This design comes from an exercise in tuning for small area and a short achievable clock period on the open sky130 flow, not from production work.
Where RTL was checked, it was by simulation tests only, not by an equivalence proof against the original.
The series may have gaps, and a smaller design here may also do less where the tests do not look.
For run 2, only the layout was checked, not whether the RTL still works.

**Run 1: signal routing as the flow saved it**

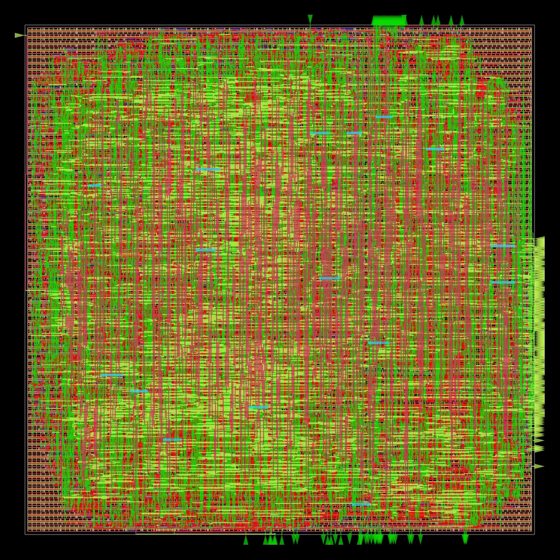
**Run 1: metal 2**

(1 px per µm)
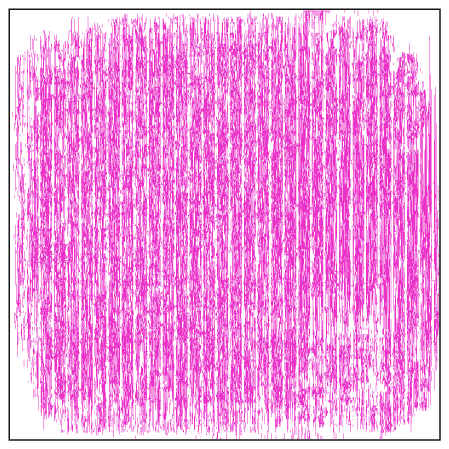
**Run 1: M1 wires**

(1.5 px per µm) Supply wires on this layer in gray.
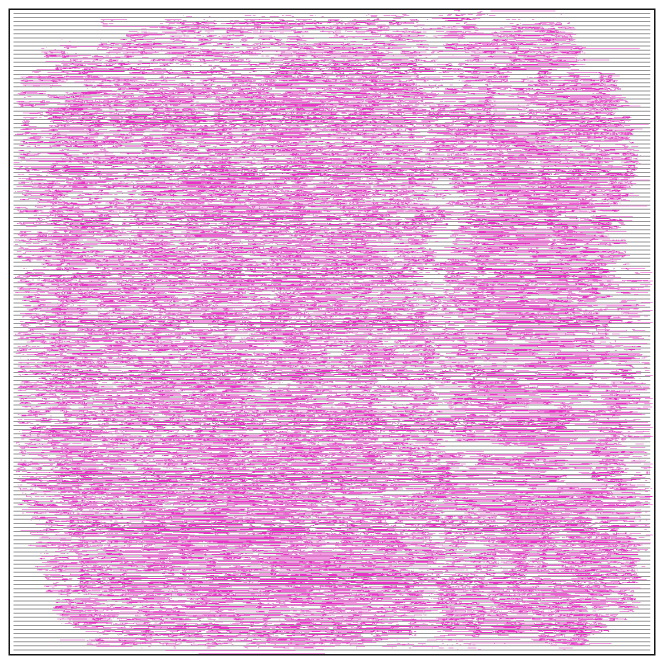
`flow/run.sh`:
```
#!/bin/bash
# synth_recipe.tcl (not shown) runs the flow's synth.tcl, then flattens the netlist and writes it again
# the make line also repeats each setting of config.mk as NAME=value (left out here)
make -C /OpenROAD-flow-scripts/flow DESIGN_CONFIG=/design/flow/config.mk WORK_HOME=/design/flow/orfs CLKGATE_MAP_FILE= SYNTH_SCRIPT=/design/flow/synth_recipe.tcl finish
```
`flow/config.mk`:
```
export PLATFORM = sky130hd
export DESIGN_NAME = Core
export DESIGN_NICKNAME = Core
export VERILOG_FILES = /design/flow/design.v
export SDC_FILE = /design/flow/constraint.sdc
export NUM_CORES = 4
export LEC_CHECK = 0
export CAP_MARGIN = 20
export CORE_MARGIN = 2
export CORE_UTILIZATION = 40
export SETUP_SLACK_MARGIN = 0.6
export SLEW_MARGIN = 20
```
`flow/constraint.sdc`:
```
create_clock -name core_clock -period 14.5 [get_ports {clock}]
set_input_delay 2.9000 -clock core_clock [delete_from_list [all_inputs] [get_ports {clock}]]
set_output_delay 2.9000 -clock core_clock [all_outputs]
set_load 0.01 [all_outputs]
```
`flow/design.v`:
```
module Control(
  input  [6:0] io_opcode,
  input  [2:0] io_funct3,
  input  [6:0] io_funct7,
  output       io_signals_regWrite,
  output       io_signals_memRead,
  output       io_signals_memWrite,
  output       io_signals_memToReg,
  output       io_signals_aluSrc,
  output       io_signals_branch,
  output       io_signals_jump,
  output [3:0] io_signals_aluOp
);
  wire  _io_signals_T = io_opcode == 7'h33;  
  wire  _io_signals_sig_aluOp_T = io_funct3 == 3'h0;  
  wire  _io_signals_sig_aluOp_T_2 = ~io_funct7[5];  
  wire  _io_signals_sig_aluOp_T_3 = io_funct3 == 3'h0 & ~io_funct7[5];  
  wire  _io_signals_sig_aluOp_T_7 = _io_signals_sig_aluOp_T & io_funct7[5];  
  wire  _io_signals_sig_aluOp_T_8 = io_funct3 == 3'h1;  
  wire  _io_signals_sig_aluOp_T_9 = io_funct3 == 3'h2;  
  wire  _io_signals_sig_aluOp_T_10 = io_funct3 == 3'h3;  
  wire  _io_signals_sig_aluOp_T_11 = io_funct3 == 3'h4;  
  wire  _io_signals_sig_aluOp_T_12 = io_funct3 == 3'h5;  
  wire  _io_signals_sig_aluOp_T_15 = io_funct3 == 3'h5 & _io_signals_sig_aluOp_T_2;  
  wire  _io_signals_sig_aluOp_T_19 = _io_signals_sig_aluOp_T_12 & io_funct7[5];  
  wire  _io_signals_sig_aluOp_T_20 = io_funct3 == 3'h6;  
  wire  _io_signals_sig_aluOp_T_21 = io_funct3 == 3'h7;  
  wire [3:0] _io_signals_sig_aluOp_T_22 = _io_signals_sig_aluOp_T_21 ? 4'h2 : 4'h0;  
  wire [3:0] _io_signals_sig_aluOp_T_23 = _io_signals_sig_aluOp_T_20 ? 4'h3 : _io_signals_sig_aluOp_T_22;  
  wire [3:0] _io_signals_sig_aluOp_T_24 = _io_signals_sig_aluOp_T_19 ? 4'h7 : _io_signals_sig_aluOp_T_23;  
  wire [3:0] _io_signals_sig_aluOp_T_25 = _io_signals_sig_aluOp_T_15 ? 4'h6 : _io_signals_sig_aluOp_T_24;  
  wire [3:0] _io_signals_sig_aluOp_T_26 = _io_signals_sig_aluOp_T_11 ? 4'h4 : _io_signals_sig_aluOp_T_25;  
  wire [3:0] _io_signals_sig_aluOp_T_27 = _io_signals_sig_aluOp_T_10 ? 4'h9 : _io_signals_sig_aluOp_T_26;  
  wire [3:0] _io_signals_sig_aluOp_T_28 = _io_signals_sig_aluOp_T_9 ? 4'h8 : _io_signals_sig_aluOp_T_27;  
  wire [3:0] _io_signals_sig_aluOp_T_29 = _io_signals_sig_aluOp_T_8 ? 4'h5 : _io_signals_sig_aluOp_T_28;  
  wire [3:0] _io_signals_sig_aluOp_T_30 = _io_signals_sig_aluOp_T_7 ? 4'h1 : _io_signals_sig_aluOp_T_29;  
  wire [3:0] io_signals_sig_aluOp = _io_signals_sig_aluOp_T_3 ? 4'h0 : _io_signals_sig_aluOp_T_30;  
  wire  _io_signals_T_1 = io_opcode == 7'h13;  
  wire [3:0] io_signals_sig_1_aluOp = _io_signals_sig_aluOp_T ? 4'h0 : _io_signals_sig_aluOp_T_29;  
  wire  _io_signals_T_2 = io_opcode == 7'h37;  
  wire  _io_signals_T_3 = io_opcode == 7'h17;  
  wire  _io_signals_T_4 = io_opcode == 7'h6f;  
  wire  _io_signals_T_5 = io_opcode == 7'h67;  
  wire  _io_signals_T_6 = io_opcode == 7'h63;  
  wire  _io_signals_T_7 = io_opcode == 7'h3;  
  wire  _io_signals_T_8 = io_opcode == 7'h23;  
  wire  _io_signals_T_10_memWrite = _io_signals_T_7 ? 1'h0 : _io_signals_T_8;  
  wire  _io_signals_T_11_regWrite = _io_signals_T_6 ? 1'h0 : _io_signals_T_7;  
  wire  _io_signals_T_11_memWrite = _io_signals_T_6 ? 1'h0 : _io_signals_T_10_memWrite;  
  wire  _io_signals_T_11_aluSrc = _io_signals_T_6 ? 1'h0 : _io_signals_T_7 | _io_signals_T_8;  
  wire  _io_signals_T_12_memRead = _io_signals_T_5 ? 1'h0 : _io_signals_T_11_regWrite;  
  wire  _io_signals_T_12_memWrite = _io_signals_T_5 ? 1'h0 : _io_signals_T_11_memWrite;  
  wire  _io_signals_T_12_branch = _io_signals_T_5 ? 1'h0 : _io_signals_T_6;  
  wire  _io_signals_T_13_memRead = _io_signals_T_4 ? 1'h0 : _io_signals_T_12_memRead;  
  wire  _io_signals_T_13_memWrite = _io_signals_T_4 ? 1'h0 : _io_signals_T_12_memWrite;  
  wire  _io_signals_T_13_aluSrc = _io_signals_T_4 ? 1'h0 : _io_signals_T_5 | _io_signals_T_11_aluSrc;  
  wire  _io_signals_T_13_branch = _io_signals_T_4 ? 1'h0 : _io_signals_T_12_branch;  
  wire  _io_signals_T_14_memRead = _io_signals_T_3 ? 1'h0 : _io_signals_T_13_memRead;  
  wire  _io_signals_T_14_memWrite = _io_signals_T_3 ? 1'h0 : _io_signals_T_13_memWrite;  
  wire  _io_signals_T_14_branch = _io_signals_T_3 ? 1'h0 : _io_signals_T_13_branch;  
  wire  _io_signals_T_14_jump = _io_signals_T_3 ? 1'h0 : _io_signals_T_4 | _io_signals_T_5;  
  wire  _io_signals_T_15_memRead = _io_signals_T_2 ? 1'h0 : _io_signals_T_14_memRead;  
  wire  _io_signals_T_15_memWrite = _io_signals_T_2 ? 1'h0 : _io_signals_T_14_memWrite;  
  wire  _io_signals_T_15_branch = _io_signals_T_2 ? 1'h0 : _io_signals_T_14_branch;  
  wire  _io_signals_T_15_jump = _io_signals_T_2 ? 1'h0 : _io_signals_T_14_jump;  
  wire  _io_signals_T_16_memRead = _io_signals_T_1 ? 1'h0 : _io_signals_T_15_memRead;  
  wire  _io_signals_T_16_memWrite = _io_signals_T_1 ? 1'h0 : _io_signals_T_15_memWrite;  
  wire  _io_signals_T_16_branch = _io_signals_T_1 ? 1'h0 : _io_signals_T_15_branch;  
  wire  _io_signals_T_16_jump = _io_signals_T_1 ? 1'h0 : _io_signals_T_15_jump;  
  wire [3:0] _io_signals_T_16_aluOp = _io_signals_T_1 ? io_signals_sig_1_aluOp : 4'h0;  
  assign io_signals_regWrite = _io_signals_T | (_io_signals_T_1 | (_io_signals_T_2 | (_io_signals_T_3 | (_io_signals_T_4
     | (_io_signals_T_5 | _io_signals_T_11_regWrite)))));  
  assign io_signals_memRead = _io_signals_T ? 1'h0 : _io_signals_T_16_memRead;  
  assign io_signals_memWrite = _io_signals_T ? 1'h0 : _io_signals_T_16_memWrite;  
  assign io_signals_memToReg = _io_signals_T ? 1'h0 : _io_signals_T_16_memRead;  
  assign io_signals_aluSrc = _io_signals_T ? 1'h0 : _io_signals_T_1 | (_io_signals_T_2 | (_io_signals_T_3 |
    _io_signals_T_13_aluSrc));  
  assign io_signals_branch = _io_signals_T ? 1'h0 : _io_signals_T_16_branch;  
  assign io_signals_jump = _io_signals_T ? 1'h0 : _io_signals_T_16_jump;  
  assign io_signals_aluOp = _io_signals_T ? io_signals_sig_aluOp : _io_signals_T_16_aluOp;  
endmodule
module RegFile(
  input         clock,
  input         reset,
  input  [4:0]  io_readAddr1,
  input  [4:0]  io_readAddr2,
  output [31:0] io_readData1,
  output [31:0] io_readData2,
  input  [4:0]  io_writeAddr,
  input  [31:0] io_writeData,
  input         io_writeEn
);
  reg [31:0] regs_0;  
  reg [31:0] regs_1;  
  reg [31:0] regs_2;  
  reg [31:0] regs_3;  
  reg [31:0] regs_4;  
  reg [31:0] regs_5;  
  reg [31:0] regs_6;  
  reg [31:0] regs_7;  
  reg [31:0] regs_8;  
  reg [31:0] regs_9;  
  reg [31:0] regs_10;  
  reg [31:0] regs_11;  
  reg [31:0] regs_12;  
  reg [31:0] regs_13;  
  reg [31:0] regs_14;  
  reg [31:0] regs_15;  
  reg [31:0] regs_16;  
  reg [31:0] regs_17;  
  reg [31:0] regs_18;  
  reg [31:0] regs_19;  
  reg [31:0] regs_20;  
  reg [31:0] regs_21;  
  reg [31:0] regs_22;  
  reg [31:0] regs_23;  
  reg [31:0] regs_24;  
  reg [31:0] regs_25;  
  reg [31:0] regs_26;  
  reg [31:0] regs_27;  
  reg [31:0] regs_28;  
  reg [31:0] regs_29;  
  reg [31:0] regs_30;  
  reg [31:0] regs_31;  
  wire [31:0] _GEN_1 = 5'h1 == io_readAddr1 ? regs_1 : regs_0;  
  wire [31:0] _GEN_2 = 5'h2 == io_readAddr1 ? regs_2 : _GEN_1;  
  wire [31:0] _GEN_3 = 5'h3 == io_readAddr1 ? regs_3 : _GEN_2;  
  wire [31:0] _GEN_4 = 5'h4 == io_readAddr1 ? regs_4 : _GEN_3;  
  wire [31:0] _GEN_5 = 5'h5 == io_readAddr1 ? regs_5 : _GEN_4;  
  wire [31:0] _GEN_6 = 5'h6 == io_readAddr1 ? regs_6 : _GEN_5;  
  wire [31:0] _GEN_7 = 5'h7 == io_readAddr1 ? regs_7 : _GEN_6;  
  wire [31:0] _GEN_8 = 5'h8 == io_readAddr1 ? regs_8 : _GEN_7;  
  wire [31:0] _GEN_9 = 5'h9 == io_readAddr1 ? regs_9 : _GEN_8;  
  wire [31:0] _GEN_10 = 5'ha == io_readAddr1 ? regs_10 : _GEN_9;  
  wire [31:0] _GEN_11 = 5'hb == io_readAddr1 ? regs_11 : _GEN_10;  
  wire [31:0] _GEN_12 = 5'hc == io_readAddr1 ? regs_12 : _GEN_11;  
  wire [31:0] _GEN_13 = 5'hd == io_readAddr1 ? regs_13 : _GEN_12;  
  wire [31:0] _GEN_14 = 5'he == io_readAddr1 ? regs_14 : _GEN_13;  
  wire [31:0] _GEN_15 = 5'hf == io_readAddr1 ? regs_15 : _GEN_14;  
  wire [31:0] _GEN_16 = 5'h10 == io_readAddr1 ? regs_16 : _GEN_15;  
  wire [31:0] _GEN_17 = 5'h11 == io_readAddr1 ? regs_17 : _GEN_16;  
  wire [31:0] _GEN_18 = 5'h12 == io_readAddr1 ? regs_18 : _GEN_17;  
  wire [31:0] _GEN_19 = 5'h13 == io_readAddr1 ? regs_19 : _GEN_18;  
  wire [31:0] _GEN_20 = 5'h14 == io_readAddr1 ? regs_20 : _GEN_19;  
  wire [31:0] _GEN_21 = 5'h15 == io_readAddr1 ? regs_21 : _GEN_20;  
  wire [31:0] _GEN_22 = 5'h16 == io_readAddr1 ? regs_22 : _GEN_21;  
  wire [31:0] _GEN_23 = 5'h17 == io_readAddr1 ? regs_23 : _GEN_22;  
  wire [31:0] _GEN_24 = 5'h18 == io_readAddr1 ? regs_24 : _GEN_23;  
  wire [31:0] _GEN_25 = 5'h19 == io_readAddr1 ? regs_25 : _GEN_24;  
  wire [31:0] _GEN_26 = 5'h1a == io_readAddr1 ? regs_26 : _GEN_25;  
  wire [31:0] _GEN_27 = 5'h1b == io_readAddr1 ? regs_27 : _GEN_26;  
  wire [31:0] _GEN_28 = 5'h1c == io_readAddr1 ? regs_28 : _GEN_27;  
  wire [31:0] _GEN_29 = 5'h1d == io_readAddr1 ? regs_29 : _GEN_28;  
  wire [31:0] _GEN_30 = 5'h1e == io_readAddr1 ? regs_30 : _GEN_29;  
  wire [31:0] _GEN_31 = 5'h1f == io_readAddr1 ? regs_31 : _GEN_30;  
  wire [31:0] _GEN_33 = 5'h1 == io_readAddr2 ? regs_1 : regs_0;  
  wire [31:0] _GEN_34 = 5'h2 == io_readAddr2 ? regs_2 : _GEN_33;  
  wire [31:0] _GEN_35 = 5'h3 == io_readAddr2 ? regs_3 : _GEN_34;  
  wire [31:0] _GEN_36 = 5'h4 == io_readAddr2 ? regs_4 : _GEN_35;  
  wire [31:0] _GEN_37 = 5'h5 == io_readAddr2 ? regs_5 : _GEN_36;  
  wire [31:0] _GEN_38 = 5'h6 == io_readAddr2 ? regs_6 : _GEN_37;  
  wire [31:0] _GEN_39 = 5'h7 == io_readAddr2 ? regs_7 : _GEN_38;  
  wire [31:0] _GEN_40 = 5'h8 == io_readAddr2 ? regs_8 : _GEN_39;  
  wire [31:0] _GEN_41 = 5'h9 == io_readAddr2 ? regs_9 : _GEN_40;  
  wire [31:0] _GEN_42 = 5'ha == io_readAddr2 ? regs_10 : _GEN_41;  
  wire [31:0] _GEN_43 = 5'hb == io_readAddr2 ? regs_11 : _GEN_42;  
  wire [31:0] _GEN_44 = 5'hc == io_readAddr2 ? regs_12 : _GEN_43;  
  wire [31:0] _GEN_45 = 5'hd == io_readAddr2 ? regs_13 : _GEN_44;  
  wire [31:0] _GEN_46 = 5'he == io_readAddr2 ? regs_14 : _GEN_45;  
  wire [31:0] _GEN_47 = 5'hf == io_readAddr2 ? regs_15 : _GEN_46;  
  wire [31:0] _GEN_48 = 5'h10 == io_readAddr2 ? regs_16 : _GEN_47;  
  wire [31:0] _GEN_49 = 5'h11 == io_readAddr2 ? regs_17 : _GEN_48;  
  wire [31:0] _GEN_50 = 5'h12 == io_readAddr2 ? regs_18 : _GEN_49;  
  wire [31:0] _GEN_51 = 5'h13 == io_readAddr2 ? regs_19 : _GEN_50;  
  wire [31:0] _GEN_52 = 5'h14 == io_readAddr2 ? regs_20 : _GEN_51;  
  wire [31:0] _GEN_53 = 5'h15 == io_readAddr2 ? regs_21 : _GEN_52;  
  wire [31:0] _GEN_54 = 5'h16 == io_readAddr2 ? regs_22 : _GEN_53;  
  wire [31:0] _GEN_55 = 5'h17 == io_readAddr2 ? regs_23 : _GEN_54;  
  wire [31:0] _GEN_56 = 5'h18 == io_readAddr2 ? regs_24 : _GEN_55;  
  wire [31:0] _GEN_57 = 5'h19 == io_readAddr2 ? regs_25 : _GEN_56;  
  wire [31:0] _GEN_58 = 5'h1a == io_readAddr2 ? regs_26 : _GEN_57;  
  wire [31:0] _GEN_59 = 5'h1b == io_readAddr2 ? regs_27 : _GEN_58;  
  wire [31:0] _GEN_60 = 5'h1c == io_readAddr2 ? regs_28 : _GEN_59;  
  wire [31:0] _GEN_61 = 5'h1d == io_readAddr2 ? regs_29 : _GEN_60;  
  wire [31:0] _GEN_62 = 5'h1e == io_readAddr2 ? regs_30 : _GEN_61;  
  wire [31:0] _GEN_63 = 5'h1f == io_readAddr2 ? regs_31 : _GEN_62;  
  assign io_readData1 = io_readAddr1 == 5'h0 ? 32'h0 : _GEN_31;  
  assign io_readData2 = io_readAddr2 == 5'h0 ? 32'h0 : _GEN_63;  
  always @(posedge clock) begin
    if (reset) begin  
      regs_0 <= 32'h0;  
    end else if (io_writeEn & io_writeAddr != 5'h0) begin  
      if (5'h0 == io_writeAddr) begin  
        regs_0 <= io_writeData;  
      end
    end
    if (reset) begin  
      regs_1 <= 32'h0;  
    end else if (io_writeEn & io_writeAddr != 5'h0) begin  
      if (5'h1 == io_writeAddr) begin  
        regs_1 <= io_writeData;  
      end
    end
    if (reset) begin  
      regs_2 <= 32'h0;  
    end else if (io_writeEn & io_writeAddr != 5'h0) begin  
      if (5'h2 == io_writeAddr) begin  
        regs_2 <= io_writeData;  
      end
    end
    if (reset) begin  
      regs_3 <= 32'h0;  
    end else if (io_writeEn & io_writeAddr != 5'h0) begin  
      if (5'h3 == io_writeAddr) begin  
        regs_3 <= io_writeData;  
      end
    end
    if (reset) begin  
      regs_4 <= 32'h0;  
    end else if (io_writeEn & io_writeAddr != 5'h0) begin  
      if (5'h4 == io_writeAddr) begin  
        regs_4 <= io_writeData;  
      end
    end
    if (reset) begin  
      regs_5 <= 32'h0;  
    end else if (io_writeEn & io_writeAddr != 5'h0) begin  
      if (5'h5 == io_writeAddr) begin  
        regs_5 <= io_writeData;  
      end
    end
    if (reset) begin  
      regs_6 <= 32'h0;  
    end else if (io_writeEn & io_writeAddr != 5'h0) begin  
      if (5'h6 == io_writeAddr) begin  
        regs_6 <= io_writeData;  
      end
    end
    if (reset) begin  
      regs_7 <= 32'h0;  
    end else if (io_writeEn & io_writeAddr != 5'h0) begin  
      if (5'h7 == io_writeAddr) begin  
        regs_7 <= io_writeData;  
      end
    end
    if (reset) begin  
      regs_8 <= 32'h0;  
    end else if (io_writeEn & io_writeAddr != 5'h0) begin  
      if (5'h8 == io_writeAddr) begin  
        regs_8 <= io_writeData;  
      end
    end
    if (reset) begin  
      regs_9 <= 32'h0;  
    end else if (io_writeEn & io_writeAddr != 5'h0) begin  
      if (5'h9 == io_writeAddr) begin  
        regs_9 <= io_writeData;  
      end
    end
    if (reset) begin  
      regs_10 <= 32'h0;  
    end else if (io_writeEn & io_writeAddr != 5'h0) begin  
      if (5'ha == io_writeAddr) begin  
        regs_10 <= io_writeData;  
      end
    end
    if (reset) begin  
      regs_11 <= 32'h0;  
    end else if (io_writeEn & io_writeAddr != 5'h0) begin  
      if (5'hb == io_writeAddr) begin  
        regs_11 <= io_writeData;  
      end
    end
    if (reset) begin  
      regs_12 <= 32'h0;  
    end else if (io_writeEn & io_writeAddr != 5'h0) begin  
      if (5'hc == io_writeAddr) begin  
        regs_12 <= io_writeData;  
      end
    end
    if (reset) begin  
      regs_13 <= 32'h0;  
    end else if (io_writeEn & io_writeAddr != 5'h0) begin  
      if (5'hd == io_writeAddr) begin  
        regs_13 <= io_writeData;  
      end
    end
    if (reset) begin  
      regs_14 <= 32'h0;  
    end else if (io_writeEn & io_writeAddr != 5'h0) begin  
      if (5'he == io_writeAddr) begin  
        regs_14 <= io_writeData;  
      end
    end
    if (reset) begin  
      regs_15 <= 32'h0;  
    end else if (io_writeEn & io_writeAddr != 5'h0) begin  
      if (5'hf == io_writeAddr) begin  
        regs_15 <= io_writeData;  
      end
    end
    if (reset) begin  
      regs_16 <= 32'h0;  
    end else if (io_writeEn & io_writeAddr != 5'h0) begin  
      if (5'h10 == io_writeAddr) begin  
        regs_16 <= io_writeData;  
      end
    end
    if (reset) begin  
      regs_17 <= 32'h0;  
    end else if (io_writeEn & io_writeAddr != 5'h0) begin  
      if (5'h11 == io_writeAddr) begin  
        regs_17 <= io_writeData;  
      end
    end
    if (reset) begin  
      regs_18 <= 32'h0;  
    end else if (io_writeEn & io_writeAddr != 5'h0) begin  
      if (5'h12 == io_writeAddr) begin  
        regs_18 <= io_writeData;  
      end
    end
    if (reset) begin  
      regs_19 <= 32'h0;  
    end else if (io_writeEn & io_writeAddr != 5'h0) begin  
      if (5'h13 == io_writeAddr) begin  
        regs_19 <= io_writeData;  
      end
    end
    if (reset) begin  
      regs_20 <= 32'h0;  
    end else if (io_writeEn & io_writeAddr != 5'h0) begin  
      if (5'h14 == io_writeAddr) begin  
        regs_20 <= io_writeData;  
      end
    end
    if (reset) begin  
      regs_21 <= 32'h0;  
    end else if (io_writeEn & io_writeAddr != 5'h0) begin  
      if (5'h15 == io_writeAddr) begin  
        regs_21 <= io_writeData;  
      end
    end
    if (reset) begin  
      regs_22 <= 32'h0;  
    end else if (io_writeEn & io_writeAddr != 5'h0) begin  
      if (5'h16 == io_writeAddr) begin  
        regs_22 <= io_writeData;  
      end
    end
    if (reset) begin  
      regs_23 <= 32'h0;  
    end else if (io_writeEn & io_writeAddr != 5'h0) begin  
      if (5'h17 == io_writeAddr) begin  
        regs_23 <= io_writeData;  
      end
    end
    if (reset) begin  
      regs_24 <= 32'h0;  
    end else if (io_writeEn & io_writeAddr != 5'h0) begin  
      if (5'h18 == io_writeAddr) begin  
        regs_24 <= io_writeData;  
      end
    end
    if (reset) begin  
      regs_25 <= 32'h0;  
    end else if (io_writeEn & io_writeAddr != 5'h0) begin  
      if (5'h19 == io_writeAddr) begin  
        regs_25 <= io_writeData;  
      end
    end
    if (reset) begin  
      regs_26 <= 32'h0;  
    end else if (io_writeEn & io_writeAddr != 5'h0) begin  
      if (5'h1a == io_writeAddr) begin  
        regs_26 <= io_writeData;  
      end
    end
    if (reset) begin  
      regs_27 <= 32'h0;  
    end else if (io_writeEn & io_writeAddr != 5'h0) begin  
      if (5'h1b == io_writeAddr) begin  
        regs_27 <= io_writeData;  
      end
    end
    if (reset) begin  
      regs_28 <= 32'h0;  
    end else if (io_writeEn & io_writeAddr != 5'h0) begin  
      if (5'h1c == io_writeAddr) begin  
        regs_28 <= io_writeData;  
      end
    end
    if (reset) begin  
      regs_29 <= 32'h0;  
    end else if (io_writeEn & io_writeAddr != 5'h0) begin  
      if (5'h1d == io_writeAddr) begin  
        regs_29 <= io_writeData;  
      end
    end
    if (reset) begin  
      regs_30 <= 32'h0;  
    end else if (io_writeEn & io_writeAddr != 5'h0) begin  
      if (5'h1e == io_writeAddr) begin  
        regs_30 <= io_writeData;  
      end
    end
    if (reset) begin  
      regs_31 <= 32'h0;  
    end else if (io_writeEn & io_writeAddr != 5'h0) begin  
      if (5'h1f == io_writeAddr) begin  
        regs_31 <= io_writeData;  
      end
    end
  end
endmodule
module Alu(
  input  [3:0]  io_op,
  input  [31:0] io_in1,
  input  [31:0] io_in2,
  output [31:0] io_out,
  output        io_zero
);
  wire [4:0] shamt = io_in2[4:0];  
  wire  _io_out_T = io_op == 4'h0;  
  wire [31:0] _io_out_T_2 = io_in1 + io_in2;  
  wire  _io_out_T_3 = io_op == 4'h1;  
  wire [31:0] _io_out_T_5 = io_in1 - io_in2;  
  wire  _io_out_T_6 = io_op == 4'h2;  
  wire [31:0] _io_out_T_7 = io_in1 & io_in2;  
  wire  _io_out_T_8 = io_op == 4'h3;  
  wire [31:0] _io_out_T_9 = io_in1 | io_in2;  
  wire  _io_out_T_10 = io_op == 4'h4;  
  wire [31:0] _io_out_T_11 = io_in1 ^ io_in2;  
  wire  _io_out_T_12 = io_op == 4'h5;  
  wire [62:0] _GEN_0 = {{31'd0}, io_in1};  
  wire [62:0] _io_out_T_13 = _GEN_0 << shamt;  
  wire  _io_out_T_14 = io_op == 4'h6;  
  wire [31:0] _io_out_T_15 = io_in1 >> shamt;  
  wire  _io_out_T_16 = io_op == 4'h7;  
  wire [31:0] _io_out_T_19 = $signed(io_in1) >>> shamt;  
  wire  _io_out_T_20 = io_op == 4'h8;  
  wire  _io_out_T_23 = $signed(io_in1) < $signed(io_in2);  
  wire  _io_out_T_24 = io_op == 4'h9;  
  wire  _io_out_T_25 = io_in1 < io_in2;  
  wire  _io_out_T_27 = _io_out_T_20 ? _io_out_T_23 : _io_out_T_24 & _io_out_T_25;  
  wire [31:0] _io_out_T_28 = _io_out_T_16 ? _io_out_T_19 : {{31'd0}, _io_out_T_27};  
  wire [31:0] _io_out_T_29 = _io_out_T_14 ? _io_out_T_15 : _io_out_T_28;  
  wire [62:0] _io_out_T_30 = _io_out_T_12 ? _io_out_T_13 : {{31'd0}, _io_out_T_29};  
  wire [62:0] _io_out_T_31 = _io_out_T_10 ? {{31'd0}, _io_out_T_11} : _io_out_T_30;  
  wire [62:0] _io_out_T_32 = _io_out_T_8 ? {{31'd0}, _io_out_T_9} : _io_out_T_31;  
  wire [62:0] _io_out_T_33 = _io_out_T_6 ? {{31'd0}, _io_out_T_7} : _io_out_T_32;  
  wire [62:0] _io_out_T_34 = _io_out_T_3 ? {{31'd0}, _io_out_T_5} : _io_out_T_33;  
  wire [62:0] _io_out_T_35 = _io_out_T ? {{31'd0}, _io_out_T_2} : _io_out_T_34;  
  assign io_out = _io_out_T_35[31:0];  
  assign io_zero = io_out == 32'h0;  
endmodule
module Core(
  input         clock,
  input         reset,
  output [31:0] io_instrAddr,
  input  [31:0] io_instrData,
  output [31:0] io_dataAddr,
  output [31:0] io_dataWrite,
  input  [31:0] io_dataRead,
  output        io_dataWen,
  output        io_dataRen,
  output [3:0]  io_dataMask,
  output [31:0] io_pcDebug
);
  wire [6:0] control_io_opcode;  
  wire [2:0] control_io_funct3;  
  wire [6:0] control_io_funct7;  
  wire  control_io_signals_regWrite;  
  wire  control_io_signals_memRead;  
  wire  control_io_signals_memWrite;  
  wire  control_io_signals_memToReg;  
  wire  control_io_signals_aluSrc;  
  wire  control_io_signals_branch;  
  wire  control_io_signals_jump;  
  wire [3:0] control_io_signals_aluOp;  
  wire  regFile_clock;  
  wire  regFile_reset;  
  wire [4:0] regFile_io_readAddr1;  
  wire [4:0] regFile_io_readAddr2;  
  wire [31:0] regFile_io_readData1;  
  wire [31:0] regFile_io_readData2;  
  wire [4:0] regFile_io_writeAddr;  
  wire [31:0] regFile_io_writeData;  
  wire  regFile_io_writeEn;  
  wire [3:0] alu_io_op;  
  wire [31:0] alu_io_in1;  
  wire [31:0] alu_io_in2;  
  wire [31:0] alu_io_out;  
  wire  alu_io_zero;  
  reg [31:0] pcReg;  
  wire  _aluIn1_T_1 = io_instrData[6:0] == 7'h17;  
  wire [31:0] datapath_regRead1 = regFile_io_readData1;  
  wire [19:0] _aluIn2_T_2 = io_instrData[31] ? 20'hfffff : 20'h0;  
  wire [31:0] _aluIn2_T_6 = {_aluIn2_T_2,io_instrData[31:20]};  
  wire [31:0] datapath_regRead2 = regFile_io_readData2;  
  wire [31:0] aluIn2 = control_io_signals_aluSrc ? _aluIn2_T_6 : datapath_regRead2;  
  wire [31:0] _finalAluIn2_T_6 = {io_instrData[31:12],12'h0};  
  wire [31:0] _datapath_regWriteData_T_1 = pcReg + 32'h4;  
  wire [31:0] datapath_aluResult = alu_io_out;  
  wire [31:0] _datapath_regWriteData_T_2 = control_io_signals_jump ? _datapath_regWriteData_T_1 : datapath_aluResult;  
  wire [18:0] _branchTarget_T_2 = io_instrData[31] ? 19'h7ffff : 19'h0;  
  wire [31:0] _branchTarget_T_9 = {_branchTarget_T_2,io_instrData[31],io_instrData[7],io_instrData[30:25],io_instrData[
    11:8],1'h0};  
  wire [31:0] branchTarget = pcReg + _branchTarget_T_9;  
  wire  _jumpTarget_T_1 = io_instrData[6:0] == 7'h67;  
  wire [31:0] _jumpTarget_T_10 = datapath_regRead1 + _aluIn2_T_6;  
  wire [31:0] _jumpTarget_T_12 = _jumpTarget_T_10 & 32'hfffffffe;  
  wire [10:0] _jumpTarget_T_15 = io_instrData[31] ? 11'h7ff : 11'h0;  
  wire [31:0] _jumpTarget_T_22 = {_jumpTarget_T_15,io_instrData[31],io_instrData[19:12],io_instrData[20],io_instrData[30
    :21],1'h0};  
  wire [31:0] _jumpTarget_T_24 = pcReg + _jumpTarget_T_22;  
  wire  _nextPc_T_2 = control_io_signals_branch & alu_io_zero;  
  Control control (  
    .io_opcode(control_io_opcode),
    .io_funct3(control_io_funct3),
    .io_funct7(control_io_funct7),
    .io_signals_regWrite(control_io_signals_regWrite),
    .io_signals_memRead(control_io_signals_memRead),
    .io_signals_memWrite(control_io_signals_memWrite),
    .io_signals_memToReg(control_io_signals_memToReg),
    .io_signals_aluSrc(control_io_signals_aluSrc),
    .io_signals_branch(control_io_signals_branch),
    .io_signals_jump(control_io_signals_jump),
    .io_signals_aluOp(control_io_signals_aluOp)
  );
  RegFile regFile (  
    .clock(regFile_clock),
    .reset(regFile_reset),
    .io_readAddr1(regFile_io_readAddr1),
    .io_readAddr2(regFile_io_readAddr2),
    .io_readData1(regFile_io_readData1),
    .io_readData2(regFile_io_readData2),
    .io_writeAddr(regFile_io_writeAddr),
    .io_writeData(regFile_io_writeData),
    .io_writeEn(regFile_io_writeEn)
  );
  Alu alu (  
    .io_op(alu_io_op),
    .io_in1(alu_io_in1),
    .io_in2(alu_io_in2),
    .io_out(alu_io_out),
    .io_zero(alu_io_zero)
  );
  assign io_instrAddr = pcReg;  
  assign io_dataAddr = alu_io_out;  
  assign io_dataWrite = regFile_io_readData2;  
  assign io_dataWen = control_io_signals_memWrite;  
  assign io_dataRen = control_io_signals_memRead;  
  assign io_dataMask = 4'hf;  
  assign io_pcDebug = pcReg;  
  assign control_io_opcode = io_instrData[6:0];  
  assign control_io_funct3 = io_instrData[14:12];  
  assign control_io_funct7 = io_instrData[31:25];  
  assign regFile_clock = clock;
  assign regFile_reset = reset;
  assign regFile_io_readAddr1 = io_instrData[19:15];  
  assign regFile_io_readAddr2 = io_instrData[24:20];  
  assign regFile_io_writeAddr = io_instrData[11:7];  
  assign regFile_io_writeData = control_io_signals_memToReg ? io_dataRead : _datapath_regWriteData_T_2;  
  assign regFile_io_writeEn = control_io_signals_regWrite;  
  assign alu_io_op = control_io_signals_aluOp;  
  assign alu_io_in1 = _aluIn1_T_1 ? pcReg : datapath_regRead1;  
  assign alu_io_in2 = io_instrData[6:0] == 7'h37 ? _finalAluIn2_T_6 : aluIn2;  
  always @(posedge clock) begin
    if (reset) begin  
      pcReg <= 32'h80000000;  
    end else if (control_io_signals_jump) begin  
      if (_jumpTarget_T_1) begin  
        pcReg <= _jumpTarget_T_12;
      end else begin
        pcReg <= _jumpTarget_T_24;
      end
    end else if (_nextPc_T_2) begin  
      pcReg <= branchTarget;
    end else begin
      pcReg <= _datapath_regWriteData_T_1;
    end
  end
endmodule
```
==> impl_metrics.toml, run 1 <==
[global_routing]
number_of_antenna_violations_at_the_first_check_in_global_routing = 35
met1_usage_pct = 55.95
globalRouteOverflowTotal = 0
grt_first_pass_wirelength_mm = 628.6
grt_start_max_net_pins = 195
met3_usage_pct = 13.73

[clock_tree]
clock_sinks = 1055
cts_resized = 10
cts_tree = "done"

[sta]
fmax_mhz = 71.56
layout_worst_path_cycle_share_pct = 96.37
hold_violations = 0
final-setup-viol-count = 0
fin_hold_ws_ns = 0.4782

[route]
top_layer = "met5"
route.vias.total = 85680
initial_drc_count = 13390
totalWireLength_mm = 457.8
ant_nets = 0

[die]
std_cell_rows = 156
die_width_um = 429.3
floorplan.die.height_um = 429.3
floorplan.die_area_um2 = 184300

[cells_and_area]
layout-drive-gt1-share_pct = 12.46
fin_nets = 9966
n_clock_buffer = 153
comb.multi_input.count = 7489
fillers = 18170
area_share_clock_buf_inv_pct = 4.927
final.signal_inverter_count = 158
final_core_util_pct = 46.60

[place]
gp_congestion = 1.164

[run_status]
run_status = "no timing/DRC/antenna violations"

[logic_synthesis]
synth.area.top_cells = "dfxtp_1 (29%), a211oi_1 (13%), nor2_1 (8.7%)"
synth_seq_area_share_pct = 29.19
yosysWarnings = 2
synth.avg_cell_area_um2 = 7.449
synth_top_area_share_pct = 29.19
synth_seq_cells = 1055
ys_dominant_reg_cell = "dfxtp_1"
synth_common_cells = "nor2_1 (1672), a211oi_1 (1207), dfxtp_1 (1055), clkbuf_1 (747), a21oi_1 (596)"
synthAdderAreaFrac_pct = 3.095

[critical_path]
r2r_end = "pcReg[23]$_SDFF_PP0_"
critical_path.slowest_cell = "clkdlybuf4s50_1"
cp_num_buf_inv = 9
ff2ff_path_depth = 39

[min_path]
timing.hold.worst.class = "reg -> reg"
worst_hold_startpoint = "regFile.regs_0[24]$_SDFFE_PP0P_"
min_to = "regFile.regs_0[24]$_SDFFE_PP0P_"
Back to the opening pictures, 'signal routing as the flow saved it':
met3 wirelength from detailed routing: 53.31 mm
routed metal-1 wirelength: 164.5 mm
total global routing track utilization: 47.41%
met2 wire len: 189.8 mm

Back to the opening pictures, 'metal 2':
main direction: vertical
wire length on this layer: 190 mm
share of all routed wire: 41%
longest straight run: 203 µm

Back to the opening pictures, 'M1 wires':
longest straight run: 104 µm
wire length on this layer: 164 mm
nets with wire on the layer: 9449

## Run 2: files that changed since run 1, shown whole
==> flow/design.v <==
module Core(
  input         clock,
  input         reset,
  output [31:0] io_instrAddr,
  input  [31:0] io_instrData,
  output [31:0] io_dataAddr,
  output [31:0] io_dataWrite,
  input  [31:0] io_dataRead,
  output        io_dataWen,
  output        io_dataRen,
  output [3:0]  io_dataMask,
  output [31:0] io_pcDebug
);
  wire [31:0] ins = io_instrData;
  wire [6:0]  op  = ins[6:0];
  wire [4:0]  rd  = ins[11:7];
  wire [2:0]  f3  = ins[14:12];
  wire [4:0]  rs1 = ins[19:15];
  wire [4:0]  rs2 = ins[24:20];
  wire isOP    = op == 7'h33;
  wire isOPI   = op == 7'h13;
  wire isLUI   = op == 7'h37;
  wire isAUIPC = op == 7'h17;
  wire isJAL   = op == 7'h6f;
  wire isJALR  = op == 7'h67;
  wire isBR    = op == 7'h63;
  wire isLD    = op == 7'h03;
  wire isST    = op == 7'h23;
  wire regWrite = isOP | isOPI | isLUI | isAUIPC | isJAL | isJALR | isLD;
  wire [31:0] iimm = {{20{ins[31]}}, ins[31:20]};
  wire [31:0] uimm = {ins[31:12], 12'h0};
  wire [31:0] bimm = {{20{ins[31]}}, ins[7], ins[30:25], ins[11:8], 1'b0};
  wire [31:0] jimm = {{12{ins[31]}}, ins[19:12], ins[20], ins[30:21], 1'b0};
  reg  [31:0] pc;
  reg  [32*32-1:32] rf;
  reg  [31:1] valid;
  wire [31:1] sel1, sel2, wen;
  genvar gi;
  generate
    for (gi = 1; gi < 32; gi = gi + 1) begin : g_dec
      assign sel1[gi] = valid[gi] & (rs1 == gi);
      assign sel2[gi] = valid[gi] & (rs2 == gi);
      assign wen[gi]  = regWrite & (rd == gi);
    end
  endgenerate
  reg [31:0] r1, r2;
  integer i;
  always @* begin
    r1 = 32'h0;
    r2 = 32'h0;
    for (i = 1; i < 32; i = i + 1) begin
      r1 = r1 | ({32{sel1[i]}} & rf[i*32 +: 32]);
      r2 = r2 | ({32{sel2[i]}} & rf[i*32 +: 32]);
    end
  end
  wire [12:0] alo  = {1'b0, r1[11:0]} + {1'b0, ins[31:20]};
  wire [19:0] ahi  = r1[31:12];
  wire [19:0] ainc = ahi + 20'h1;
  wire [19:0] adec = ahi - 20'h1;
  wire        c12  = alo[12];
  wire        sgn  = ins[31];
  wire [19:0] ahiSum = (c12 == sgn) ? ahi : (c12 ? ainc : adec);
  wire [31:0] addr = {ahiSum, alo[11:0]};
  wire [31:0] bsrc = isLUI ? uimm : (isOPI ? iimm : r2);
  wire opAlu = isOP | isOPI;
  wire isCmp = opAlu & (f3[2:1] == 2'b01);
  wire sub   = (isOP & (f3 == 3'h0) & ins[30]) | isCmp;
  wire [32:0] sum33 = {1'b0, r1} + {1'b0, bsrc ^ {32{sub}}} + {32'h0, sub};
  wire [31:0] sum = sum33[31:0];
  wire sltu = ~sum33[32];
  wire slt  = (r1[31] ^ bsrc[31]) ? r1[31] : sum[31];
  wire [4:0]  shamt = bsrc[4:0];
  wire        left  = ~f3[2];
  wire [31:0] r1rev;
  wire [31:0] shrev;
  generate
    for (gi = 0; gi < 32; gi = gi + 1) begin : g_rev
      assign r1rev[gi] = r1[31 - gi];
    end
  endgenerate
  wire [31:0] shin = left ? r1rev : r1;
  wire        fill = ~left & ins[30] & r1[31];
  wire [63:0] shx  = {{32{fill}}, shin} >> shamt;
  wire [31:0] shr  = shx[31:0];
  generate
    for (gi = 0; gi < 32; gi = gi + 1) begin : g_rev2
      assign shrev[gi] = shr[31 - gi];
    end
  endgenerate
  wire [31:0] shres = left ? shrev : shr;
  reg [31:0] aluOut;
  always @* begin
    if (opAlu) begin
      case (f3)
        3'h0: aluOut = sum;
        3'h1: aluOut = shres;
        3'h2: aluOut = {31'h0, slt};
        3'h3: aluOut = {31'h0, sltu};
        3'h4: aluOut = r1 ^ bsrc;
        3'h5: aluOut = shres;
        3'h6: aluOut = r1 | bsrc;
        default: aluOut = r1 & bsrc;
      endcase
    end else begin
      aluOut = sum;
    end
  end
  wire [31:0] pc4   = pc + 32'h4;
  wire [31:0] pcImm = isAUIPC ? iimm : (ins[3] ? jimm : bimm);
  wire [31:0] pcAdd = pc + pcImm;
  wire        taken = isBR & (sum == 32'h0);
  wire [31:0] wdata = isLD ? io_dataRead :
                      (isJAL | isJALR) ? pc4 :
                      isAUIPC ? pcAdd : aluOut;
  always @(posedge clock) begin
    if (reset)
      pc <= 32'h80000000;
    else if (isJALR)
      pc <= {addr[31:1], 1'b0};
    else if (isJAL | taken)
      pc <= pcAdd;
    else
      pc <= pc4;
  end
  always @(posedge clock) begin
    if (reset)
      valid <= 31'h0;
    else
      valid <= valid | wen;
  end
  integer k;
  always @(posedge clock) begin
    for (k = 1; k < 32; k = k + 1)
      if (wen[k]) rf[k*32 +: 32] <= wdata;
  end
  assign io_instrAddr = pc;
  assign io_pcDebug   = pc;
  assign io_dataAddr  = addr;
  assign io_dataWrite = r2;
  assign io_dataWen   = isST;
  assign io_dataRen   = isLD;
  assign io_dataMask  = 4'hf;
endmodule
**Run 2: metal 2**

(1 px per µm)
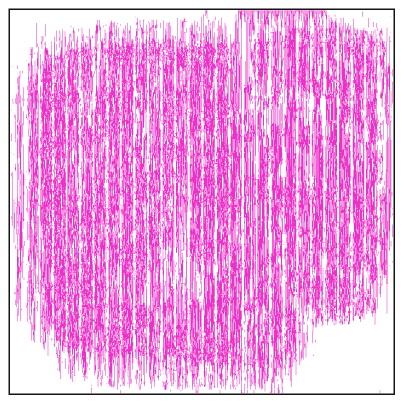
longest straight run: 195 µm
nets with wire on the layer: 4731

==> impl_metrics.toml, run 2 <==
[global_routing]
grt_start_max_net_pins = 54
grt_first_pass_wirelength_mm = 457.2
globalRouteOverflowTotal = 0
number_of_antenna_violations_at_the_first_check_in_global_routing = 34
met3_usage_pct = 18.83

[cells_and_area]
final_core_util_pct = 46.88
fillers = 13160
n_clock_buffer = 129
comb.multi_input.count = 3557
area_share_clock_buf_inv_pct = 5.713

[logic_synthesis]
synth_top_area_share_pct = 51.68
synth_seq_cells = 1055
yosysWarnings = 1
synth.area.top_cells = "edfxtp_1 (52%), a22oi_1 (8.1%), ha_1 (3.4%)"
synthAdderAreaFrac_pct = 3.547

[sta]
fmax_mhz = 74.00
hold_violations = 0
fin_hold_ws_ns = 0.5541
layout_worst_path_cycle_share_pct = 93.20

[route]
initial_drc_count = 12790
top_layer = "met5"
ant_nets = 0
totalWireLength_mm = 349.3
met3_length_mm = 54.39
detailroute.wirelength.met2_mm = 140.9

[die]
floorplan.die.height_um = 383.6
die_width_um = 383.6

[critical_path]
critical_path.slowest_cell = "clkdlybuf4s50_1"
r2r_end = "pc[31]$_SDFF_PP1_"
cp_num_buf_inv = 7

[run_status]
run_status = "no timing/DRC/antenna violations"

[clock_tree]
clock_sinks = 1055
cts_resized = 0
cts_tree = "done"

[place]
gp_congestion = 1.050

[min_path]
timing.hold.worst.class = "reg -> reg"
**Run 2: cell sizes after repair**

(1.5 px per µm)
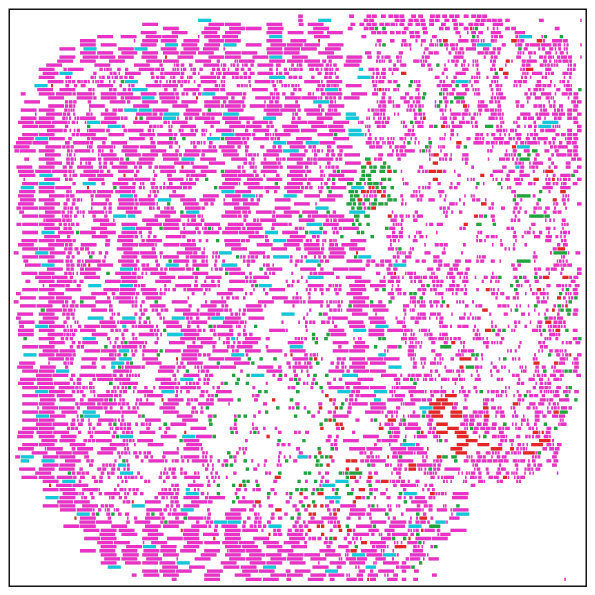
[cyan] drive 6 and up | cells: 150
[green] drive 3 to 4 | cells: 370
[red] drive 2 | cells: 173
[magenta] drive 1 or less | cells: 4757
final cell area excluding filler cells: 67180 µm²
Worst Slack Setup Final: 0.9862 ns

==> run 3: a larger rewrite; changed files in full <==
==> flow/design.v <==
module Core(
  input         clock,
  input         reset,
  output [31:0] io_instrAddr,
  input  [31:0] io_instrData,
  output [31:0] io_dataAddr,
  output [31:0] io_dataWrite,
  input  [31:0] io_dataRead,
  output        io_dataWen,
  output        io_dataRen,
  output [3:0]  io_dataMask,
  output [31:0] io_pcDebug
);
  wire [31:0] ins = io_instrData;
  wire [6:0]  op  = ins[6:0];
  wire [4:0]  rd  = ins[11:7];
  wire [2:0]  f3  = ins[14:12];
  wire [4:0]  rs1 = ins[19:15];
  wire [4:0]  rs2 = ins[24:20];
  wire isOP    = op == 7'h33;
  wire isOPI   = op == 7'h13;
  wire isLUI   = op == 7'h37;
  wire isAUIPC = op == 7'h17;
  wire isJAL   = op == 7'h6f;
  wire isJALR  = op == 7'h67;
  wire isBR    = op == 7'h63;
  wire isLD    = op == 7'h03;
  wire isST    = op == 7'h23;
  wire regWrite = isOP | isOPI | isLUI | isAUIPC | isJAL | isJALR | isLD;
  wire [31:0] iimm = {{20{ins[31]}}, ins[31:20]};
  wire [31:0] uimm = {ins[31:12], 12'h0};
  wire [31:0] bimm = {{20{ins[31]}}, ins[7], ins[30:25], ins[11:8], 1'b0};
  wire [31:0] jimm = {{12{ins[31]}}, ins[19:12], ins[20], ins[30:21], 1'b0};
  reg  [31:1] pcr;
  wire [31:0] pc = {pcr, 1'b0};    
  reg  [32*32-1:32] rf;
  reg  [31:1] valid;
  wire [31:1] wen;
  genvar gi;
  generate
    for (gi = 1; gi < 32; gi = gi + 1) begin : g_dec
      assign wen[gi] = regWrite & (rd == gi);
    end
  endgenerate
  wire [31:0] r1, r2;
  RegRead read1 (.rs(rs1), .valid(valid), .rf(rf), .r(r1));
  RegRead read2 (.rs(rs2), .valid(valid), .rf(rf), .r(r2));
  wire [31:0] addr;
  AddrGen agen (.r1(r1), .imm(ins[31:20]), .addr(addr));
  wire [31:0] bsrc = isLUI ? uimm : (isOPI ? iimm : r2);
  wire opAlu = isOP | isOPI;
  wire isCmp = opAlu & (f3[2:1] == 2'b01);
  wire sub   = (isOP & (f3 == 3'h0) & ins[30]) | isCmp;
  wire [31:0] pc4   = pc + 32'h4;
  wire [31:0] pcImm = isAUIPC ? iimm : (ins[3] ? jimm : bimm);
  wire [31:0] pcAdd = pc + pcImm;
  wire [9:0] wsel;
  assign wsel[0] = isLUI | (opAlu & (f3 == 3'h0));           
  assign wsel[1] = opAlu & (f3 == 3'h1);                     
  assign wsel[2] = opAlu & (f3 == 3'h5);                     
  assign wsel[3] = opAlu & (f3 == 3'h4 | f3 == 3'h6);        
  assign wsel[4] = opAlu & (f3 == 3'h6 | f3 == 3'h7);        
  assign wsel[5] = opAlu & (f3 == 3'h2);                     
  assign wsel[6] = opAlu & (f3 == 3'h3);                     
  assign wsel[7] = isLD;
  assign wsel[8] = isJAL | isJALR;
  assign wsel[9] = isAUIPC;
  wire [31:0] wdata;
  wire        sumZero;
  Exec exec (.r1(r1), .b(bsrc), .sub(sub), .left(~f3[2]), .arith(ins[30]),
             .wsel(wsel), .ld(io_dataRead), .pc4(pc4), .pcAdd(pcAdd),
             .wdata(wdata), .zero(sumZero));
  wire        taken = isBR & sumZero;
  always @(posedge clock) begin
    if (reset)
      pcr <= 31'h40000000;
    else if (isJALR)
      pcr <= addr[31:1];
    else if (isJAL | taken)
      pcr <= pcAdd[31:1];
    else
      pcr <= pc4[31:1];
  end
  always @(posedge clock) begin
    if (reset)
      valid <= 31'h0;
    else
      valid <= valid | wen;
  end
  integer k;
  always @(posedge clock) begin
    for (k = 1; k < 32; k = k + 1)
      if (wen[k]) rf[k*32 +: 32] <= wdata;
  end
  assign io_instrAddr = pc;
  assign io_pcDebug   = pc;
  assign io_dataAddr  = addr;
  assign io_dataWrite = r2;
  assign io_dataWen   = isST;
  assign io_dataRen   = isLD;
  assign io_dataMask  = 4'hf;
endmodule
module RegRead(
  input  [4:0]       rs,
  input  [31:1]      valid,
  input  [1023:32]   rf,
  output reg [31:0]  r
);
  wire [3:0] lo;
  wire [7:0] hi;
  genvar gi;
  generate
    for (gi = 0; gi < 4; gi = gi + 1) begin : g_lo
      assign lo[gi] = rs[1:0] == gi;
    end
    for (gi = 0; gi < 8; gi = gi + 1) begin : g_hi
      assign hi[gi] = rs[4:2] == gi;
    end
  endgenerate
  wire [31:1] sel;
  generate
    for (gi = 1; gi < 32; gi = gi + 1) begin : g_sel
      assign sel[gi] = valid[gi] & lo[gi % 4] & hi[gi / 4];
    end
  endgenerate
  wire [32:0] sx = {1'b0, sel, 1'b0};    
  generate
    for (gi = 0; gi < 32; gi = gi + 1) begin : g_bit
      wire [32:0] d;
      wire [10:0] y;
      genvar k;
      for (k = 0; k < 33; k = k + 1) begin : g_d
        if (k >= 1 && k <= 31) begin : v
          assign d[k] = rf[k*32 + gi];
        end else begin : z
          assign d[k] = 1'b0;
        end
      end
      for (k = 0; k < 11; k = k + 1) begin : g_aoi
        Aoi222 u (.a1(sx[3*k]), .a2(d[3*k]), .b1(sx[3*k+1]), .b2(d[3*k+1]),
                  .c1(sx[3*k+2]), .c2(d[3*k+2]), .y(y[k]));
      end
      wire o0, o1, o2;
      Nand4 n0 (.a(y[0]), .b(y[1]), .c(y[2]), .d(y[3]), .y(o0));
      Nand4 n1 (.a(y[4]), .b(y[5]), .c(y[6]), .d(y[7]), .y(o1));
      Nand3 n2 (.a(y[8]), .b(y[9]), .c(y[10]), .y(o2));
      always @* r[gi] = o0 | o1 | o2;
    end
  endgenerate
endmodule
module AddrGen(
  input  [31:0] r1,
  input  [11:0] imm,
  output [31:0] addr
);
  genvar gi;
  wire [11:0] la = r1[11:0];
  wire [11:0] lb = imm;
  wire [11:0] kg0 = la & lb;
  wire [11:0] kt0 = la | lb;
  wire [11:0] kg1, kt1, kg2, kt2, kg3, kt3, kg4;
  generate
    for (gi = 0; gi < 12; gi = gi + 1) begin : g_ks
      if (gi >= 1) begin : l1
        assign kg1[gi] = kg0[gi] | (kt0[gi] & kg0[gi-1]);
        assign kt1[gi] = kt0[gi] & kt0[gi-1];
      end else begin : l1n
        assign kg1[gi] = kg0[gi];
        assign kt1[gi] = kt0[gi];
      end
      if (gi >= 2) begin : l2
        assign kg2[gi] = kg1[gi] | (kt1[gi] & kg1[gi-2]);
        assign kt2[gi] = kt1[gi] & kt1[gi-2];
      end else begin : l2n
        assign kg2[gi] = kg1[gi];
        assign kt2[gi] = kt1[gi];
      end
      if (gi >= 4) begin : l3
        assign kg3[gi] = kg2[gi] | (kt2[gi] & kg2[gi-4]);
        assign kt3[gi] = kt2[gi] & kt2[gi-4];
      end else begin : l3n
        assign kg3[gi] = kg2[gi];
        assign kt3[gi] = kt2[gi];
      end
      if (gi >= 8) begin : l4
        assign kg4[gi] = kg3[gi] | (kt3[gi] & kg3[gi-8]);
      end else begin : l4n
        assign kg4[gi] = kg3[gi];
      end
    end
  endgenerate
  wire [11:0] lc  = {kg4[10:0], 1'b0};
  wire [11:0] alo = (la ^ lc) ^ lb;
  wire        c12 = kg4[11];
  wire [19:0] ahi = r1[31:12];
  wire [19:0] incm, decm;
  generate
    for (gi = 0; gi < 20; gi = gi + 1) begin : g_incdec
      if (gi == 0) begin : b0
        assign incm[gi] = 1'b1;
        assign decm[gi] = 1'b1;
      end else begin : bn
        assign incm[gi] = &ahi[gi-1:0];
        assign decm[gi] = ~|ahi[gi-1:0];
      end
    end
  endgenerate
  wire        sgn  = imm[11];
  wire [19:0] flip = (c12 == sgn) ? 20'h0 : (c12 ? incm : decm);
  assign addr = {ahi ^ flip, alo};
endmodule
module Aoi222(input a1, a2, b1, b2, c1, c2, output y);
  assign y = ~((a1 & a2) | (b1 & b2) | (c1 & c2));
endmodule
module Nand4(input a, b, c, d, output y);
  assign y = ~(a & b & c & d);
endmodule
module Nand3(input a, b, c, output y);
  assign y = ~(a & b & c);
endmodule
module Exec(
  input  [31:0] r1,
  input  [31:0] b,
  input         sub,
  input         left,
  input         arith,
  input  [9:0]  wsel,
  input  [31:0] ld,
  input  [31:0] pc4,
  input  [31:0] pcAdd,
  output [31:0] wdata,
  output        zero
);
  genvar gi, l;
  wire [31:0] bx = b ^ {32{sub}};
  wire [31:0] p  = r1 ^ bx;
  wire [31:0] g  = r1 & bx;
  wire [31:0] G [0:5];
  wire [31:0] P [0:5];
  assign G[0] = {g[31:1], g[0] | (p[0] & sub)};
  assign P[0] = p;
  generate
    for (l = 0; l < 5; l = l + 1) begin : g_lvl
      for (gi = 0; gi < 32; gi = gi + 1) begin : g_b
        if ((gi >> l) & 1) begin : m
          localparam integer J = ((gi >> l) << l) - 1;
          assign G[l+1][gi] = G[l][gi] | (P[l][gi] & G[l][J]);
          assign P[l+1][gi] = P[l][gi] & P[l][J];
        end else begin : k
          assign G[l+1][gi] = G[l][gi];
          assign P[l+1][gi] = P[l][gi];
        end
      end
    end
  endgenerate
  wire [31:0] c   = {G[5][30:0], sub};
  wire [31:0] sum = p ^ c;
  wire        cout = G[5][31];
  wire sltu = ~cout;
  wire slt  = (r1[31] ^ b[31]) ? r1[31] : sum[31];
  assign zero = ~|sum;
  wire [31:0] shin;
  generate
    for (gi = 0; gi < 32; gi = gi + 1) begin : g_rev
      assign shin[gi] = left ? r1[31 - gi] : r1[gi];
    end
  endgenerate
  wire fill = ~left & arith & r1[31];
  wire [4:0] sh = b[4:0];
  wire [31:0] S [0:5];
  assign S[0] = shin;
  generate
    for (l = 0; l < 5; l = l + 1) begin : g_sh
      for (gi = 0; gi < 32; gi = gi + 1) begin : g_b
        if (gi + (1 << l) < 32) begin : m
          assign S[l+1][gi] = sh[l] ? S[l][gi + (1 << l)] : S[l][gi];
        end else begin : f
          assign S[l+1][gi] = sh[l] ? fill : S[l][gi];
        end
      end
    end
  endgenerate
  wire [31:0] shr = S[5];
  generate
    for (gi = 0; gi < 32; gi = gi + 1) begin : g_out
      wire t = (wsel[0] & sum[gi]) | (wsel[1] & shr[31 - gi]) | (wsel[2] & shr[gi]) |
               (wsel[3] & p[gi]) | (wsel[4] & g[gi]) |
               (wsel[7] & ld[gi]) | (wsel[8] & pc4[gi]) | (wsel[9] & pcAdd[gi]);
      if (gi == 0) begin : b0
        assign wdata[gi] = t | (wsel[5] & slt) | (wsel[6] & sltu);
      end else begin : bn
        assign wdata[gi] = t;
      end
    end
  endgenerate
endmodule
==> flow/config.mk <==
export PLATFORM = sky130hd
export DESIGN_NAME = Core
export DESIGN_NICKNAME = Core
export VERILOG_FILES = /design/flow/design.v
export SDC_FILE = /design/flow/constraint.sdc
export NUM_CORES = 4
export LEC_CHECK = 0
export CAP_MARGIN = 20
export CORE_MARGIN = 2
export CORE_UTILIZATION = 50
export SETUP_SLACK_MARGIN = 5
export SLEW_MARGIN = 20
export SYNTH_HIERARCHICAL = 1
**Run 3: cell sizes after repair**

(2 px per µm)
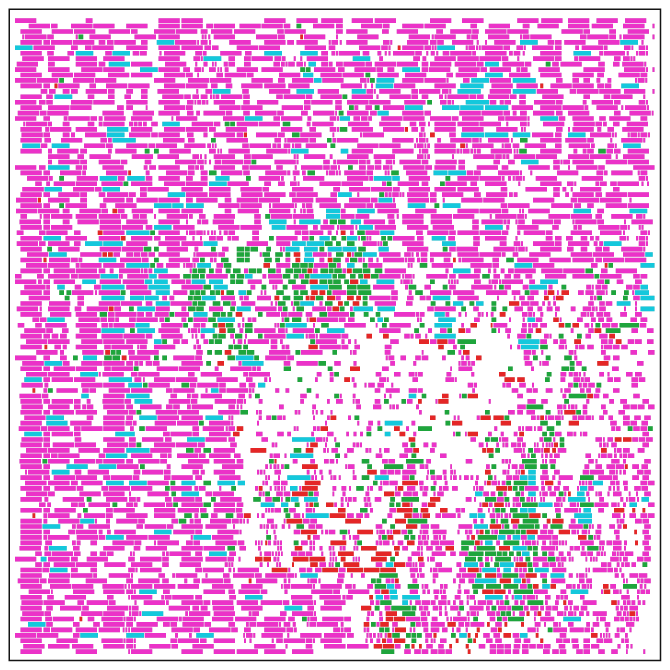
[cyan] drive 6 and up | cells: 285
[red] drive 2 | cells: 258
[green] drive 3 to 4 | cells: 508
[magenta] drive 1 or less | cells: 3661

==> impl_metrics.toml, run 3 <==
[run_status]
run_status = "no timing/DRC/antenna violations"

[critical_path]
ff2ff_path_depth = 27
r2r_end = "pcr[27]$_SDFF_PP0_"
critical_path.slowest_cell = "or3_4"

[sta]
final-setup-viol-count = 0
hold_violations = 0
layout_worst_path_cycle_share_pct = 71.05
fmax_mhz = 97.07
final.setup.worst_slack_ns = 4.198

[cells_and_area]
fin_nets = 4763
final_core_util_pct = 64.45
layout-drive-gt1-share_pct = 22.30
area_share_clock_buf_inv_pct = 5.436
final.signal_inverter_count = 48
n_clock_buffer = 129
finish.instance_area_um2 = 65670
comb.multi_input.count = 2763

[logic_synthesis]
synth_common_cells = "edfxtp_1 (992), a222oi_1 (725), nand2_1 (202), nor2_1 (185), nand4_1 (150)"
synth.area.top_cells = "edfxtp_1 (58%), a222oi_1 (14%), dfxtp_1 (2.4%)"
synthAdderAreaFrac_pct = 2.046
yosysWarnings = 9
ys_dominant_reg_cell = "edfxtp_1"
synth_seq_cells = 1054
synth_top_area_share_pct = 57.86
synth.avg_cell_area_um2 = 13.67

[route]
initial_drc_count = 12340
ant_nets = 0
route.vias.total = 47670
met1_length_mm = 87.25

[min_path]
worst_hold_startpoint = "valid[26]$_SDFF_PP0_"
min_to = "valid[26]$_SDFF_PP0_"

[place]
placedInstanceArea_um2 = 56750

[global_routing]
grtUsageTotal_pct = 46.66
number_of_antenna_violations_at_the_first_check_in_global_routing = 30
globalRouteOverflowTotal = 0
grt_start_max_net_pins = 49
grt_first_pass_wirelength_mm = 342.9
met3_usage_pct = 17.95
met1_usage_pct = 59.87

[die]
floorplan.die.height_um = 324.9
std_cell_rows = 117
die_width_um = 324.9

[clock_tree]
clock_sinks = 1054
cts_tree = "done"
**Run 3: signal routing as the flow saved it**

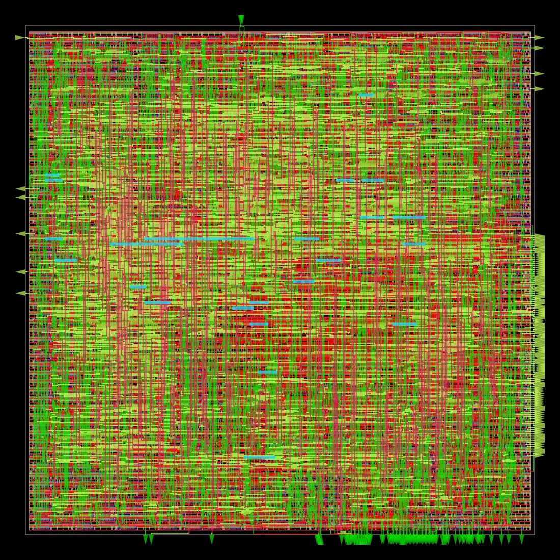
met3 wirelength from detailed routing: 43.27 mm
met2 wire len: 104.9 mm

--- run 4 (diff from run 3) ---
==> flow/flow/run.sh (new file) <==
#!/bin/bash
# Layout flow: the standard flow (standard.sh) with the standard synthesis
# unchanged, and two changes to how the layout is made:
#  - the port buffers are buf_2 cells instead of the delay buffers buffer_ports
#    picks by default (every port still gets its buffer);
#  - the clock tree is built without dummy loads;
# Each step's full output goes to a log file of its own in this folder.
set -euo pipefail
bash standard.sh synth > log_1_synth.txt 2>&1
bash standard.sh \
  "BUFFER_PORTS_ARGS=-buffer_cell sky130_fd_sc_hd__buf_2" \
  "CTS_ARGS=-sink_clustering_enable -repair_clock_nets -dont_use_dummy_load" \
  finish > log_2_layout.txt 2>&1
==> flow/standard.sh (new file) <==
#!/bin/bash
# synth_recipe.tcl (not shown) runs the flow's synth.tcl, then flattens the netlist and writes it again
# the make line also repeats each setting of config.mk as NAME=value (left out here)
make -C /OpenROAD-flow-scripts/flow DESIGN_CONFIG=/design/flow/config.mk WORK_HOME=/design/flow/orfs CLKGATE_MAP_FILE= SYNTH_SCRIPT=/design/flow/synth_recipe.tcl "${@:-finish}"
removed: flow/run.sh
**Run 4: cell classes on the final placement**

(1.5 px per µm) Fill, decap, tap and diode cells in gray.
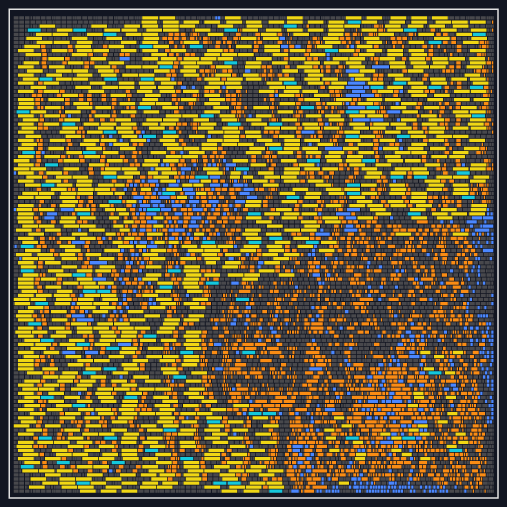
[blue] other buffers and delay cells | cells: 558 | share of their area: 8.3%
[yellow] flip-flops | cells: 1054 | share of their area: 51%
[cyan] cells driving clock nets | cells: 106 | share of their area: 4.3%
[orange] all other logic | cells: 2813 | share of their area: 37%

==> impl_metrics.toml, run 4 <==
[run_status]
run_status = "no timing/DRC/antenna violations"

[critical_path]
cp_num_buf_inv = 3
critical_path.slowest_cell = "or3_4"
r2r_end = "pcr[31]$_SDFF_PP1_"

[clock_tree]
clock_sinks = 1054
cts_tree = "done"

[die]
die_width_um = 324.9
std_cell_rows = 117
floorplan.die.height_um = 324.9

[min_path]
min_to = "valid[29]$_SDFF_PP0_"
timing.hold.worst.class = "reg -> reg"

[logic_synthesis]
synth.area.top_cells = "edfxtp_1 (58%), a222oi_1 (14%), dfxtp_1 (2.4%)"
synth.avg_cell_area_um2 = 13.67
synth_seq_area_share_pct = 60.27
synthAdderAreaFrac_pct = 2.046
synth_top_area_share_pct = 57.86
ys_dominant_reg_cell = "edfxtp_1"

[place]
gp_congestion = 1.081

[global_routing]
globalRouteOverflowTotal = 0
grtUsageTotal_pct = 43.30
grt_first_pass_wirelength_mm = 321.2
met3_usage_pct = 17.03

[route]
totalWireLength_mm = 246.1
ant_nets = 0
detailroute.wirelength.met2_mm = 102.7
top_layer = "met5"
initial_drc_count = 12200

[cells_and_area]
comb.multi_input.count = 2765
final.signal_inverter_count = 48
finish.instance_area_um2 = 63000
n_clock_buffer = 106
area_share_clock_buf_inv_pct = 4.210

[sta]
fin_hold_ws_ns = 0.4825
layout_worst_path_cycle_share_pct = 70.73
final-setup-viol-count = 0
hold_violations = 0
**Run 4: signal routing as the flow saved it**

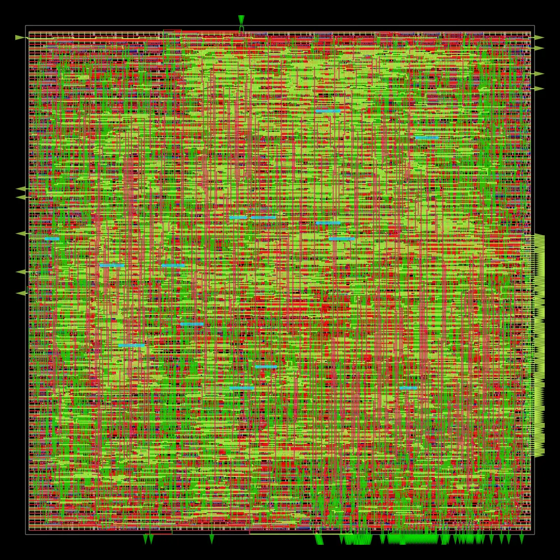
routed metal-1 wirelength: 84.13 mm
via total after detailed routing: 46220
met3 wirelength from detailed routing: 41.97 mm

## Run 5: files that changed since run 4, shown whole
==> flow/design.v <==
module Core(
  input         clock,
  input         reset,
  output [31:0] io_instrAddr,
  input  [31:0] io_instrData,
  output [31:0] io_dataAddr,
  output [31:0] io_dataWrite,
  input  [31:0] io_dataRead,
  output        io_dataWen,
  output        io_dataRen,
  output [3:0]  io_dataMask,
  output [31:0] io_pcDebug
);
  wire [31:0] ins = io_instrData;
  wire [6:0]  op  = ins[6:0];
  wire [4:0]  rd  = ins[11:7];
  wire [2:0]  f3  = ins[14:12];
  wire [4:0]  rs1 = ins[19:15];
  wire [4:0]  rs2 = ins[24:20];
  wire isOP    = op == 7'h33;
  wire isOPI   = op == 7'h13;
  wire isLUI   = op == 7'h37;
  wire isAUIPC = op == 7'h17;
  wire isJAL   = op == 7'h6f;
  wire isJALR  = op == 7'h67;
  wire isBR    = op == 7'h63;
  wire isLD    = op == 7'h03;
  wire isST    = op == 7'h23;
  wire regWrite = isOP | isOPI | isLUI | isAUIPC | isJAL | isJALR | isLD;
  wire [31:0] iimm = {{20{ins[31]}}, ins[31:20]};
  wire [31:0] uimm = {ins[31:12], 12'h0};
  wire [31:0] bimm = {{20{ins[31]}}, ins[7], ins[30:25], ins[11:8], 1'b0};
  wire [31:0] jimm = {{12{ins[31]}}, ins[19:12], ins[20], ins[30:21], 1'b0};
  reg  [31:1] pcr;
  wire [31:0] pc = {pcr, 1'b0};    
  reg  [32*32-1:32] rf;
  reg  [31:1] valid;
  wire [31:1] wen;
  genvar gi;
  generate
    for (gi = 1; gi < 32; gi = gi + 1) begin : g_dec
      assign wen[gi] = regWrite & (rd == gi);
    end
  endgenerate
  wire [31:0] r1, r2;
  wire [31:0] r1n, r2n;
  RegRead read1 (.rs(rs1), .valid(valid), .rf(rf), .rn(r1n));
  RegRead read2 (.rs(rs2), .valid(valid), .rf(rf), .rn(r2n));
  assign r1 = ~r1n;
  assign r2 = ~r2n;
  wire [31:0] addr;
  AddrGen agen (.r1n(r1n), .imm(ins[31:20]), .addr(addr));
  wire [31:0] bsrc = isLUI ? uimm : (isOPI ? iimm : r2);
  wire opAlu = isOP | isOPI;
  wire isCmp = opAlu & (f3[2:1] == 2'b01);
  wire sub   = (isOP & (f3 == 3'h0) & ins[30]) | isCmp;
  wire [31:0] pc4   = pc + 32'h4;
  wire [31:0] pcImm = isAUIPC ? iimm : (ins[3] ? jimm : bimm);
  wire [31:0] pcAdd = pc + pcImm;
  wire [9:0] wsel;
  assign wsel[0] = isLUI | (opAlu & (f3 == 3'h0));           
  assign wsel[1] = opAlu & (f3 == 3'h1);                     
  assign wsel[2] = opAlu & (f3 == 3'h5);                     
  assign wsel[3] = opAlu & (f3 == 3'h4 | f3 == 3'h6);        
  assign wsel[4] = opAlu & (f3 == 3'h6 | f3 == 3'h7);        
  assign wsel[5] = opAlu & (f3 == 3'h2);                     
  assign wsel[6] = opAlu & (f3 == 3'h3);                     
  assign wsel[7] = isLD;
  assign wsel[8] = isJAL | isJALR;
  assign wsel[9] = isAUIPC;
  wire [31:0] wdata;
  wire        sumZero;
  Exec exec (.r1(r1), .b(bsrc), .sub(sub), .left(~f3[2]), .arith(ins[30]),
             .wsel(wsel), .ld(io_dataRead), .pc4(pc4[31:1]), .pcAdd(pcAdd),
             .wdata(wdata), .zero(sumZero));
  wire        taken = isBR & sumZero;
  always @(posedge clock) begin
    if (reset)
      pcr <= 31'h40000000;
    else if (isJALR)
      pcr <= addr[31:1];
    else if (isJAL | taken)
      pcr <= pcAdd[31:1];
    else
      pcr <= pc4[31:1];
  end
  always @(posedge clock) begin
    if (reset)
      valid <= 31'h0;
    else
      valid <= valid | wen;
  end
  integer k;
  always @(posedge clock) begin
    for (k = 1; k < 32; k = k + 1)
      if (wen[k]) rf[k*32 +: 32] <= wdata;
  end
  assign io_instrAddr = pc;
  assign io_pcDebug   = pc;
  assign io_dataAddr  = addr;
  assign io_dataWrite = r2;
  assign io_dataWen   = isST;
  assign io_dataRen   = isLD;
  assign io_dataMask  = 4'hf;
endmodule
module RegRead(
  input  [4:0]       rs,
  input  [31:1]      valid,
  input  [1023:32]   rf,
  output [31:0]      rn
);
  wire [3:0] lo;
  wire [7:0] hi;
  genvar gi;
  generate
    for (gi = 0; gi < 4; gi = gi + 1) begin : g_lo
      assign lo[gi] = rs[1:0] == gi;
    end
    for (gi = 0; gi < 8; gi = gi + 1) begin : g_hi
      assign hi[gi] = rs[4:2] == gi;
    end
  endgenerate
  wire [31:1] sel;
  generate
    for (gi = 1; gi < 32; gi = gi + 1) begin : g_sel
      assign sel[gi] = valid[gi] & lo[gi % 4] & hi[gi / 4];
    end
  endgenerate
  generate
    for (gi = 0; gi < 32; gi = gi + 1) begin : g_bit
      wire [31:1] d;
      wire [10:0] y;
      genvar k;
      for (k = 1; k < 32; k = k + 1) begin : g_d
        assign d[k] = rf[k*32 + gi];
      end
      for (k = 0; k < 10; k = k + 1) begin : g_aoi
        Aoi222 u (.a1(sel[3*k+1]), .a2(d[3*k+1]), .b1(sel[3*k+2]), .b2(d[3*k+2]),
                  .c1(sel[3*k+3]), .c2(d[3*k+3]), .y(y[k]));
      end
      Nand2 u31 (.a(sel[31]), .b(d[31]), .y(y[10]));
      wire o0, o1, o2;
      Nand4 n0 (.a(y[0]), .b(y[1]), .c(y[2]), .d(y[3]), .y(o0));
      Nand4 n1 (.a(y[4]), .b(y[5]), .c(y[6]), .d(y[7]), .y(o1));
      Nand3 n2 (.a(y[8]), .b(y[9]), .c(y[10]), .y(o2));
      Nor3 nr (.a(o0), .b(o1), .c(o2), .y(rn[gi]));
    end
  endgenerate
endmodule
module AddrGen(
  input  [31:0] r1n,
  input  [11:0] imm,
  output [31:0] addr
);
  genvar gi;
  wire [11:0] an = r1n[11:0];
  wire [11:0] g0, t0;
  generate
    for (gi = 0; gi < 12; gi = gi + 1) begin : g_gt
      GtN u (.an(an[gi]), .b(imm[gi]), .g(g0[gi]), .t(t0[gi]));
    end
  endgenerate
  wire [11:0] g1, t1, g2, t2, g3, t3, g4;
  generate
    for (gi = 0; gi < 12; gi = gi + 1) begin : g_ks
      if (gi >= 1) begin : l1
        Ao21 ug (.g1(g0[gi]), .t1(t0[gi]), .g0(g0[gi-1]), .g(g1[gi]));
        And2 ut (.a(t0[gi]), .b(t0[gi-1]), .y(t1[gi]));
      end else begin : l1n
        assign g1[gi] = g0[gi];
        assign t1[gi] = t0[gi];
      end
      if (gi >= 2) begin : l2
        Ao21 ug (.g1(g1[gi]), .t1(t1[gi]), .g0(g1[gi-2]), .g(g2[gi]));
        And2 ut (.a(t1[gi]), .b(t1[gi-2]), .y(t2[gi]));
      end else begin : l2n
        assign g2[gi] = g1[gi];
        assign t2[gi] = t1[gi];
      end
      if (gi >= 4) begin : l3
        Ao21 ug (.g1(g2[gi]), .t1(t2[gi]), .g0(g2[gi-4]), .g(g3[gi]));
        And2 ut (.a(t2[gi]), .b(t2[gi-4]), .y(t3[gi]));
      end else begin : l3n
        assign g3[gi] = g2[gi];
        assign t3[gi] = t2[gi];
      end
      if (gi >= 8) begin : l4
        Ao21 ug (.g1(g3[gi]), .t1(t3[gi]), .g0(g3[gi-8]), .g(g4[gi]));
      end else begin : l4n
        assign g4[gi] = g3[gi];
      end
    end
  endgenerate
  wire [11:0] c   = {g4[10:0], 1'b0};
  wire [11:0] x   = an ^ ~imm;
  wire [11:0] lo  = x ^ c;
  wire        c12 = g4[11];
  wire [19:0] hn = r1n[31:12];
  wire [19:0] hi = ~hn;
  wire [19:0] A [0:5];
  wire [19:0] D [0:5];
  assign A[0] = hi;
  assign D[0] = hn;
  genvar l;
  generate
    for (l = 0; l < 5; l = l + 1) begin : g_pl
      for (gi = 0; gi < 20; gi = gi + 1) begin : g_b
        if ((gi >> l) & 1) begin : m
          localparam integer J = ((gi >> l) << l) - 1;
          And2 ua (.a(A[l][gi]), .b(A[l][J]), .y(A[l+1][gi]));
          And2 ud (.a(D[l][gi]), .b(D[l][J]), .y(D[l+1][gi]));
        end else begin : k
          assign A[l+1][gi] = A[l][gi];
          assign D[l+1][gi] = D[l][gi];
        end
      end
    end
  endgenerate
  wire [19:0] incm = {A[5][18:0], 1'b1};
  wire [19:0] decm = {D[5][18:0], 1'b1};
  wire        sgn = imm[11];
  wire [19:0] withC = sgn ? hi : hi ^ incm;
  wire [19:0] noC   = sgn ? hi ^ decm : hi;
  assign addr = {c12 ? withC : noC, lo};
endmodule
module GtN(input an, b, output g, t);
  assign g = ~an & b;
  assign t = ~an | b;
endmodule
module Nand2(input a, b, output y);
  assign y = ~(a & b);
endmodule
module Nor3(input a, b, c, output y);
  assign y = ~(a | b | c);
endmodule
module Ao21(input g1, t1, g0, output g);
  assign g = g1 | (t1 & g0);
endmodule
module And2(input a, b, output y);
  assign y = a & b;
endmodule
module Aoi222(input a1, a2, b1, b2, c1, c2, output y);
  assign y = ~((a1 & a2) | (b1 & b2) | (c1 & c2));
endmodule
module Nand4(input a, b, c, d, output y);
  assign y = ~(a & b & c & d);
endmodule
module Nand3(input a, b, c, output y);
  assign y = ~(a & b & c);
endmodule
module Exec(
  input  [31:0] r1,
  input  [31:0] b,
  input         sub,
  input         left,
  input         arith,
  input  [9:0]  wsel,
  input  [31:0] ld,
  input  [31:1] pc4,
  input  [31:0] pcAdd,
  output [31:0] wdata,
  output        zero
);
  genvar gi, l;
  wire [31:0] bx = b ^ {32{sub}};
  wire [31:0] p  = r1 ^ bx;
  wire [31:0] g  = r1 & bx;
  wire [31:0] G [0:5];
  wire [31:0] P [0:5];
  assign G[0] = {g[31:1], g[0] | (p[0] & sub)};
  assign P[0] = p;
  generate
    for (l = 0; l < 5; l = l + 1) begin : g_lvl
      for (gi = 0; gi < 32; gi = gi + 1) begin : g_b
        if ((gi >> l) & 1) begin : m
          localparam integer J = ((gi >> l) << l) - 1;
          assign G[l+1][gi] = G[l][gi] | (P[l][gi] & G[l][J]);
          assign P[l+1][gi] = P[l][gi] & P[l][J];
        end else begin : k
          assign G[l+1][gi] = G[l][gi];
          assign P[l+1][gi] = P[l][gi];
        end
      end
    end
  endgenerate
  wire [31:0] c   = {G[5][30:0], sub};
  wire [31:0] sum = p ^ c;
  wire        cout = G[5][31];
  wire sltu = ~cout;
  wire slt  = (r1[31] ^ b[31]) ? r1[31] : sum[31];
  assign zero = ~|sum;
  wire [31:0] shin;
  generate
    for (gi = 0; gi < 32; gi = gi + 1) begin : g_rev
      assign shin[gi] = left ? r1[31 - gi] : r1[gi];
    end
  endgenerate
  wire fill = ~left & arith & r1[31];
  wire [4:0] sh = b[4:0];
  wire [31:0] S [0:5];
  assign S[0] = shin;
  generate
    for (l = 0; l < 5; l = l + 1) begin : g_sh
      for (gi = 0; gi < 32; gi = gi + 1) begin : g_b
        if (gi + (1 << l) < 32) begin : m
          assign S[l+1][gi] = sh[l] ? S[l][gi + (1 << l)] : S[l][gi];
        end else begin : f
          assign S[l+1][gi] = sh[l] ? fill : S[l][gi];
        end
      end
    end
  endgenerate
  wire [31:0] shr = S[5];
  generate
    for (gi = 0; gi < 32; gi = gi + 1) begin : g_out
      wire t = (wsel[0] & sum[gi]) | (wsel[1] & shr[31 - gi]) | (wsel[2] & shr[gi]) |
               (wsel[3] & p[gi]) | (wsel[4] & g[gi]) |
               (wsel[7] & ld[gi]) | (wsel[9] & pcAdd[gi]);
      if (gi == 0) begin : b0
        assign wdata[gi] = t | (wsel[5] & slt) | (wsel[6] & sltu);
      end else begin : bn
        assign wdata[gi] = t | (wsel[8] & pc4[gi]);
      end
    end
  endgenerate
endmodule
**Run 5: signal routing as the flow saved it**

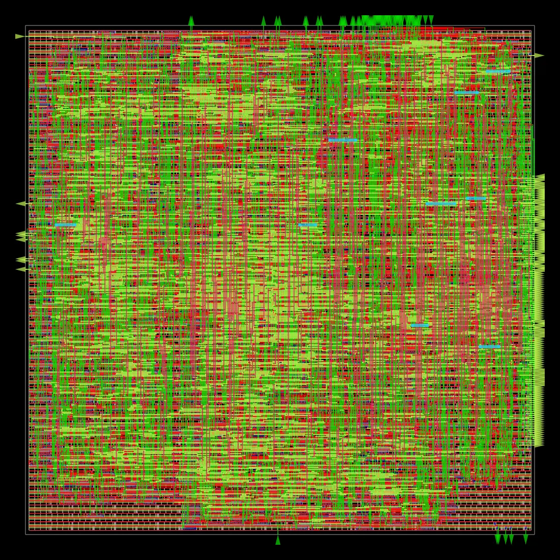
met3 wirelength from detailed routing: 36.95 mm
total global routing track utilization: 42.18%

==> impl_metrics.toml, run 5 <==
[route]
met1_length_mm = 78.62
initial_drc_count = 10680
top_layer = "met5"
ant_nets = 0
detailroute.wirelength.met2_mm = 102.4

[clock_tree]
max_clock_buf_depth = 3
cts_tree = "done"
cts_resized = 228
clock_sinks = 1054

[global_routing]
met1_usage_pct = 51.68
grt_first_pass_wirelength_mm = 316.2
met3_usage_pct = 15.53
grt_start_max_net_pins = 51
number_of_antenna_violations_at_the_first_check_in_global_routing = 21
globalRouteOverflowTotal = 0

[cells_and_area]
final_core_util_pct = 59.65
finish.instance_area_um2 = 61740
largest_class = "sequential cells"
fin_nets = 4511
layout-drive-gt1-share_pct = 23.24
mostFrequentLayoutCell = "edfxtp_1"
comb.multi_input.count = 2570
n_clock_buffer = 106
fillers = 8225
final.signal_inverter_count = 126
area_share_clock_buf_inv_pct = 4.296

[min_path]
min_to = "valid[29]$_SDFF_PP0_"
worst_hold_startpoint = "valid[29]$_SDFF_PP0_"
timing.hold.worst.class = "reg -> reg"

[die]
floorplan.die_area_um2 = 106900
die_width_um = 327.0
std_cell_rows = 118
floorplan.die.height_um = 327.0
nWellTaps = 1380

[run_status]
run_status = "no timing/DRC/antenna violations"

[logic_synthesis]
synthCells = 3886
yosysWarnings = 9

[critical_path]
critPathLaunch = "io_instrData[15]"
cp_data_required_time_ns = 11.60
cp_num_buf_inv = 4
worst-path-max-fanout = 10
ff2ff_path_depth = 29
critical_path.slowest_cell = "nor3_4"
r2r_end = "pcr[27]$_SDFF_PP0_"
rr_startpoint = "valid[16]$_SDFF_PP0_"

[sta]
final.setup.worst_slack_ns = 4.585
layout_worst_path_cycle_share_pct = 68.38
fin_hold_ws_ns = 0.5017
final-setup-viol-count = 0
hold_violations = 0
fmax_mhz = 100.9

[place]
placedInstanceArea_um2 = 55590
gp_congestion = 1.109
**Run 5: metal 2**

(1.5 px per µm)
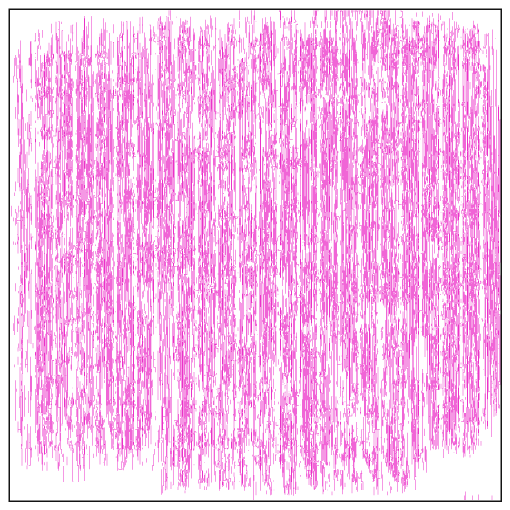
main direction: vertical
nets with wire on the layer: 4051
wire length on this layer: 102 mm
total detailed-routing wirelength: 236.7 mm
global-route track usage on met2: 63.51%
via total after detailed routing: 44810

--- run 6 (diff from run 5) ---
--- a/flow/design.v
+++ b/flow/design.v
@@ -121,12 +121,14 @@
     end
   endgenerate
-  wire [31:1] sel;
+  wire [31:1] selA, selB;
   generate
     for (gi = 1; gi < 32; gi = gi + 1) begin : g_sel
-      assign sel[gi] = valid[gi] & lo[gi % 4] & hi[gi / 4];
+      And3 ua (.a(valid[gi]), .b(lo[gi % 4]), .c(hi[gi / 4]), .y(selA[gi]));
+      And3 ub (.a(valid[gi]), .b(lo[gi % 4]), .c(hi[gi / 4]), .y(selB[gi]));
     end
   endgenerate
   generate
     for (gi = 0; gi < 32; gi = gi + 1) begin : g_bit
+      wire [31:1] sel = (gi < 16) ? selA : selB;
       wire [31:1] d;
       wire [10:0] y;
@@ -228,4 +230,7 @@
   assign t = ~an | b;
 endmodule
+module And3(input a, b, c, output y);
+  assign y = a & b & c;
+endmodule
 module Nand2(input a, b, output y);
   assign y = ~(a & b);
==> flow/flow/run.sh (replaced) <==
#!/bin/bash
# Layout flow: the standard flow (standard.sh) with the standard synthesis
# unchanged, and two changes to how the layout is made:
#  - the port buffers are buf_2 cells instead of the delay buffers buffer_ports
#    picks by default (every port still gets its buffer);
#  - the clock tree is built without dummy loads, from larger sink clusters.
# Each step's full output goes to a log file of its own in this folder.
set -euo pipefail
bash standard.sh synth > log_1_synth.txt 2>&1
bash standard.sh \
  "BUFFER_PORTS_ARGS=-buffer_cell sky130_fd_sc_hd__buf_2" \
  "CTS_ARGS=-sink_clustering_enable -repair_clock_nets -dont_use_dummy_load -sink_clustering_size 30 -sink_clustering_max_diameter 100" \
  finish > log_2_layout.txt 2>&1
**Run 6: signal routing as the flow saved it**

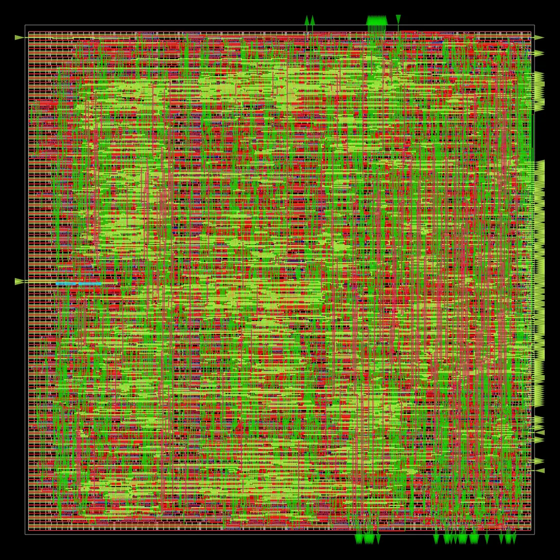
via total after detailed routing: 43440
met3 wirelength from detailed routing: 29.75 mm

==> impl_metrics.toml, run 6 <==
[min_path]
timing.hold.worst.class = "reg -> reg"
min_to = "valid[3]$_SDFF_PP0_"

[critical_path]
cp_data_required_time_ns = 11.60
critPathLaunch = "io_instrData[16]"
r2r_end = "pcr[29]$_SDFF_PP0_"

[sta]
fin_hold_ws_ns = 0.5571
final.setup.worst_slack_ns = 4.760
hold_violations = 0
layout_worst_path_cycle_share_pct = 67.17
fmax_mhz = 102.7

[cells_and_area]
mostFrequentLayoutCell = "edfxtp_1"
finish.instance_area_um2 = 59560
final_core_util_pct = 57.38
area_share_clock_buf_inv_pct = 1.933
layout-drive-gt1-share_pct = 20.70

[die]
die_width_um = 328.0
std_cell_rows = 118
floorplan.die_area_um2 = 107600
floorplan.die.height_um = 328.0

[route]
ant_nets = 0
top_layer = "met5"
initial_drc_count = 9599

[global_routing]
grt_start_max_net_pins = 65
grt_first_pass_wirelength_mm = 288.8
number_of_antenna_violations_at_the_first_check_in_global_routing = 3

[logic_synthesis]
synth.avg_cell_area_um2 = 13.10

[run_status]
run_status = "no timing/DRC/antenna violations"

[clock_tree]
cts_resized = 222
**Run 6: M1 wires**

(2 px per µm) Supply wires on this layer in gray.
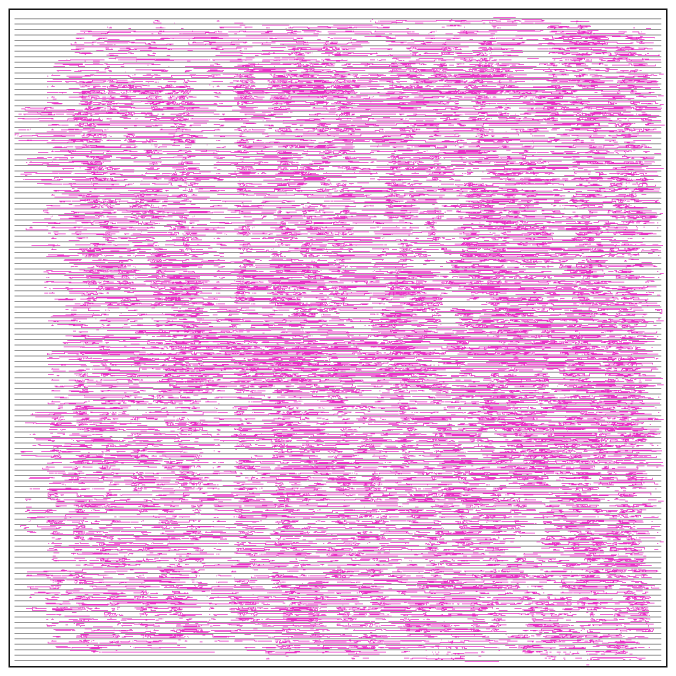
nets with wire on the layer: 4251
main direction: horizontal
share of all routed wire: 36%
longest straight run: 104 µm
total detailed-routing wirelength: 209.4 mm
GR met1 Demand/Resource: 49.14%

--- run 7 (diff from run 6) ---
--- a/flow/config.mk
+++ b/flow/config.mk
@@ -8,5 +8,5 @@
 export CAP_MARGIN = 20
 export CORE_MARGIN = 2
-export CORE_UTILIZATION = 50
+export CORE_UTILIZATION = 58
 export SETUP_SLACK_MARGIN = 5
 export SLEW_MARGIN = 20
**Run 7: cell classes on the final placement**

(1.5 px per µm) Fill, decap, tap and diode cells in gray.
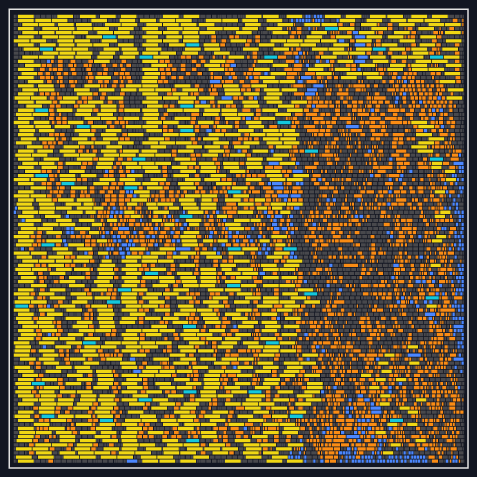
[blue] other buffers and delay cells | cells: 428 | share of their area: 5.6%
[yellow] flip-flops | cells: 1054 | share of their area: 54%
[orange] all other logic | cells: 2806 | share of their area: 38%
[cyan] cells driving clock nets | cells: 43 | share of their area: 1.9%
Post-Route Utilization: 65.52%
area of the core region: 89870 µm²

==> impl_metrics.toml, run 7 <==
[run_status]
run_status = "no timing/DRC/antenna violations"

[global_routing]
grt_first_pass_wirelength_mm = 285.1
number_of_antenna_violations_at_the_first_check_in_global_routing = 4
grt_start_max_net_pins = 65
met3_usage_pct = 12.29
globalRouteOverflowTotal = 0
met1_usage_pct = 56.47
grtUsageTotal_pct = 42.25
groute.layer.met2.usage_pct = 64.69

[die]
std_cell_rows = 110
floorplan.die_area_um2 = 92920
floorplan.die.height_um = 304.8

[place]
placed_cells_incl_taps = 5347
gp_congestion = 1.022

[route]
initial_drc_count = 10400
detailroute.wirelength.met2_mm = 91.15
route.vias.total = 44110
top_layer = "met5"
met1_length_mm = 70.25

[logic_synthesis]
synthCells = 4007
synth.avg_cell_area_um2 = 13.10

[clock_tree]
max_clock_buf_depth = 3
cts_resized = 196

[sta]
fmax_mhz = 102.5
final.setup.worst_slack_ns = 4.743
final-setup-viol-count = 0
hold_violations = 0
layout_worst_path_cycle_share_pct = 67.29
fin_hold_ws_ns = 0.5400

[min_path]
worst_hold_startpoint = "valid[3]$_SDFF_PP0_"
min_to = "valid[3]$_SDFF_PP0_"
timing.hold.worst.class = "reg -> reg"

[cells_and_area]
insertedDiodeCount = 2
fillers = 6669
layout-drive-gt1-share_pct = 19.76
finish.instance_area_um2 = 58890
comb.multi_input.count = 2676
mostFrequentLayoutCell = "edfxtp_1"
area_share_clock_buf_inv_pct = 1.827
largest_class = "sequential cells"
n_clock_buffer = 43
sequential_cell_total = 1054
fin_nets = 4471

[critical_path]
critical_path.slowest_cell = "nand4_1"
rr_startpoint = "valid[22]$_SDFF_PP0_"
cp_data_required_time_ns = 11.60
critPathLaunch = "io_instrData[16]"
cp_num_buf_inv = 6
r2r_end = "pcr[31]$_SDFF_PP1_"
ff2ff_path_depth = 26
worst-path-max-fanout = 16
regToRegSetupSlack_ns = 7.21
**Run 7: signal routing as the flow saved it**

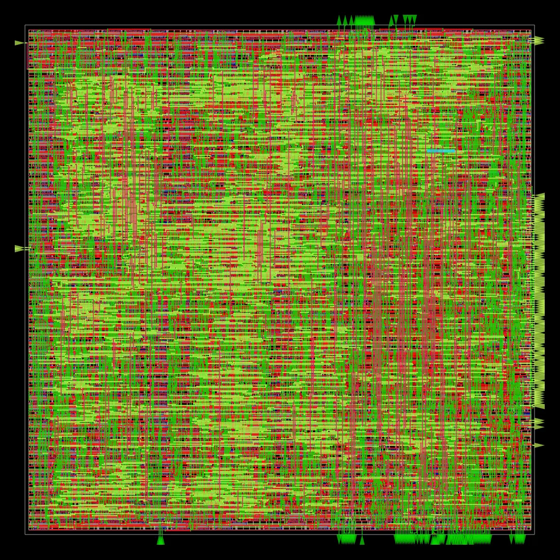
total detailed-routing wirelength: 206.6 mm
routed length per placed instance: 37.51 µm

--- run 8 (diff from run 7) ---
--- a/flow/design.v
+++ b/flow/design.v
@@ -233,4 +233,7 @@
   assign y = a & b & c;
 endmodule
+module Xor2(input a, b, output y);
+  assign y = a ^ b;
+endmodule
 module Nand2(input a, b, output y);
   assign y = ~(a & b);
@@ -294,5 +297,16 @@
   wire sltu = ~cout;
   wire slt  = (r1[31] ^ b[31]) ? r1[31] : sum[31];
-  assign zero = ~|sum;
+  wire [31:0] t = r1 | bx;
+  wire [31:0] z;
+  generate
+    for (gi = 0; gi < 32; gi = gi + 1) begin : g_z
+      if (gi == 0) begin : b0
+        Xor2 u (.a(p[0]), .b(sub), .y(z[0]));
+      end else begin : bn
+        Xor2 u (.a(p[gi]), .b(t[gi-1]), .y(z[gi]));
+      end
+    end
+  endgenerate
+  assign zero = ~|z;
   wire [31:0] shin;
   generate
--- a/flow/config.mk
+++ b/flow/config.mk
@@ -8,5 +8,5 @@
 export CAP_MARGIN = 20
 export CORE_MARGIN = 2
-export CORE_UTILIZATION = 58
+export CORE_UTILIZATION = 50
 export SETUP_SLACK_MARGIN = 5
 export SLEW_MARGIN = 20
**Run 8: cell sizes after repair**

(1.5 px per µm)
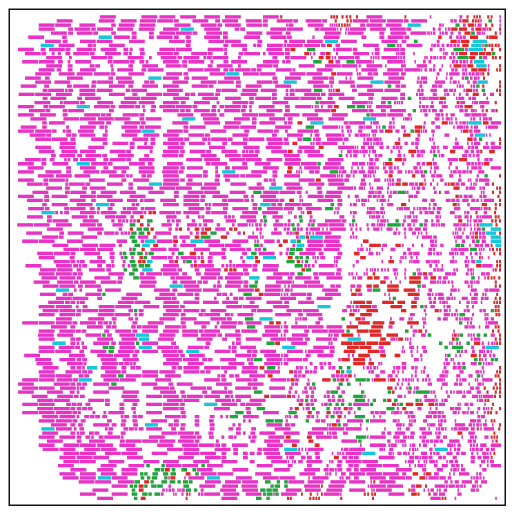
[red] drive 2 | cells: 426
[cyan] drive 6 and up | cells: 71
[magenta] drive 1 or less | cells: 3538
[green] drive 3 to 4 | cells: 246

==> impl_metrics.toml, run 8 <==
[min_path]
min_to = "valid[3]$_SDFF_PP0_"
timing.hold.worst.class = "reg -> reg"

[critical_path]
critical_path.slowest_cell = "nand4_1"
critPathLaunch = "io_instrData[19]"
worst-path-max-fanout = 12
ff2ff_path_depth = 16
r2r_end = "rf[188]$_DFFE_PP_"

[route]
detailroute.wirelength.met2_mm = 92.57
initial_drc_count = 10330
met1_length_mm = 76.65
ant_nets = 0

[die]
floorplan.die.height_um = 329.6
die_width_um = 329.6
floorplan.die_area_um2 = 108600
nWellTaps = 1391
std_cell_rows = 119

[cells_and_area]
comb.multi_input.count = 2616
fillers = 8704
n_clock_buffer = 45
insertedDiodeCount = 5
finish.instance_area_um2 = 58660
largest_class = "sequential cells"
final.signal_inverter_count = 213
final_core_util_pct = 55.72
fin_nets = 4451
layout-drive-gt1-share_pct = 17.36

[logic_synthesis]
synth.avg_cell_area_um2 = 13.22
synthCells = 4010

[sta]
final.setup.worst_slack_ns = 4.762
hold_violations = 0
layout_worst_path_cycle_share_pct = 67.16
fin_hold_ws_ns = 0.5402

[place]
placed_cells_incl_taps = 5560
placedInstanceArea_um2 = 56190

[global_routing]
globalRouteOverflowTotal = 0
groute.layer.met2.usage_pct = 57.91
grt_first_pass_wirelength_mm = 291.0
met3_usage_pct = 9.681
met1_usage_pct = 49.80
grt_start_max_net_pins = 41

[clock_tree]
max_clock_buf_depth = 3
cts_resized = 148

[run_status]
run_status = "no timing/DRC/antenna violations"
**Run 8: signal routing as the flow saved it**

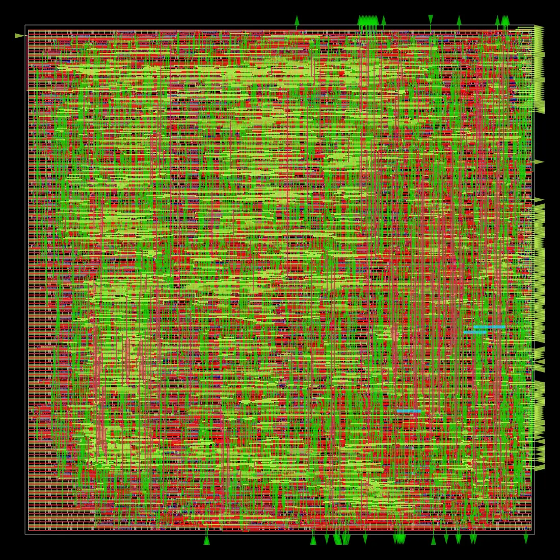
routed length per placed instance: 36.75 µm
total detailed-routing wirelength: 208.6 mm
met3 wirelength from detailed routing: 28.26 mm
top routing layer used: met5
via total after detailed routing: 43000

--- run 9 (diff from run 8) ---
--- a/flow/flow/run.sh
+++ b/flow/flow/run.sh
@@ -10,4 +10,4 @@
 bash standard.sh \
   "BUFFER_PORTS_ARGS=-buffer_cell sky130_fd_sc_hd__buf_2" \
-  "CTS_ARGS=-sink_clustering_enable -repair_clock_nets -dont_use_dummy_load -sink_clustering_size 30 -sink_clustering_max_diameter 100" \
+  "CTS_ARGS=-sink_clustering_enable -repair_clock_nets -dont_use_dummy_load -sink_clustering_size 25 -sink_clustering_max_diameter 80" \
   finish > log_2_layout.txt 2>&1
**Run 9: signal routing as the flow saved it**

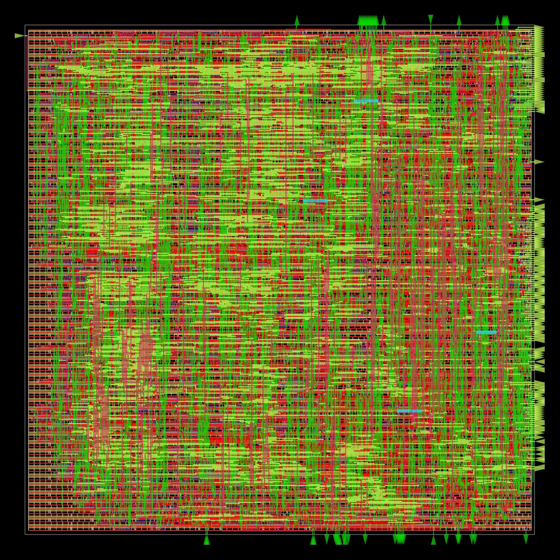
routed metal-1 wirelength: 76.16 mm
total detailed-routing wirelength: 210.5 mm

==> impl_metrics.toml, run 9 <==
[cells_and_area]
mostFrequentLayoutCell = "edfxtp_1"
finish.instance_area_um2 = 59130
final.signal_inverter_count = 213
largest_class = "sequential cells"
fillers = 8683
sequential_cell_total = 1054
layout-drive-gt1-share_pct = 18.16

[logic_synthesis]
synthCells = 4010
yosysWarnings = 9
synth.avg_cell_area_um2 = 13.22

[critical_path]
cp_data_required_time_ns = 11.60
ff2ff_path_depth = 17
worst-path-max-fanout = 13
cp_num_buf_inv = 3
r2r_end = "rf[188]$_DFFE_PP_"

[sta]
fmax_mhz = 102.8
final.setup.worst_slack_ns = 4.769
final-setup-viol-count = 0

[die]
die_width_um = 329.6
floorplan.die_area_um2 = 108600
nWellTaps = 1391
placeableCoreArea_um2 = 105300

[route]
initial_drc_count = 10090
top_layer = "met5"
ant_nets = 0
detailroute.wirelength.met2_mm = 92.06

[global_routing]
grt_first_pass_wirelength_mm = 291.3
groute.layer.met2.usage_pct = 57.00

[place]
placedInstanceArea_um2 = 56190
placed_cells_incl_taps = 5560
gp_congestion = 0.9999

[clock_tree]
max_clock_buf_depth = 3
cts_resized = 127
cts_tree = "done"

[run_status]
run_status = "no timing/DRC/antenna violations"

[min_path]
min_to = "valid[3]$_SDFF_PP0_"
**Run 9: M1 wires**

(2 px per µm) Supply wires on this layer in gray.
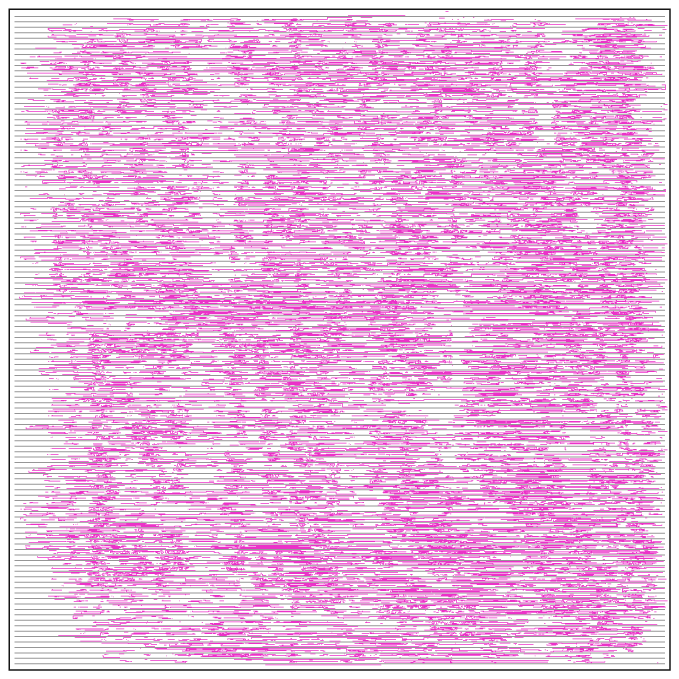
longest straight run: 107 µm
main direction: horizontal
share of all routed wire: 36%
wire length on this layer: 76.2 mm
via total after detailed routing: 43320
GR met1 Demand/Resource: 49.25%

--- run 10 (diff from run 9) ---
--- a/flow/config.mk
+++ b/flow/config.mk
@@ -8,5 +8,5 @@
 export CAP_MARGIN = 20
 export CORE_MARGIN = 2
-export CORE_UTILIZATION = 50
+export CORE_UTILIZATION = 58
 export SETUP_SLACK_MARGIN = 5
 export SLEW_MARGIN = 20
**Run 10: cell classes on the final placement**

(1.5 px per µm) Fill, decap, tap and diode cells in gray.
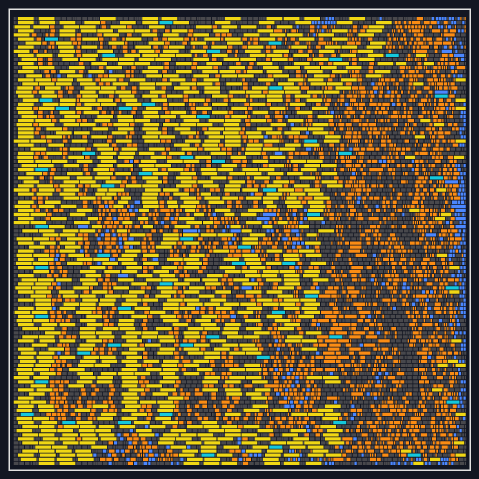
[yellow] flip-flops | cells: 1054 | share of their area: 54%
[cyan] cells driving clock nets | cells: 54 | share of their area: 2.4%
[blue] other buffers and delay cells | cells: 387 | share of their area: 4.7%
[orange] all other logic | cells: 2828 | share of their area: 39%

==> impl_metrics.toml, run 10 <==
[place]
gp_congestion = 1.112
placedInstanceArea_um2 = 55910
placed_cells_incl_taps = 5349

[cells_and_area]
n_clock_buffer = 54
layout-drive-gt1-share_pct = 18.39
insertedDiodeCount = 0
area_share_clock_buf_inv_pct = 2.294
final_core_util_pct = 65.23
finish.instance_area_um2 = 58900
largest_class = "sequential cells"
final.signal_inverter_count = 213
fin_nets = 4493

[clock_tree]
max_clock_buf_depth = 3
clock_sinks = 1054
cts_resized = 147

[route]
top_layer = "met4"
met3_length_mm = 31.30
post_drt_wl_per_cell_um = 36.49
met1_length_mm = 68.68
ant_nets = 0
detailroute.wirelength.met2_mm = 88.50

[die]
floorplan.die.height_um = 306.3
nWellTaps = 1176
placeableCoreArea_um2 = 90290
std_cell_rows = 110

[min_path]
min_to = "valid[31]$_SDFF_PP0_"
worst_hold_startpoint = "valid[31]$_SDFF_PP0_"
timing.hold.worst.class = "reg -> reg"

[critical_path]
regToRegSetupSlack_ns = 7.63
rr_startpoint = "valid[13]$_SDFF_PP0_"
cp_num_buf_inv = 5
r2r_end = "rf[155]$_DFFE_PP_"
cp_data_required_time_ns = 11.60

[global_routing]
grtUsageTotal_pct = 41.36
globalRouteOverflowTotal = 0
met3_usage_pct = 11.41
grt_start_max_net_pins = 45
number_of_antenna_violations_at_the_first_check_in_global_routing = 1

[sta]
fmax_mhz = 103.6
hold_violations = 0

[run_status]
run_status = "no timing/DRC/antenna violations"

[logic_synthesis]
yosysWarnings = 9
synth.avg_cell_area_um2 = 13.22
**Run 10: M1 wires**

(2 px per µm) Supply wires on this layer in gray.
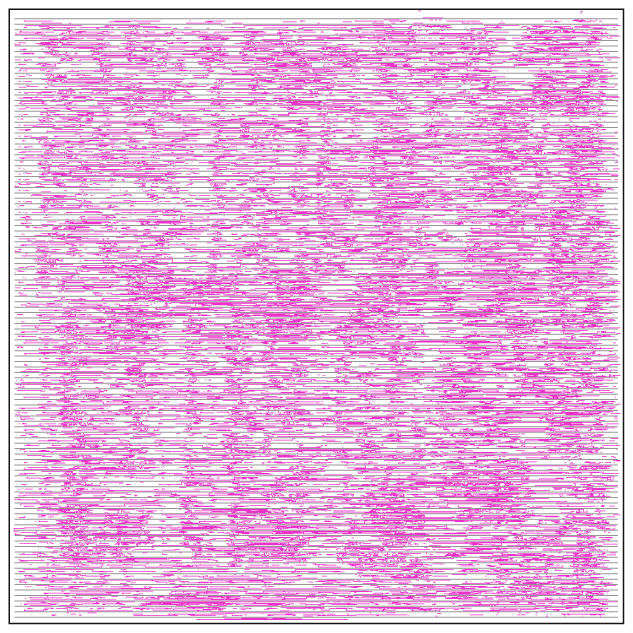
wire length on this layer: 68.7 mm
nets with wire on the layer: 4234
main direction: horizontal
share of all routed wire: 34%
longest straight run: 105 µm
total detailed-routing wirelength: 200.6 mm
via total after detailed routing: 43290

--- run 11 (diff from run 10) ---
--- a/flow/design.v
+++ b/flow/design.v
@@ -197,5 +197,4 @@
   wire [11:0] x   = an ^ ~imm;
   wire [11:0] lo  = x ^ c;
-  wire        c12 = g4[11];
   wire [19:0] hn = r1n[31:12];
   wire [19:0] hi = ~hn;
@@ -224,5 +223,15 @@
   wire [19:0] withC = sgn ? hi : hi ^ incm;
   wire [19:0] noC   = sgn ? hi ^ decm : hi;
-  assign addr = {c12 ? withC : noC, lo};
+  wire [3:0] c12x;
+  wire [19:0] up;
+  generate
+    for (gi = 0; gi < 4; gi = gi + 1) begin : g_c12
+      Ao21 uc (.g1(g3[11]), .t1(t3[11]), .g0(g3[3]), .g(c12x[gi]));
+    end
+    for (gi = 0; gi < 20; gi = gi + 1) begin : g_up
+      Mux2 um (.s(c12x[gi / 5]), .a1(withC[gi]), .a0(noC[gi]), .y(up[gi]));
+    end
+  endgenerate
+  assign addr = {up, lo};
 endmodule
 module GtN(input an, b, output g, t);
@@ -233,4 +242,7 @@
   assign y = a & b & c;
 endmodule
+module Mux2(input s, a1, a0, output y);
+  assign y = s ? a1 : a0;
+endmodule
 module Xor2(input a, b, output y);
   assign y = a ^ b;
**Run 11: metal 2**

(1.5 px per µm)
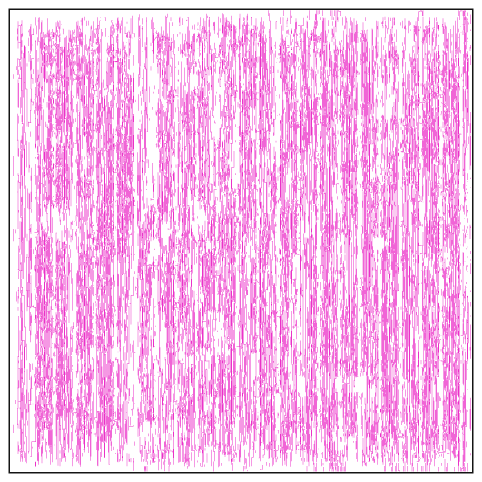
nets with wire on the layer: 3994
main direction: vertical
share of all routed wire: 45%
wire length on this layer: 90.1 mm
longest straight run: 132 µm
total detailed-routing wirelength: 201.7 mm
via total after detailed routing: 43650
global-route track usage on met2: 63.03%

==> impl_metrics.toml, run 11 <==
[run_status]
run_status = "complete, but fails checks"
checkFailReasons = "slew limit"

[logic_synthesis]
synth.avg_cell_area_um2 = 13.12
yosysWarnings = 9

[global_routing]
grt_first_pass_wirelength_mm = 278.2
number_of_antenna_violations_at_the_first_check_in_global_routing = 0
met3_usage_pct = 9.551
grtUsageTotal_pct = 40.53

[cells_and_area]
largest_class = "sequential cells"
final.signal_inverter_count = 209
area_share_clock_buf_inv_pct = 2.239
layout-drive-gt1-share_pct = 18.30
comb.multi_input.count = 2695
n_clock_buffer = 53
fin_nets = 4553
final_core_util_pct = 64.62
sequential_cell_total = 1054

[route]
met3_length_mm = 29.02
top_layer = "met4"
detailroute.wirelength.met2_mm = 90.10

[die]
die_width_um = 308.0
std_cell_rows = 111
floorplan.die.height_um = 308.0
nWellTaps = 1186

[critical_path]
r2r_end = "pcr[30]$_SDFF_PP0_"
rr_startpoint = "valid[15]$_SDFF_PP0_"
critPathLaunch = "io_instrData[18]"
cp_num_buf_inv = 4
ff2ff_path_depth = 18
cp_data_required_time_ns = 11.60

[place]
placedInstanceArea_um2 = 56500
gp_congestion = 0.9826
placed_cells_incl_taps = 5431

[sta]
final-setup-viol-count = 0
maxSlewViolCount = 2
hold_violations = 0

[min_path]
timing.hold.worst.class = "reg -> reg"
worst_hold_startpoint = "valid[5]$_SDFF_PP0_"

[clock_tree]
max_clock_buf_depth = 3
**Run 11: cell sizes after repair**

(2 px per µm)
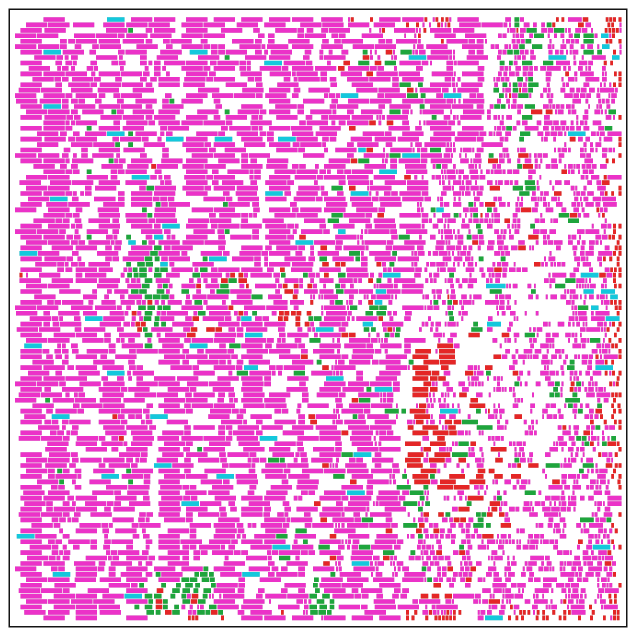
[magenta] drive 1 or less | cells: 3581
[green] drive 3 to 4 | cells: 319
[cyan] drive 6 and up | cells: 74
[red] drive 2 | cells: 409

--- run 12 (diff from run 11) ---
--- a/flow/flow/run.sh
+++ b/flow/flow/run.sh
@@ -10,4 +10,4 @@
 bash standard.sh \
   "BUFFER_PORTS_ARGS=-buffer_cell sky130_fd_sc_hd__buf_2" \
-  "CTS_ARGS=-sink_clustering_enable -repair_clock_nets -dont_use_dummy_load -sink_clustering_size 25 -sink_clustering_max_diameter 80" \
+  "CTS_ARGS=-sink_clustering_enable -repair_clock_nets -dont_use_dummy_load -sink_clustering_size 30 -sink_clustering_max_diameter 100" \
   finish > log_2_layout.txt 2>&1
--- a/flow/config.mk
+++ b/flow/config.mk
@@ -8,5 +8,5 @@
 export CAP_MARGIN = 20
 export CORE_MARGIN = 2
-export CORE_UTILIZATION = 58
+export CORE_UTILIZATION = 50
 export SETUP_SLACK_MARGIN = 5
 export SLEW_MARGIN = 20
**Run 12: metal 2**

(1.5 px per µm)
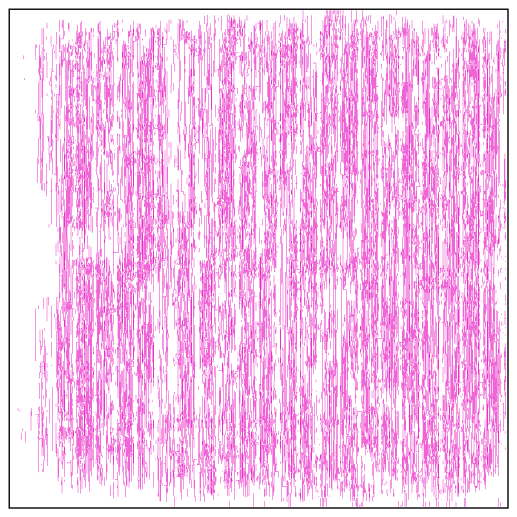
longest straight run: 113 µm
nets with wire on the layer: 4000
wire length on this layer: 93.4 mm
share of all routed wire: 45%
main direction: vertical
via total after detailed routing: 43510
total detailed-routing wirelength: 207.8 mm
global-route track usage on met2: 56.46%

==> impl_metrics.toml, run 12 <==
[critical_path]
critical_path.slowest_cell = "nand4_1"
regToRegSetupSlack_ns = 7.69
r2r_end = "rf[47]$_DFFE_PP_"
ff2ff_path_depth = 18
worst-path-max-fanout = 13
rr_startpoint = "valid[22]$_SDFF_PP0_"
critPathLaunch = "io_instrData[16]"

[route]
initial_drc_count = 10020
top_layer = "met4"
post_drt_wl_per_cell_um = 36.00
ant_nets = 0
met3_length_mm = 28.07

[run_status]
checkFailReasons = "slew limit"
run_status = "complete, but fails checks"

[global_routing]
grtUsageTotal_pct = 35.97
globalRouteOverflowTotal = 0
met3_usage_pct = 8.746
grt_start_max_net_pins = 58
number_of_antenna_violations_at_the_first_check_in_global_routing = 1

[sta]
layout_worst_path_cycle_share_pct = 66.08
maxSlewViolCount = 2
fmax_mhz = 104.4
final.setup.worst_slack_ns = 4.918
hold_violations = 0

[cells_and_area]
fin_nets = 4538
final_core_util_pct = 55.57
layout-drive-gt1-share_pct = 18.45
comb.multi_input.count = 2694
sequential_cell_total = 1054
finish.instance_area_um2 = 59330
area_share_clock_buf_inv_pct = 1.898

[min_path]
worst_hold_startpoint = "valid[29]$_SDFF_PP0_"

[clock_tree]
cts_resized = 140
cts_tree = "done"

[place]
placedInstanceArea_um2 = 56760

[logic_synthesis]
synthCells = 4085

[die]
floorplan.die.height_um = 331.4
nWellTaps = 1403
**Run 12: cell classes on the final placement**

(1.5 px per µm) Fill, decap, tap and diode cells in gray.
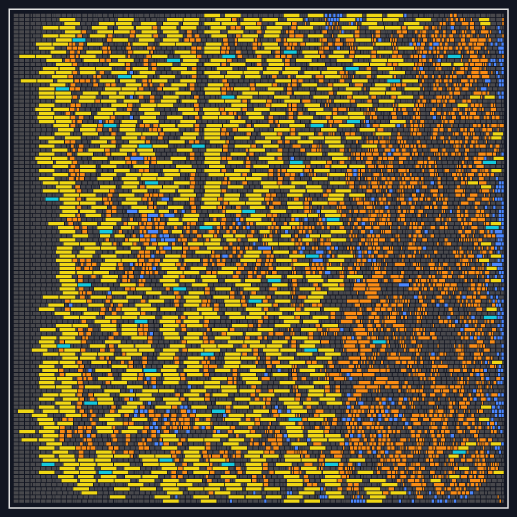
[cyan] cells driving clock nets | cells: 45 | share of their area: 2.0%
[orange] all other logic | cells: 2903 | share of their area: 40%
[yellow] flip-flops | cells: 1054 | share of their area: 54%
[blue] other buffers and delay cells | cells: 366 | share of their area: 4.3%


==> screenshots <==
Signal routing as the flow saved it.
Plate I
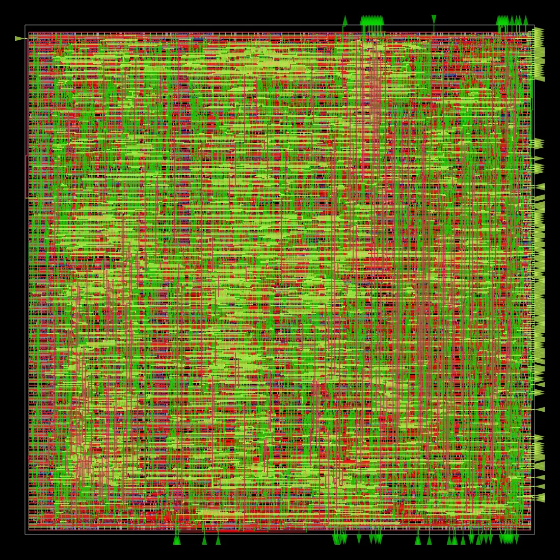
Plate II
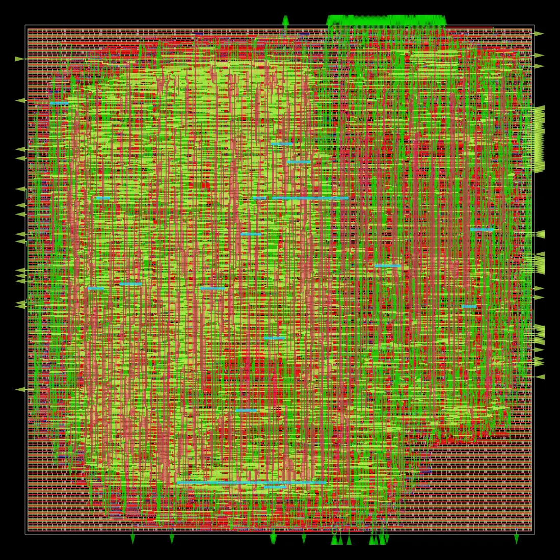
Plate III
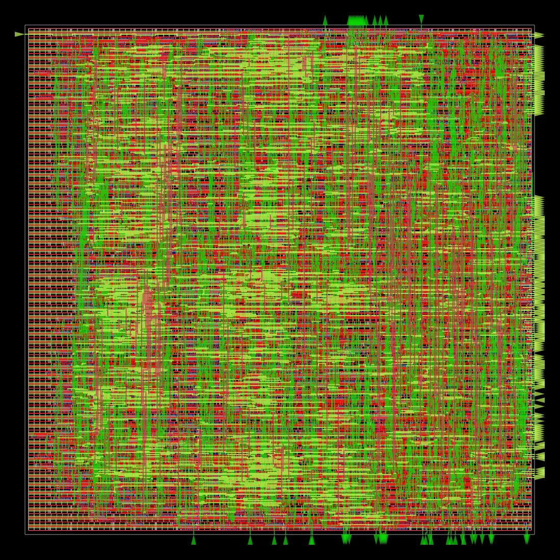
run 10 -> Plate I
run 12 -> Plate III
run 2 -> Plate II


==> screenshots <==
Cell classes on the final placement.
picture 1
(1.5 px per µm) Fill, decap, tap and diode cells in gray.
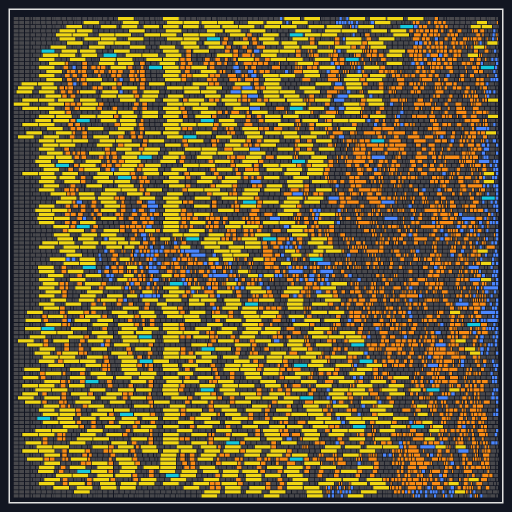
picture 2
(1.5 px per µm) Fill, decap, tap and diode cells in gray.
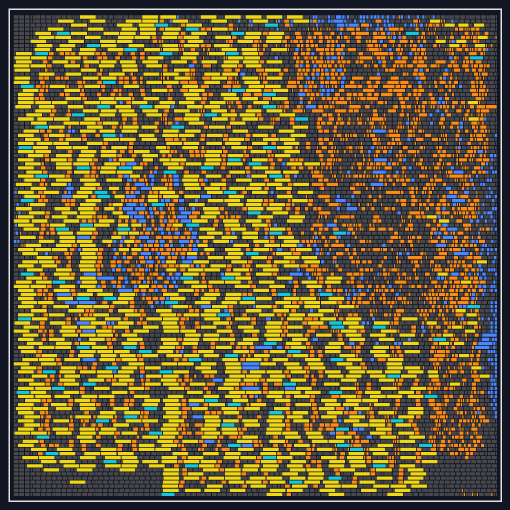
picture 3
(1.5 px per µm) Fill, decap, tap and diode cells in gray.
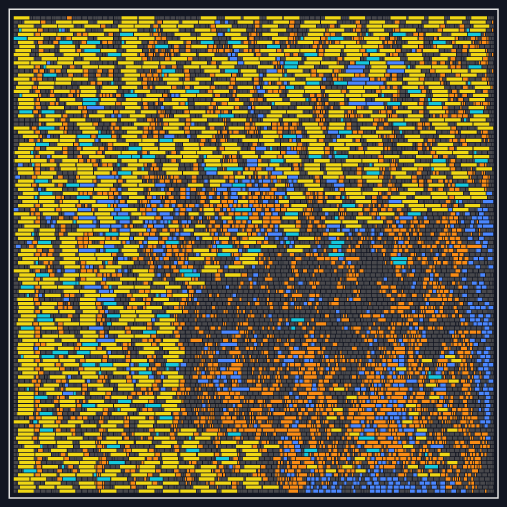
picture 4
(1.5 px per µm) Fill, decap, tap and diode cells in gray.
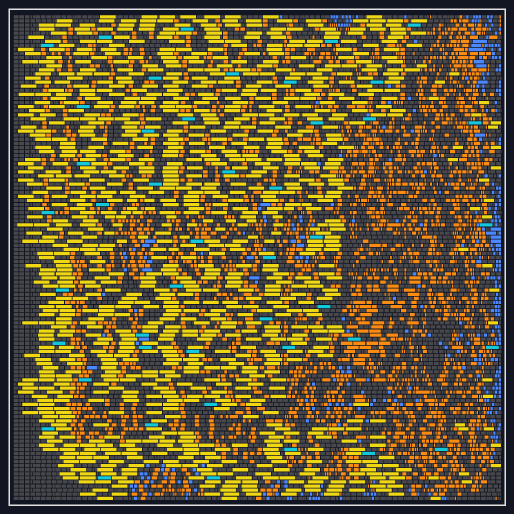
picture 5
(1.5 px per µm) Fill, decap, tap and diode cells in gray.
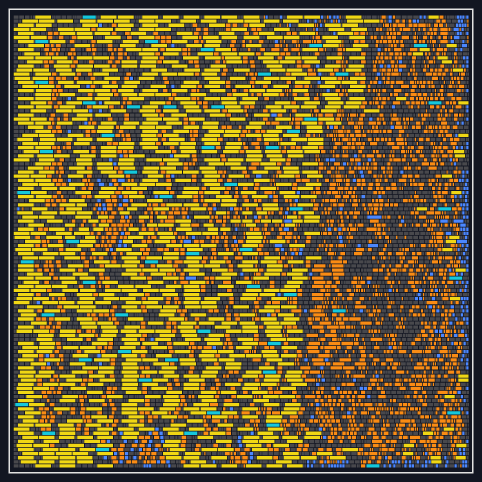
picture 6
(1 px per µm) Fill, decap, tap and diode cells in gray.
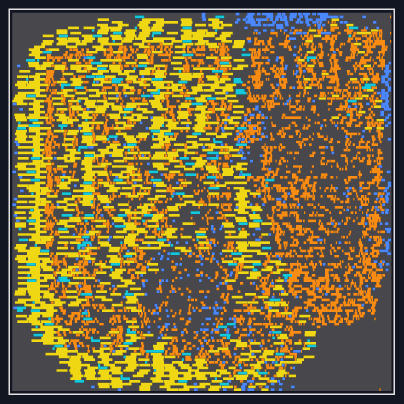
- picture 3 = run 3
- picture 4 = run 8
- picture 1 = run 6
- picture 5 = run 11
- picture 2 = run 5
- picture 6 = run 2
The one with the largest die is picture 6.
The one with the lowest utilization is picture 6.

what the ideal ports hide:
No port has a modelled driver above. Below, the same layouts with a new extraction and two added sets of constraints.
Step 1: set_driving_cell puts a clkbuf_16 on clock and a buf_2 on each other input, an assumption about the parent block.
Step 2, shift: input delay + t, output delay - t, t = (earliest + latest rising clock arrival at the registers) / 2. This alone moves slack from input paths to output paths.
Slacks: ideal / step 1 / step 2; pairs: ideal / step 1.
| run | t, ns | setup slack, ns | worst data-port slew with drivers (ns) |
|---|---|---|---|
| run 1 | 0.880 | 0.527 / 0.421 / 0.421 | 0.36 |
| run 2 | 0.853 | 0.986 / 0.963 / 0.963 | 0.10 |
| run 3 | 0.802 | 4.198 / 4.032 / 3.918 | 0.18 |
| run 4 | 0.749 | 4.245 / 4.026 / 3.791 | 0.26 |
| run 5 | 0.764 | 4.585 / 4.393 / 4.227 | 0.30 |
| run 6 | 0.733 | 4.760 / 4.560 / 4.401 | 0.32 |
| run 7 | 0.699 | 4.743 / 4.692 / 4.242 | 0.09 |
| run 8 | 0.730 | 4.762 / 4.695 / 4.428 | 0.13 |
| run 9 | 0.754 | 4.769 / 4.728 / 4.441 | 0.12 |
| run 10 | 0.745 | 4.849 / 4.591 / 4.460 | 0.29 |
| run 11 | 0.750 | 4.980 / 4.929 / 4.444 | 0.07 |
| run 12 | 0.723 | 4.918 / 4.880 / 4.467 | 0.06 |
For run 11, which loses most, drivers alone change the setup slack by -0.051 ns; drivers and shift together by -0.536 ns.
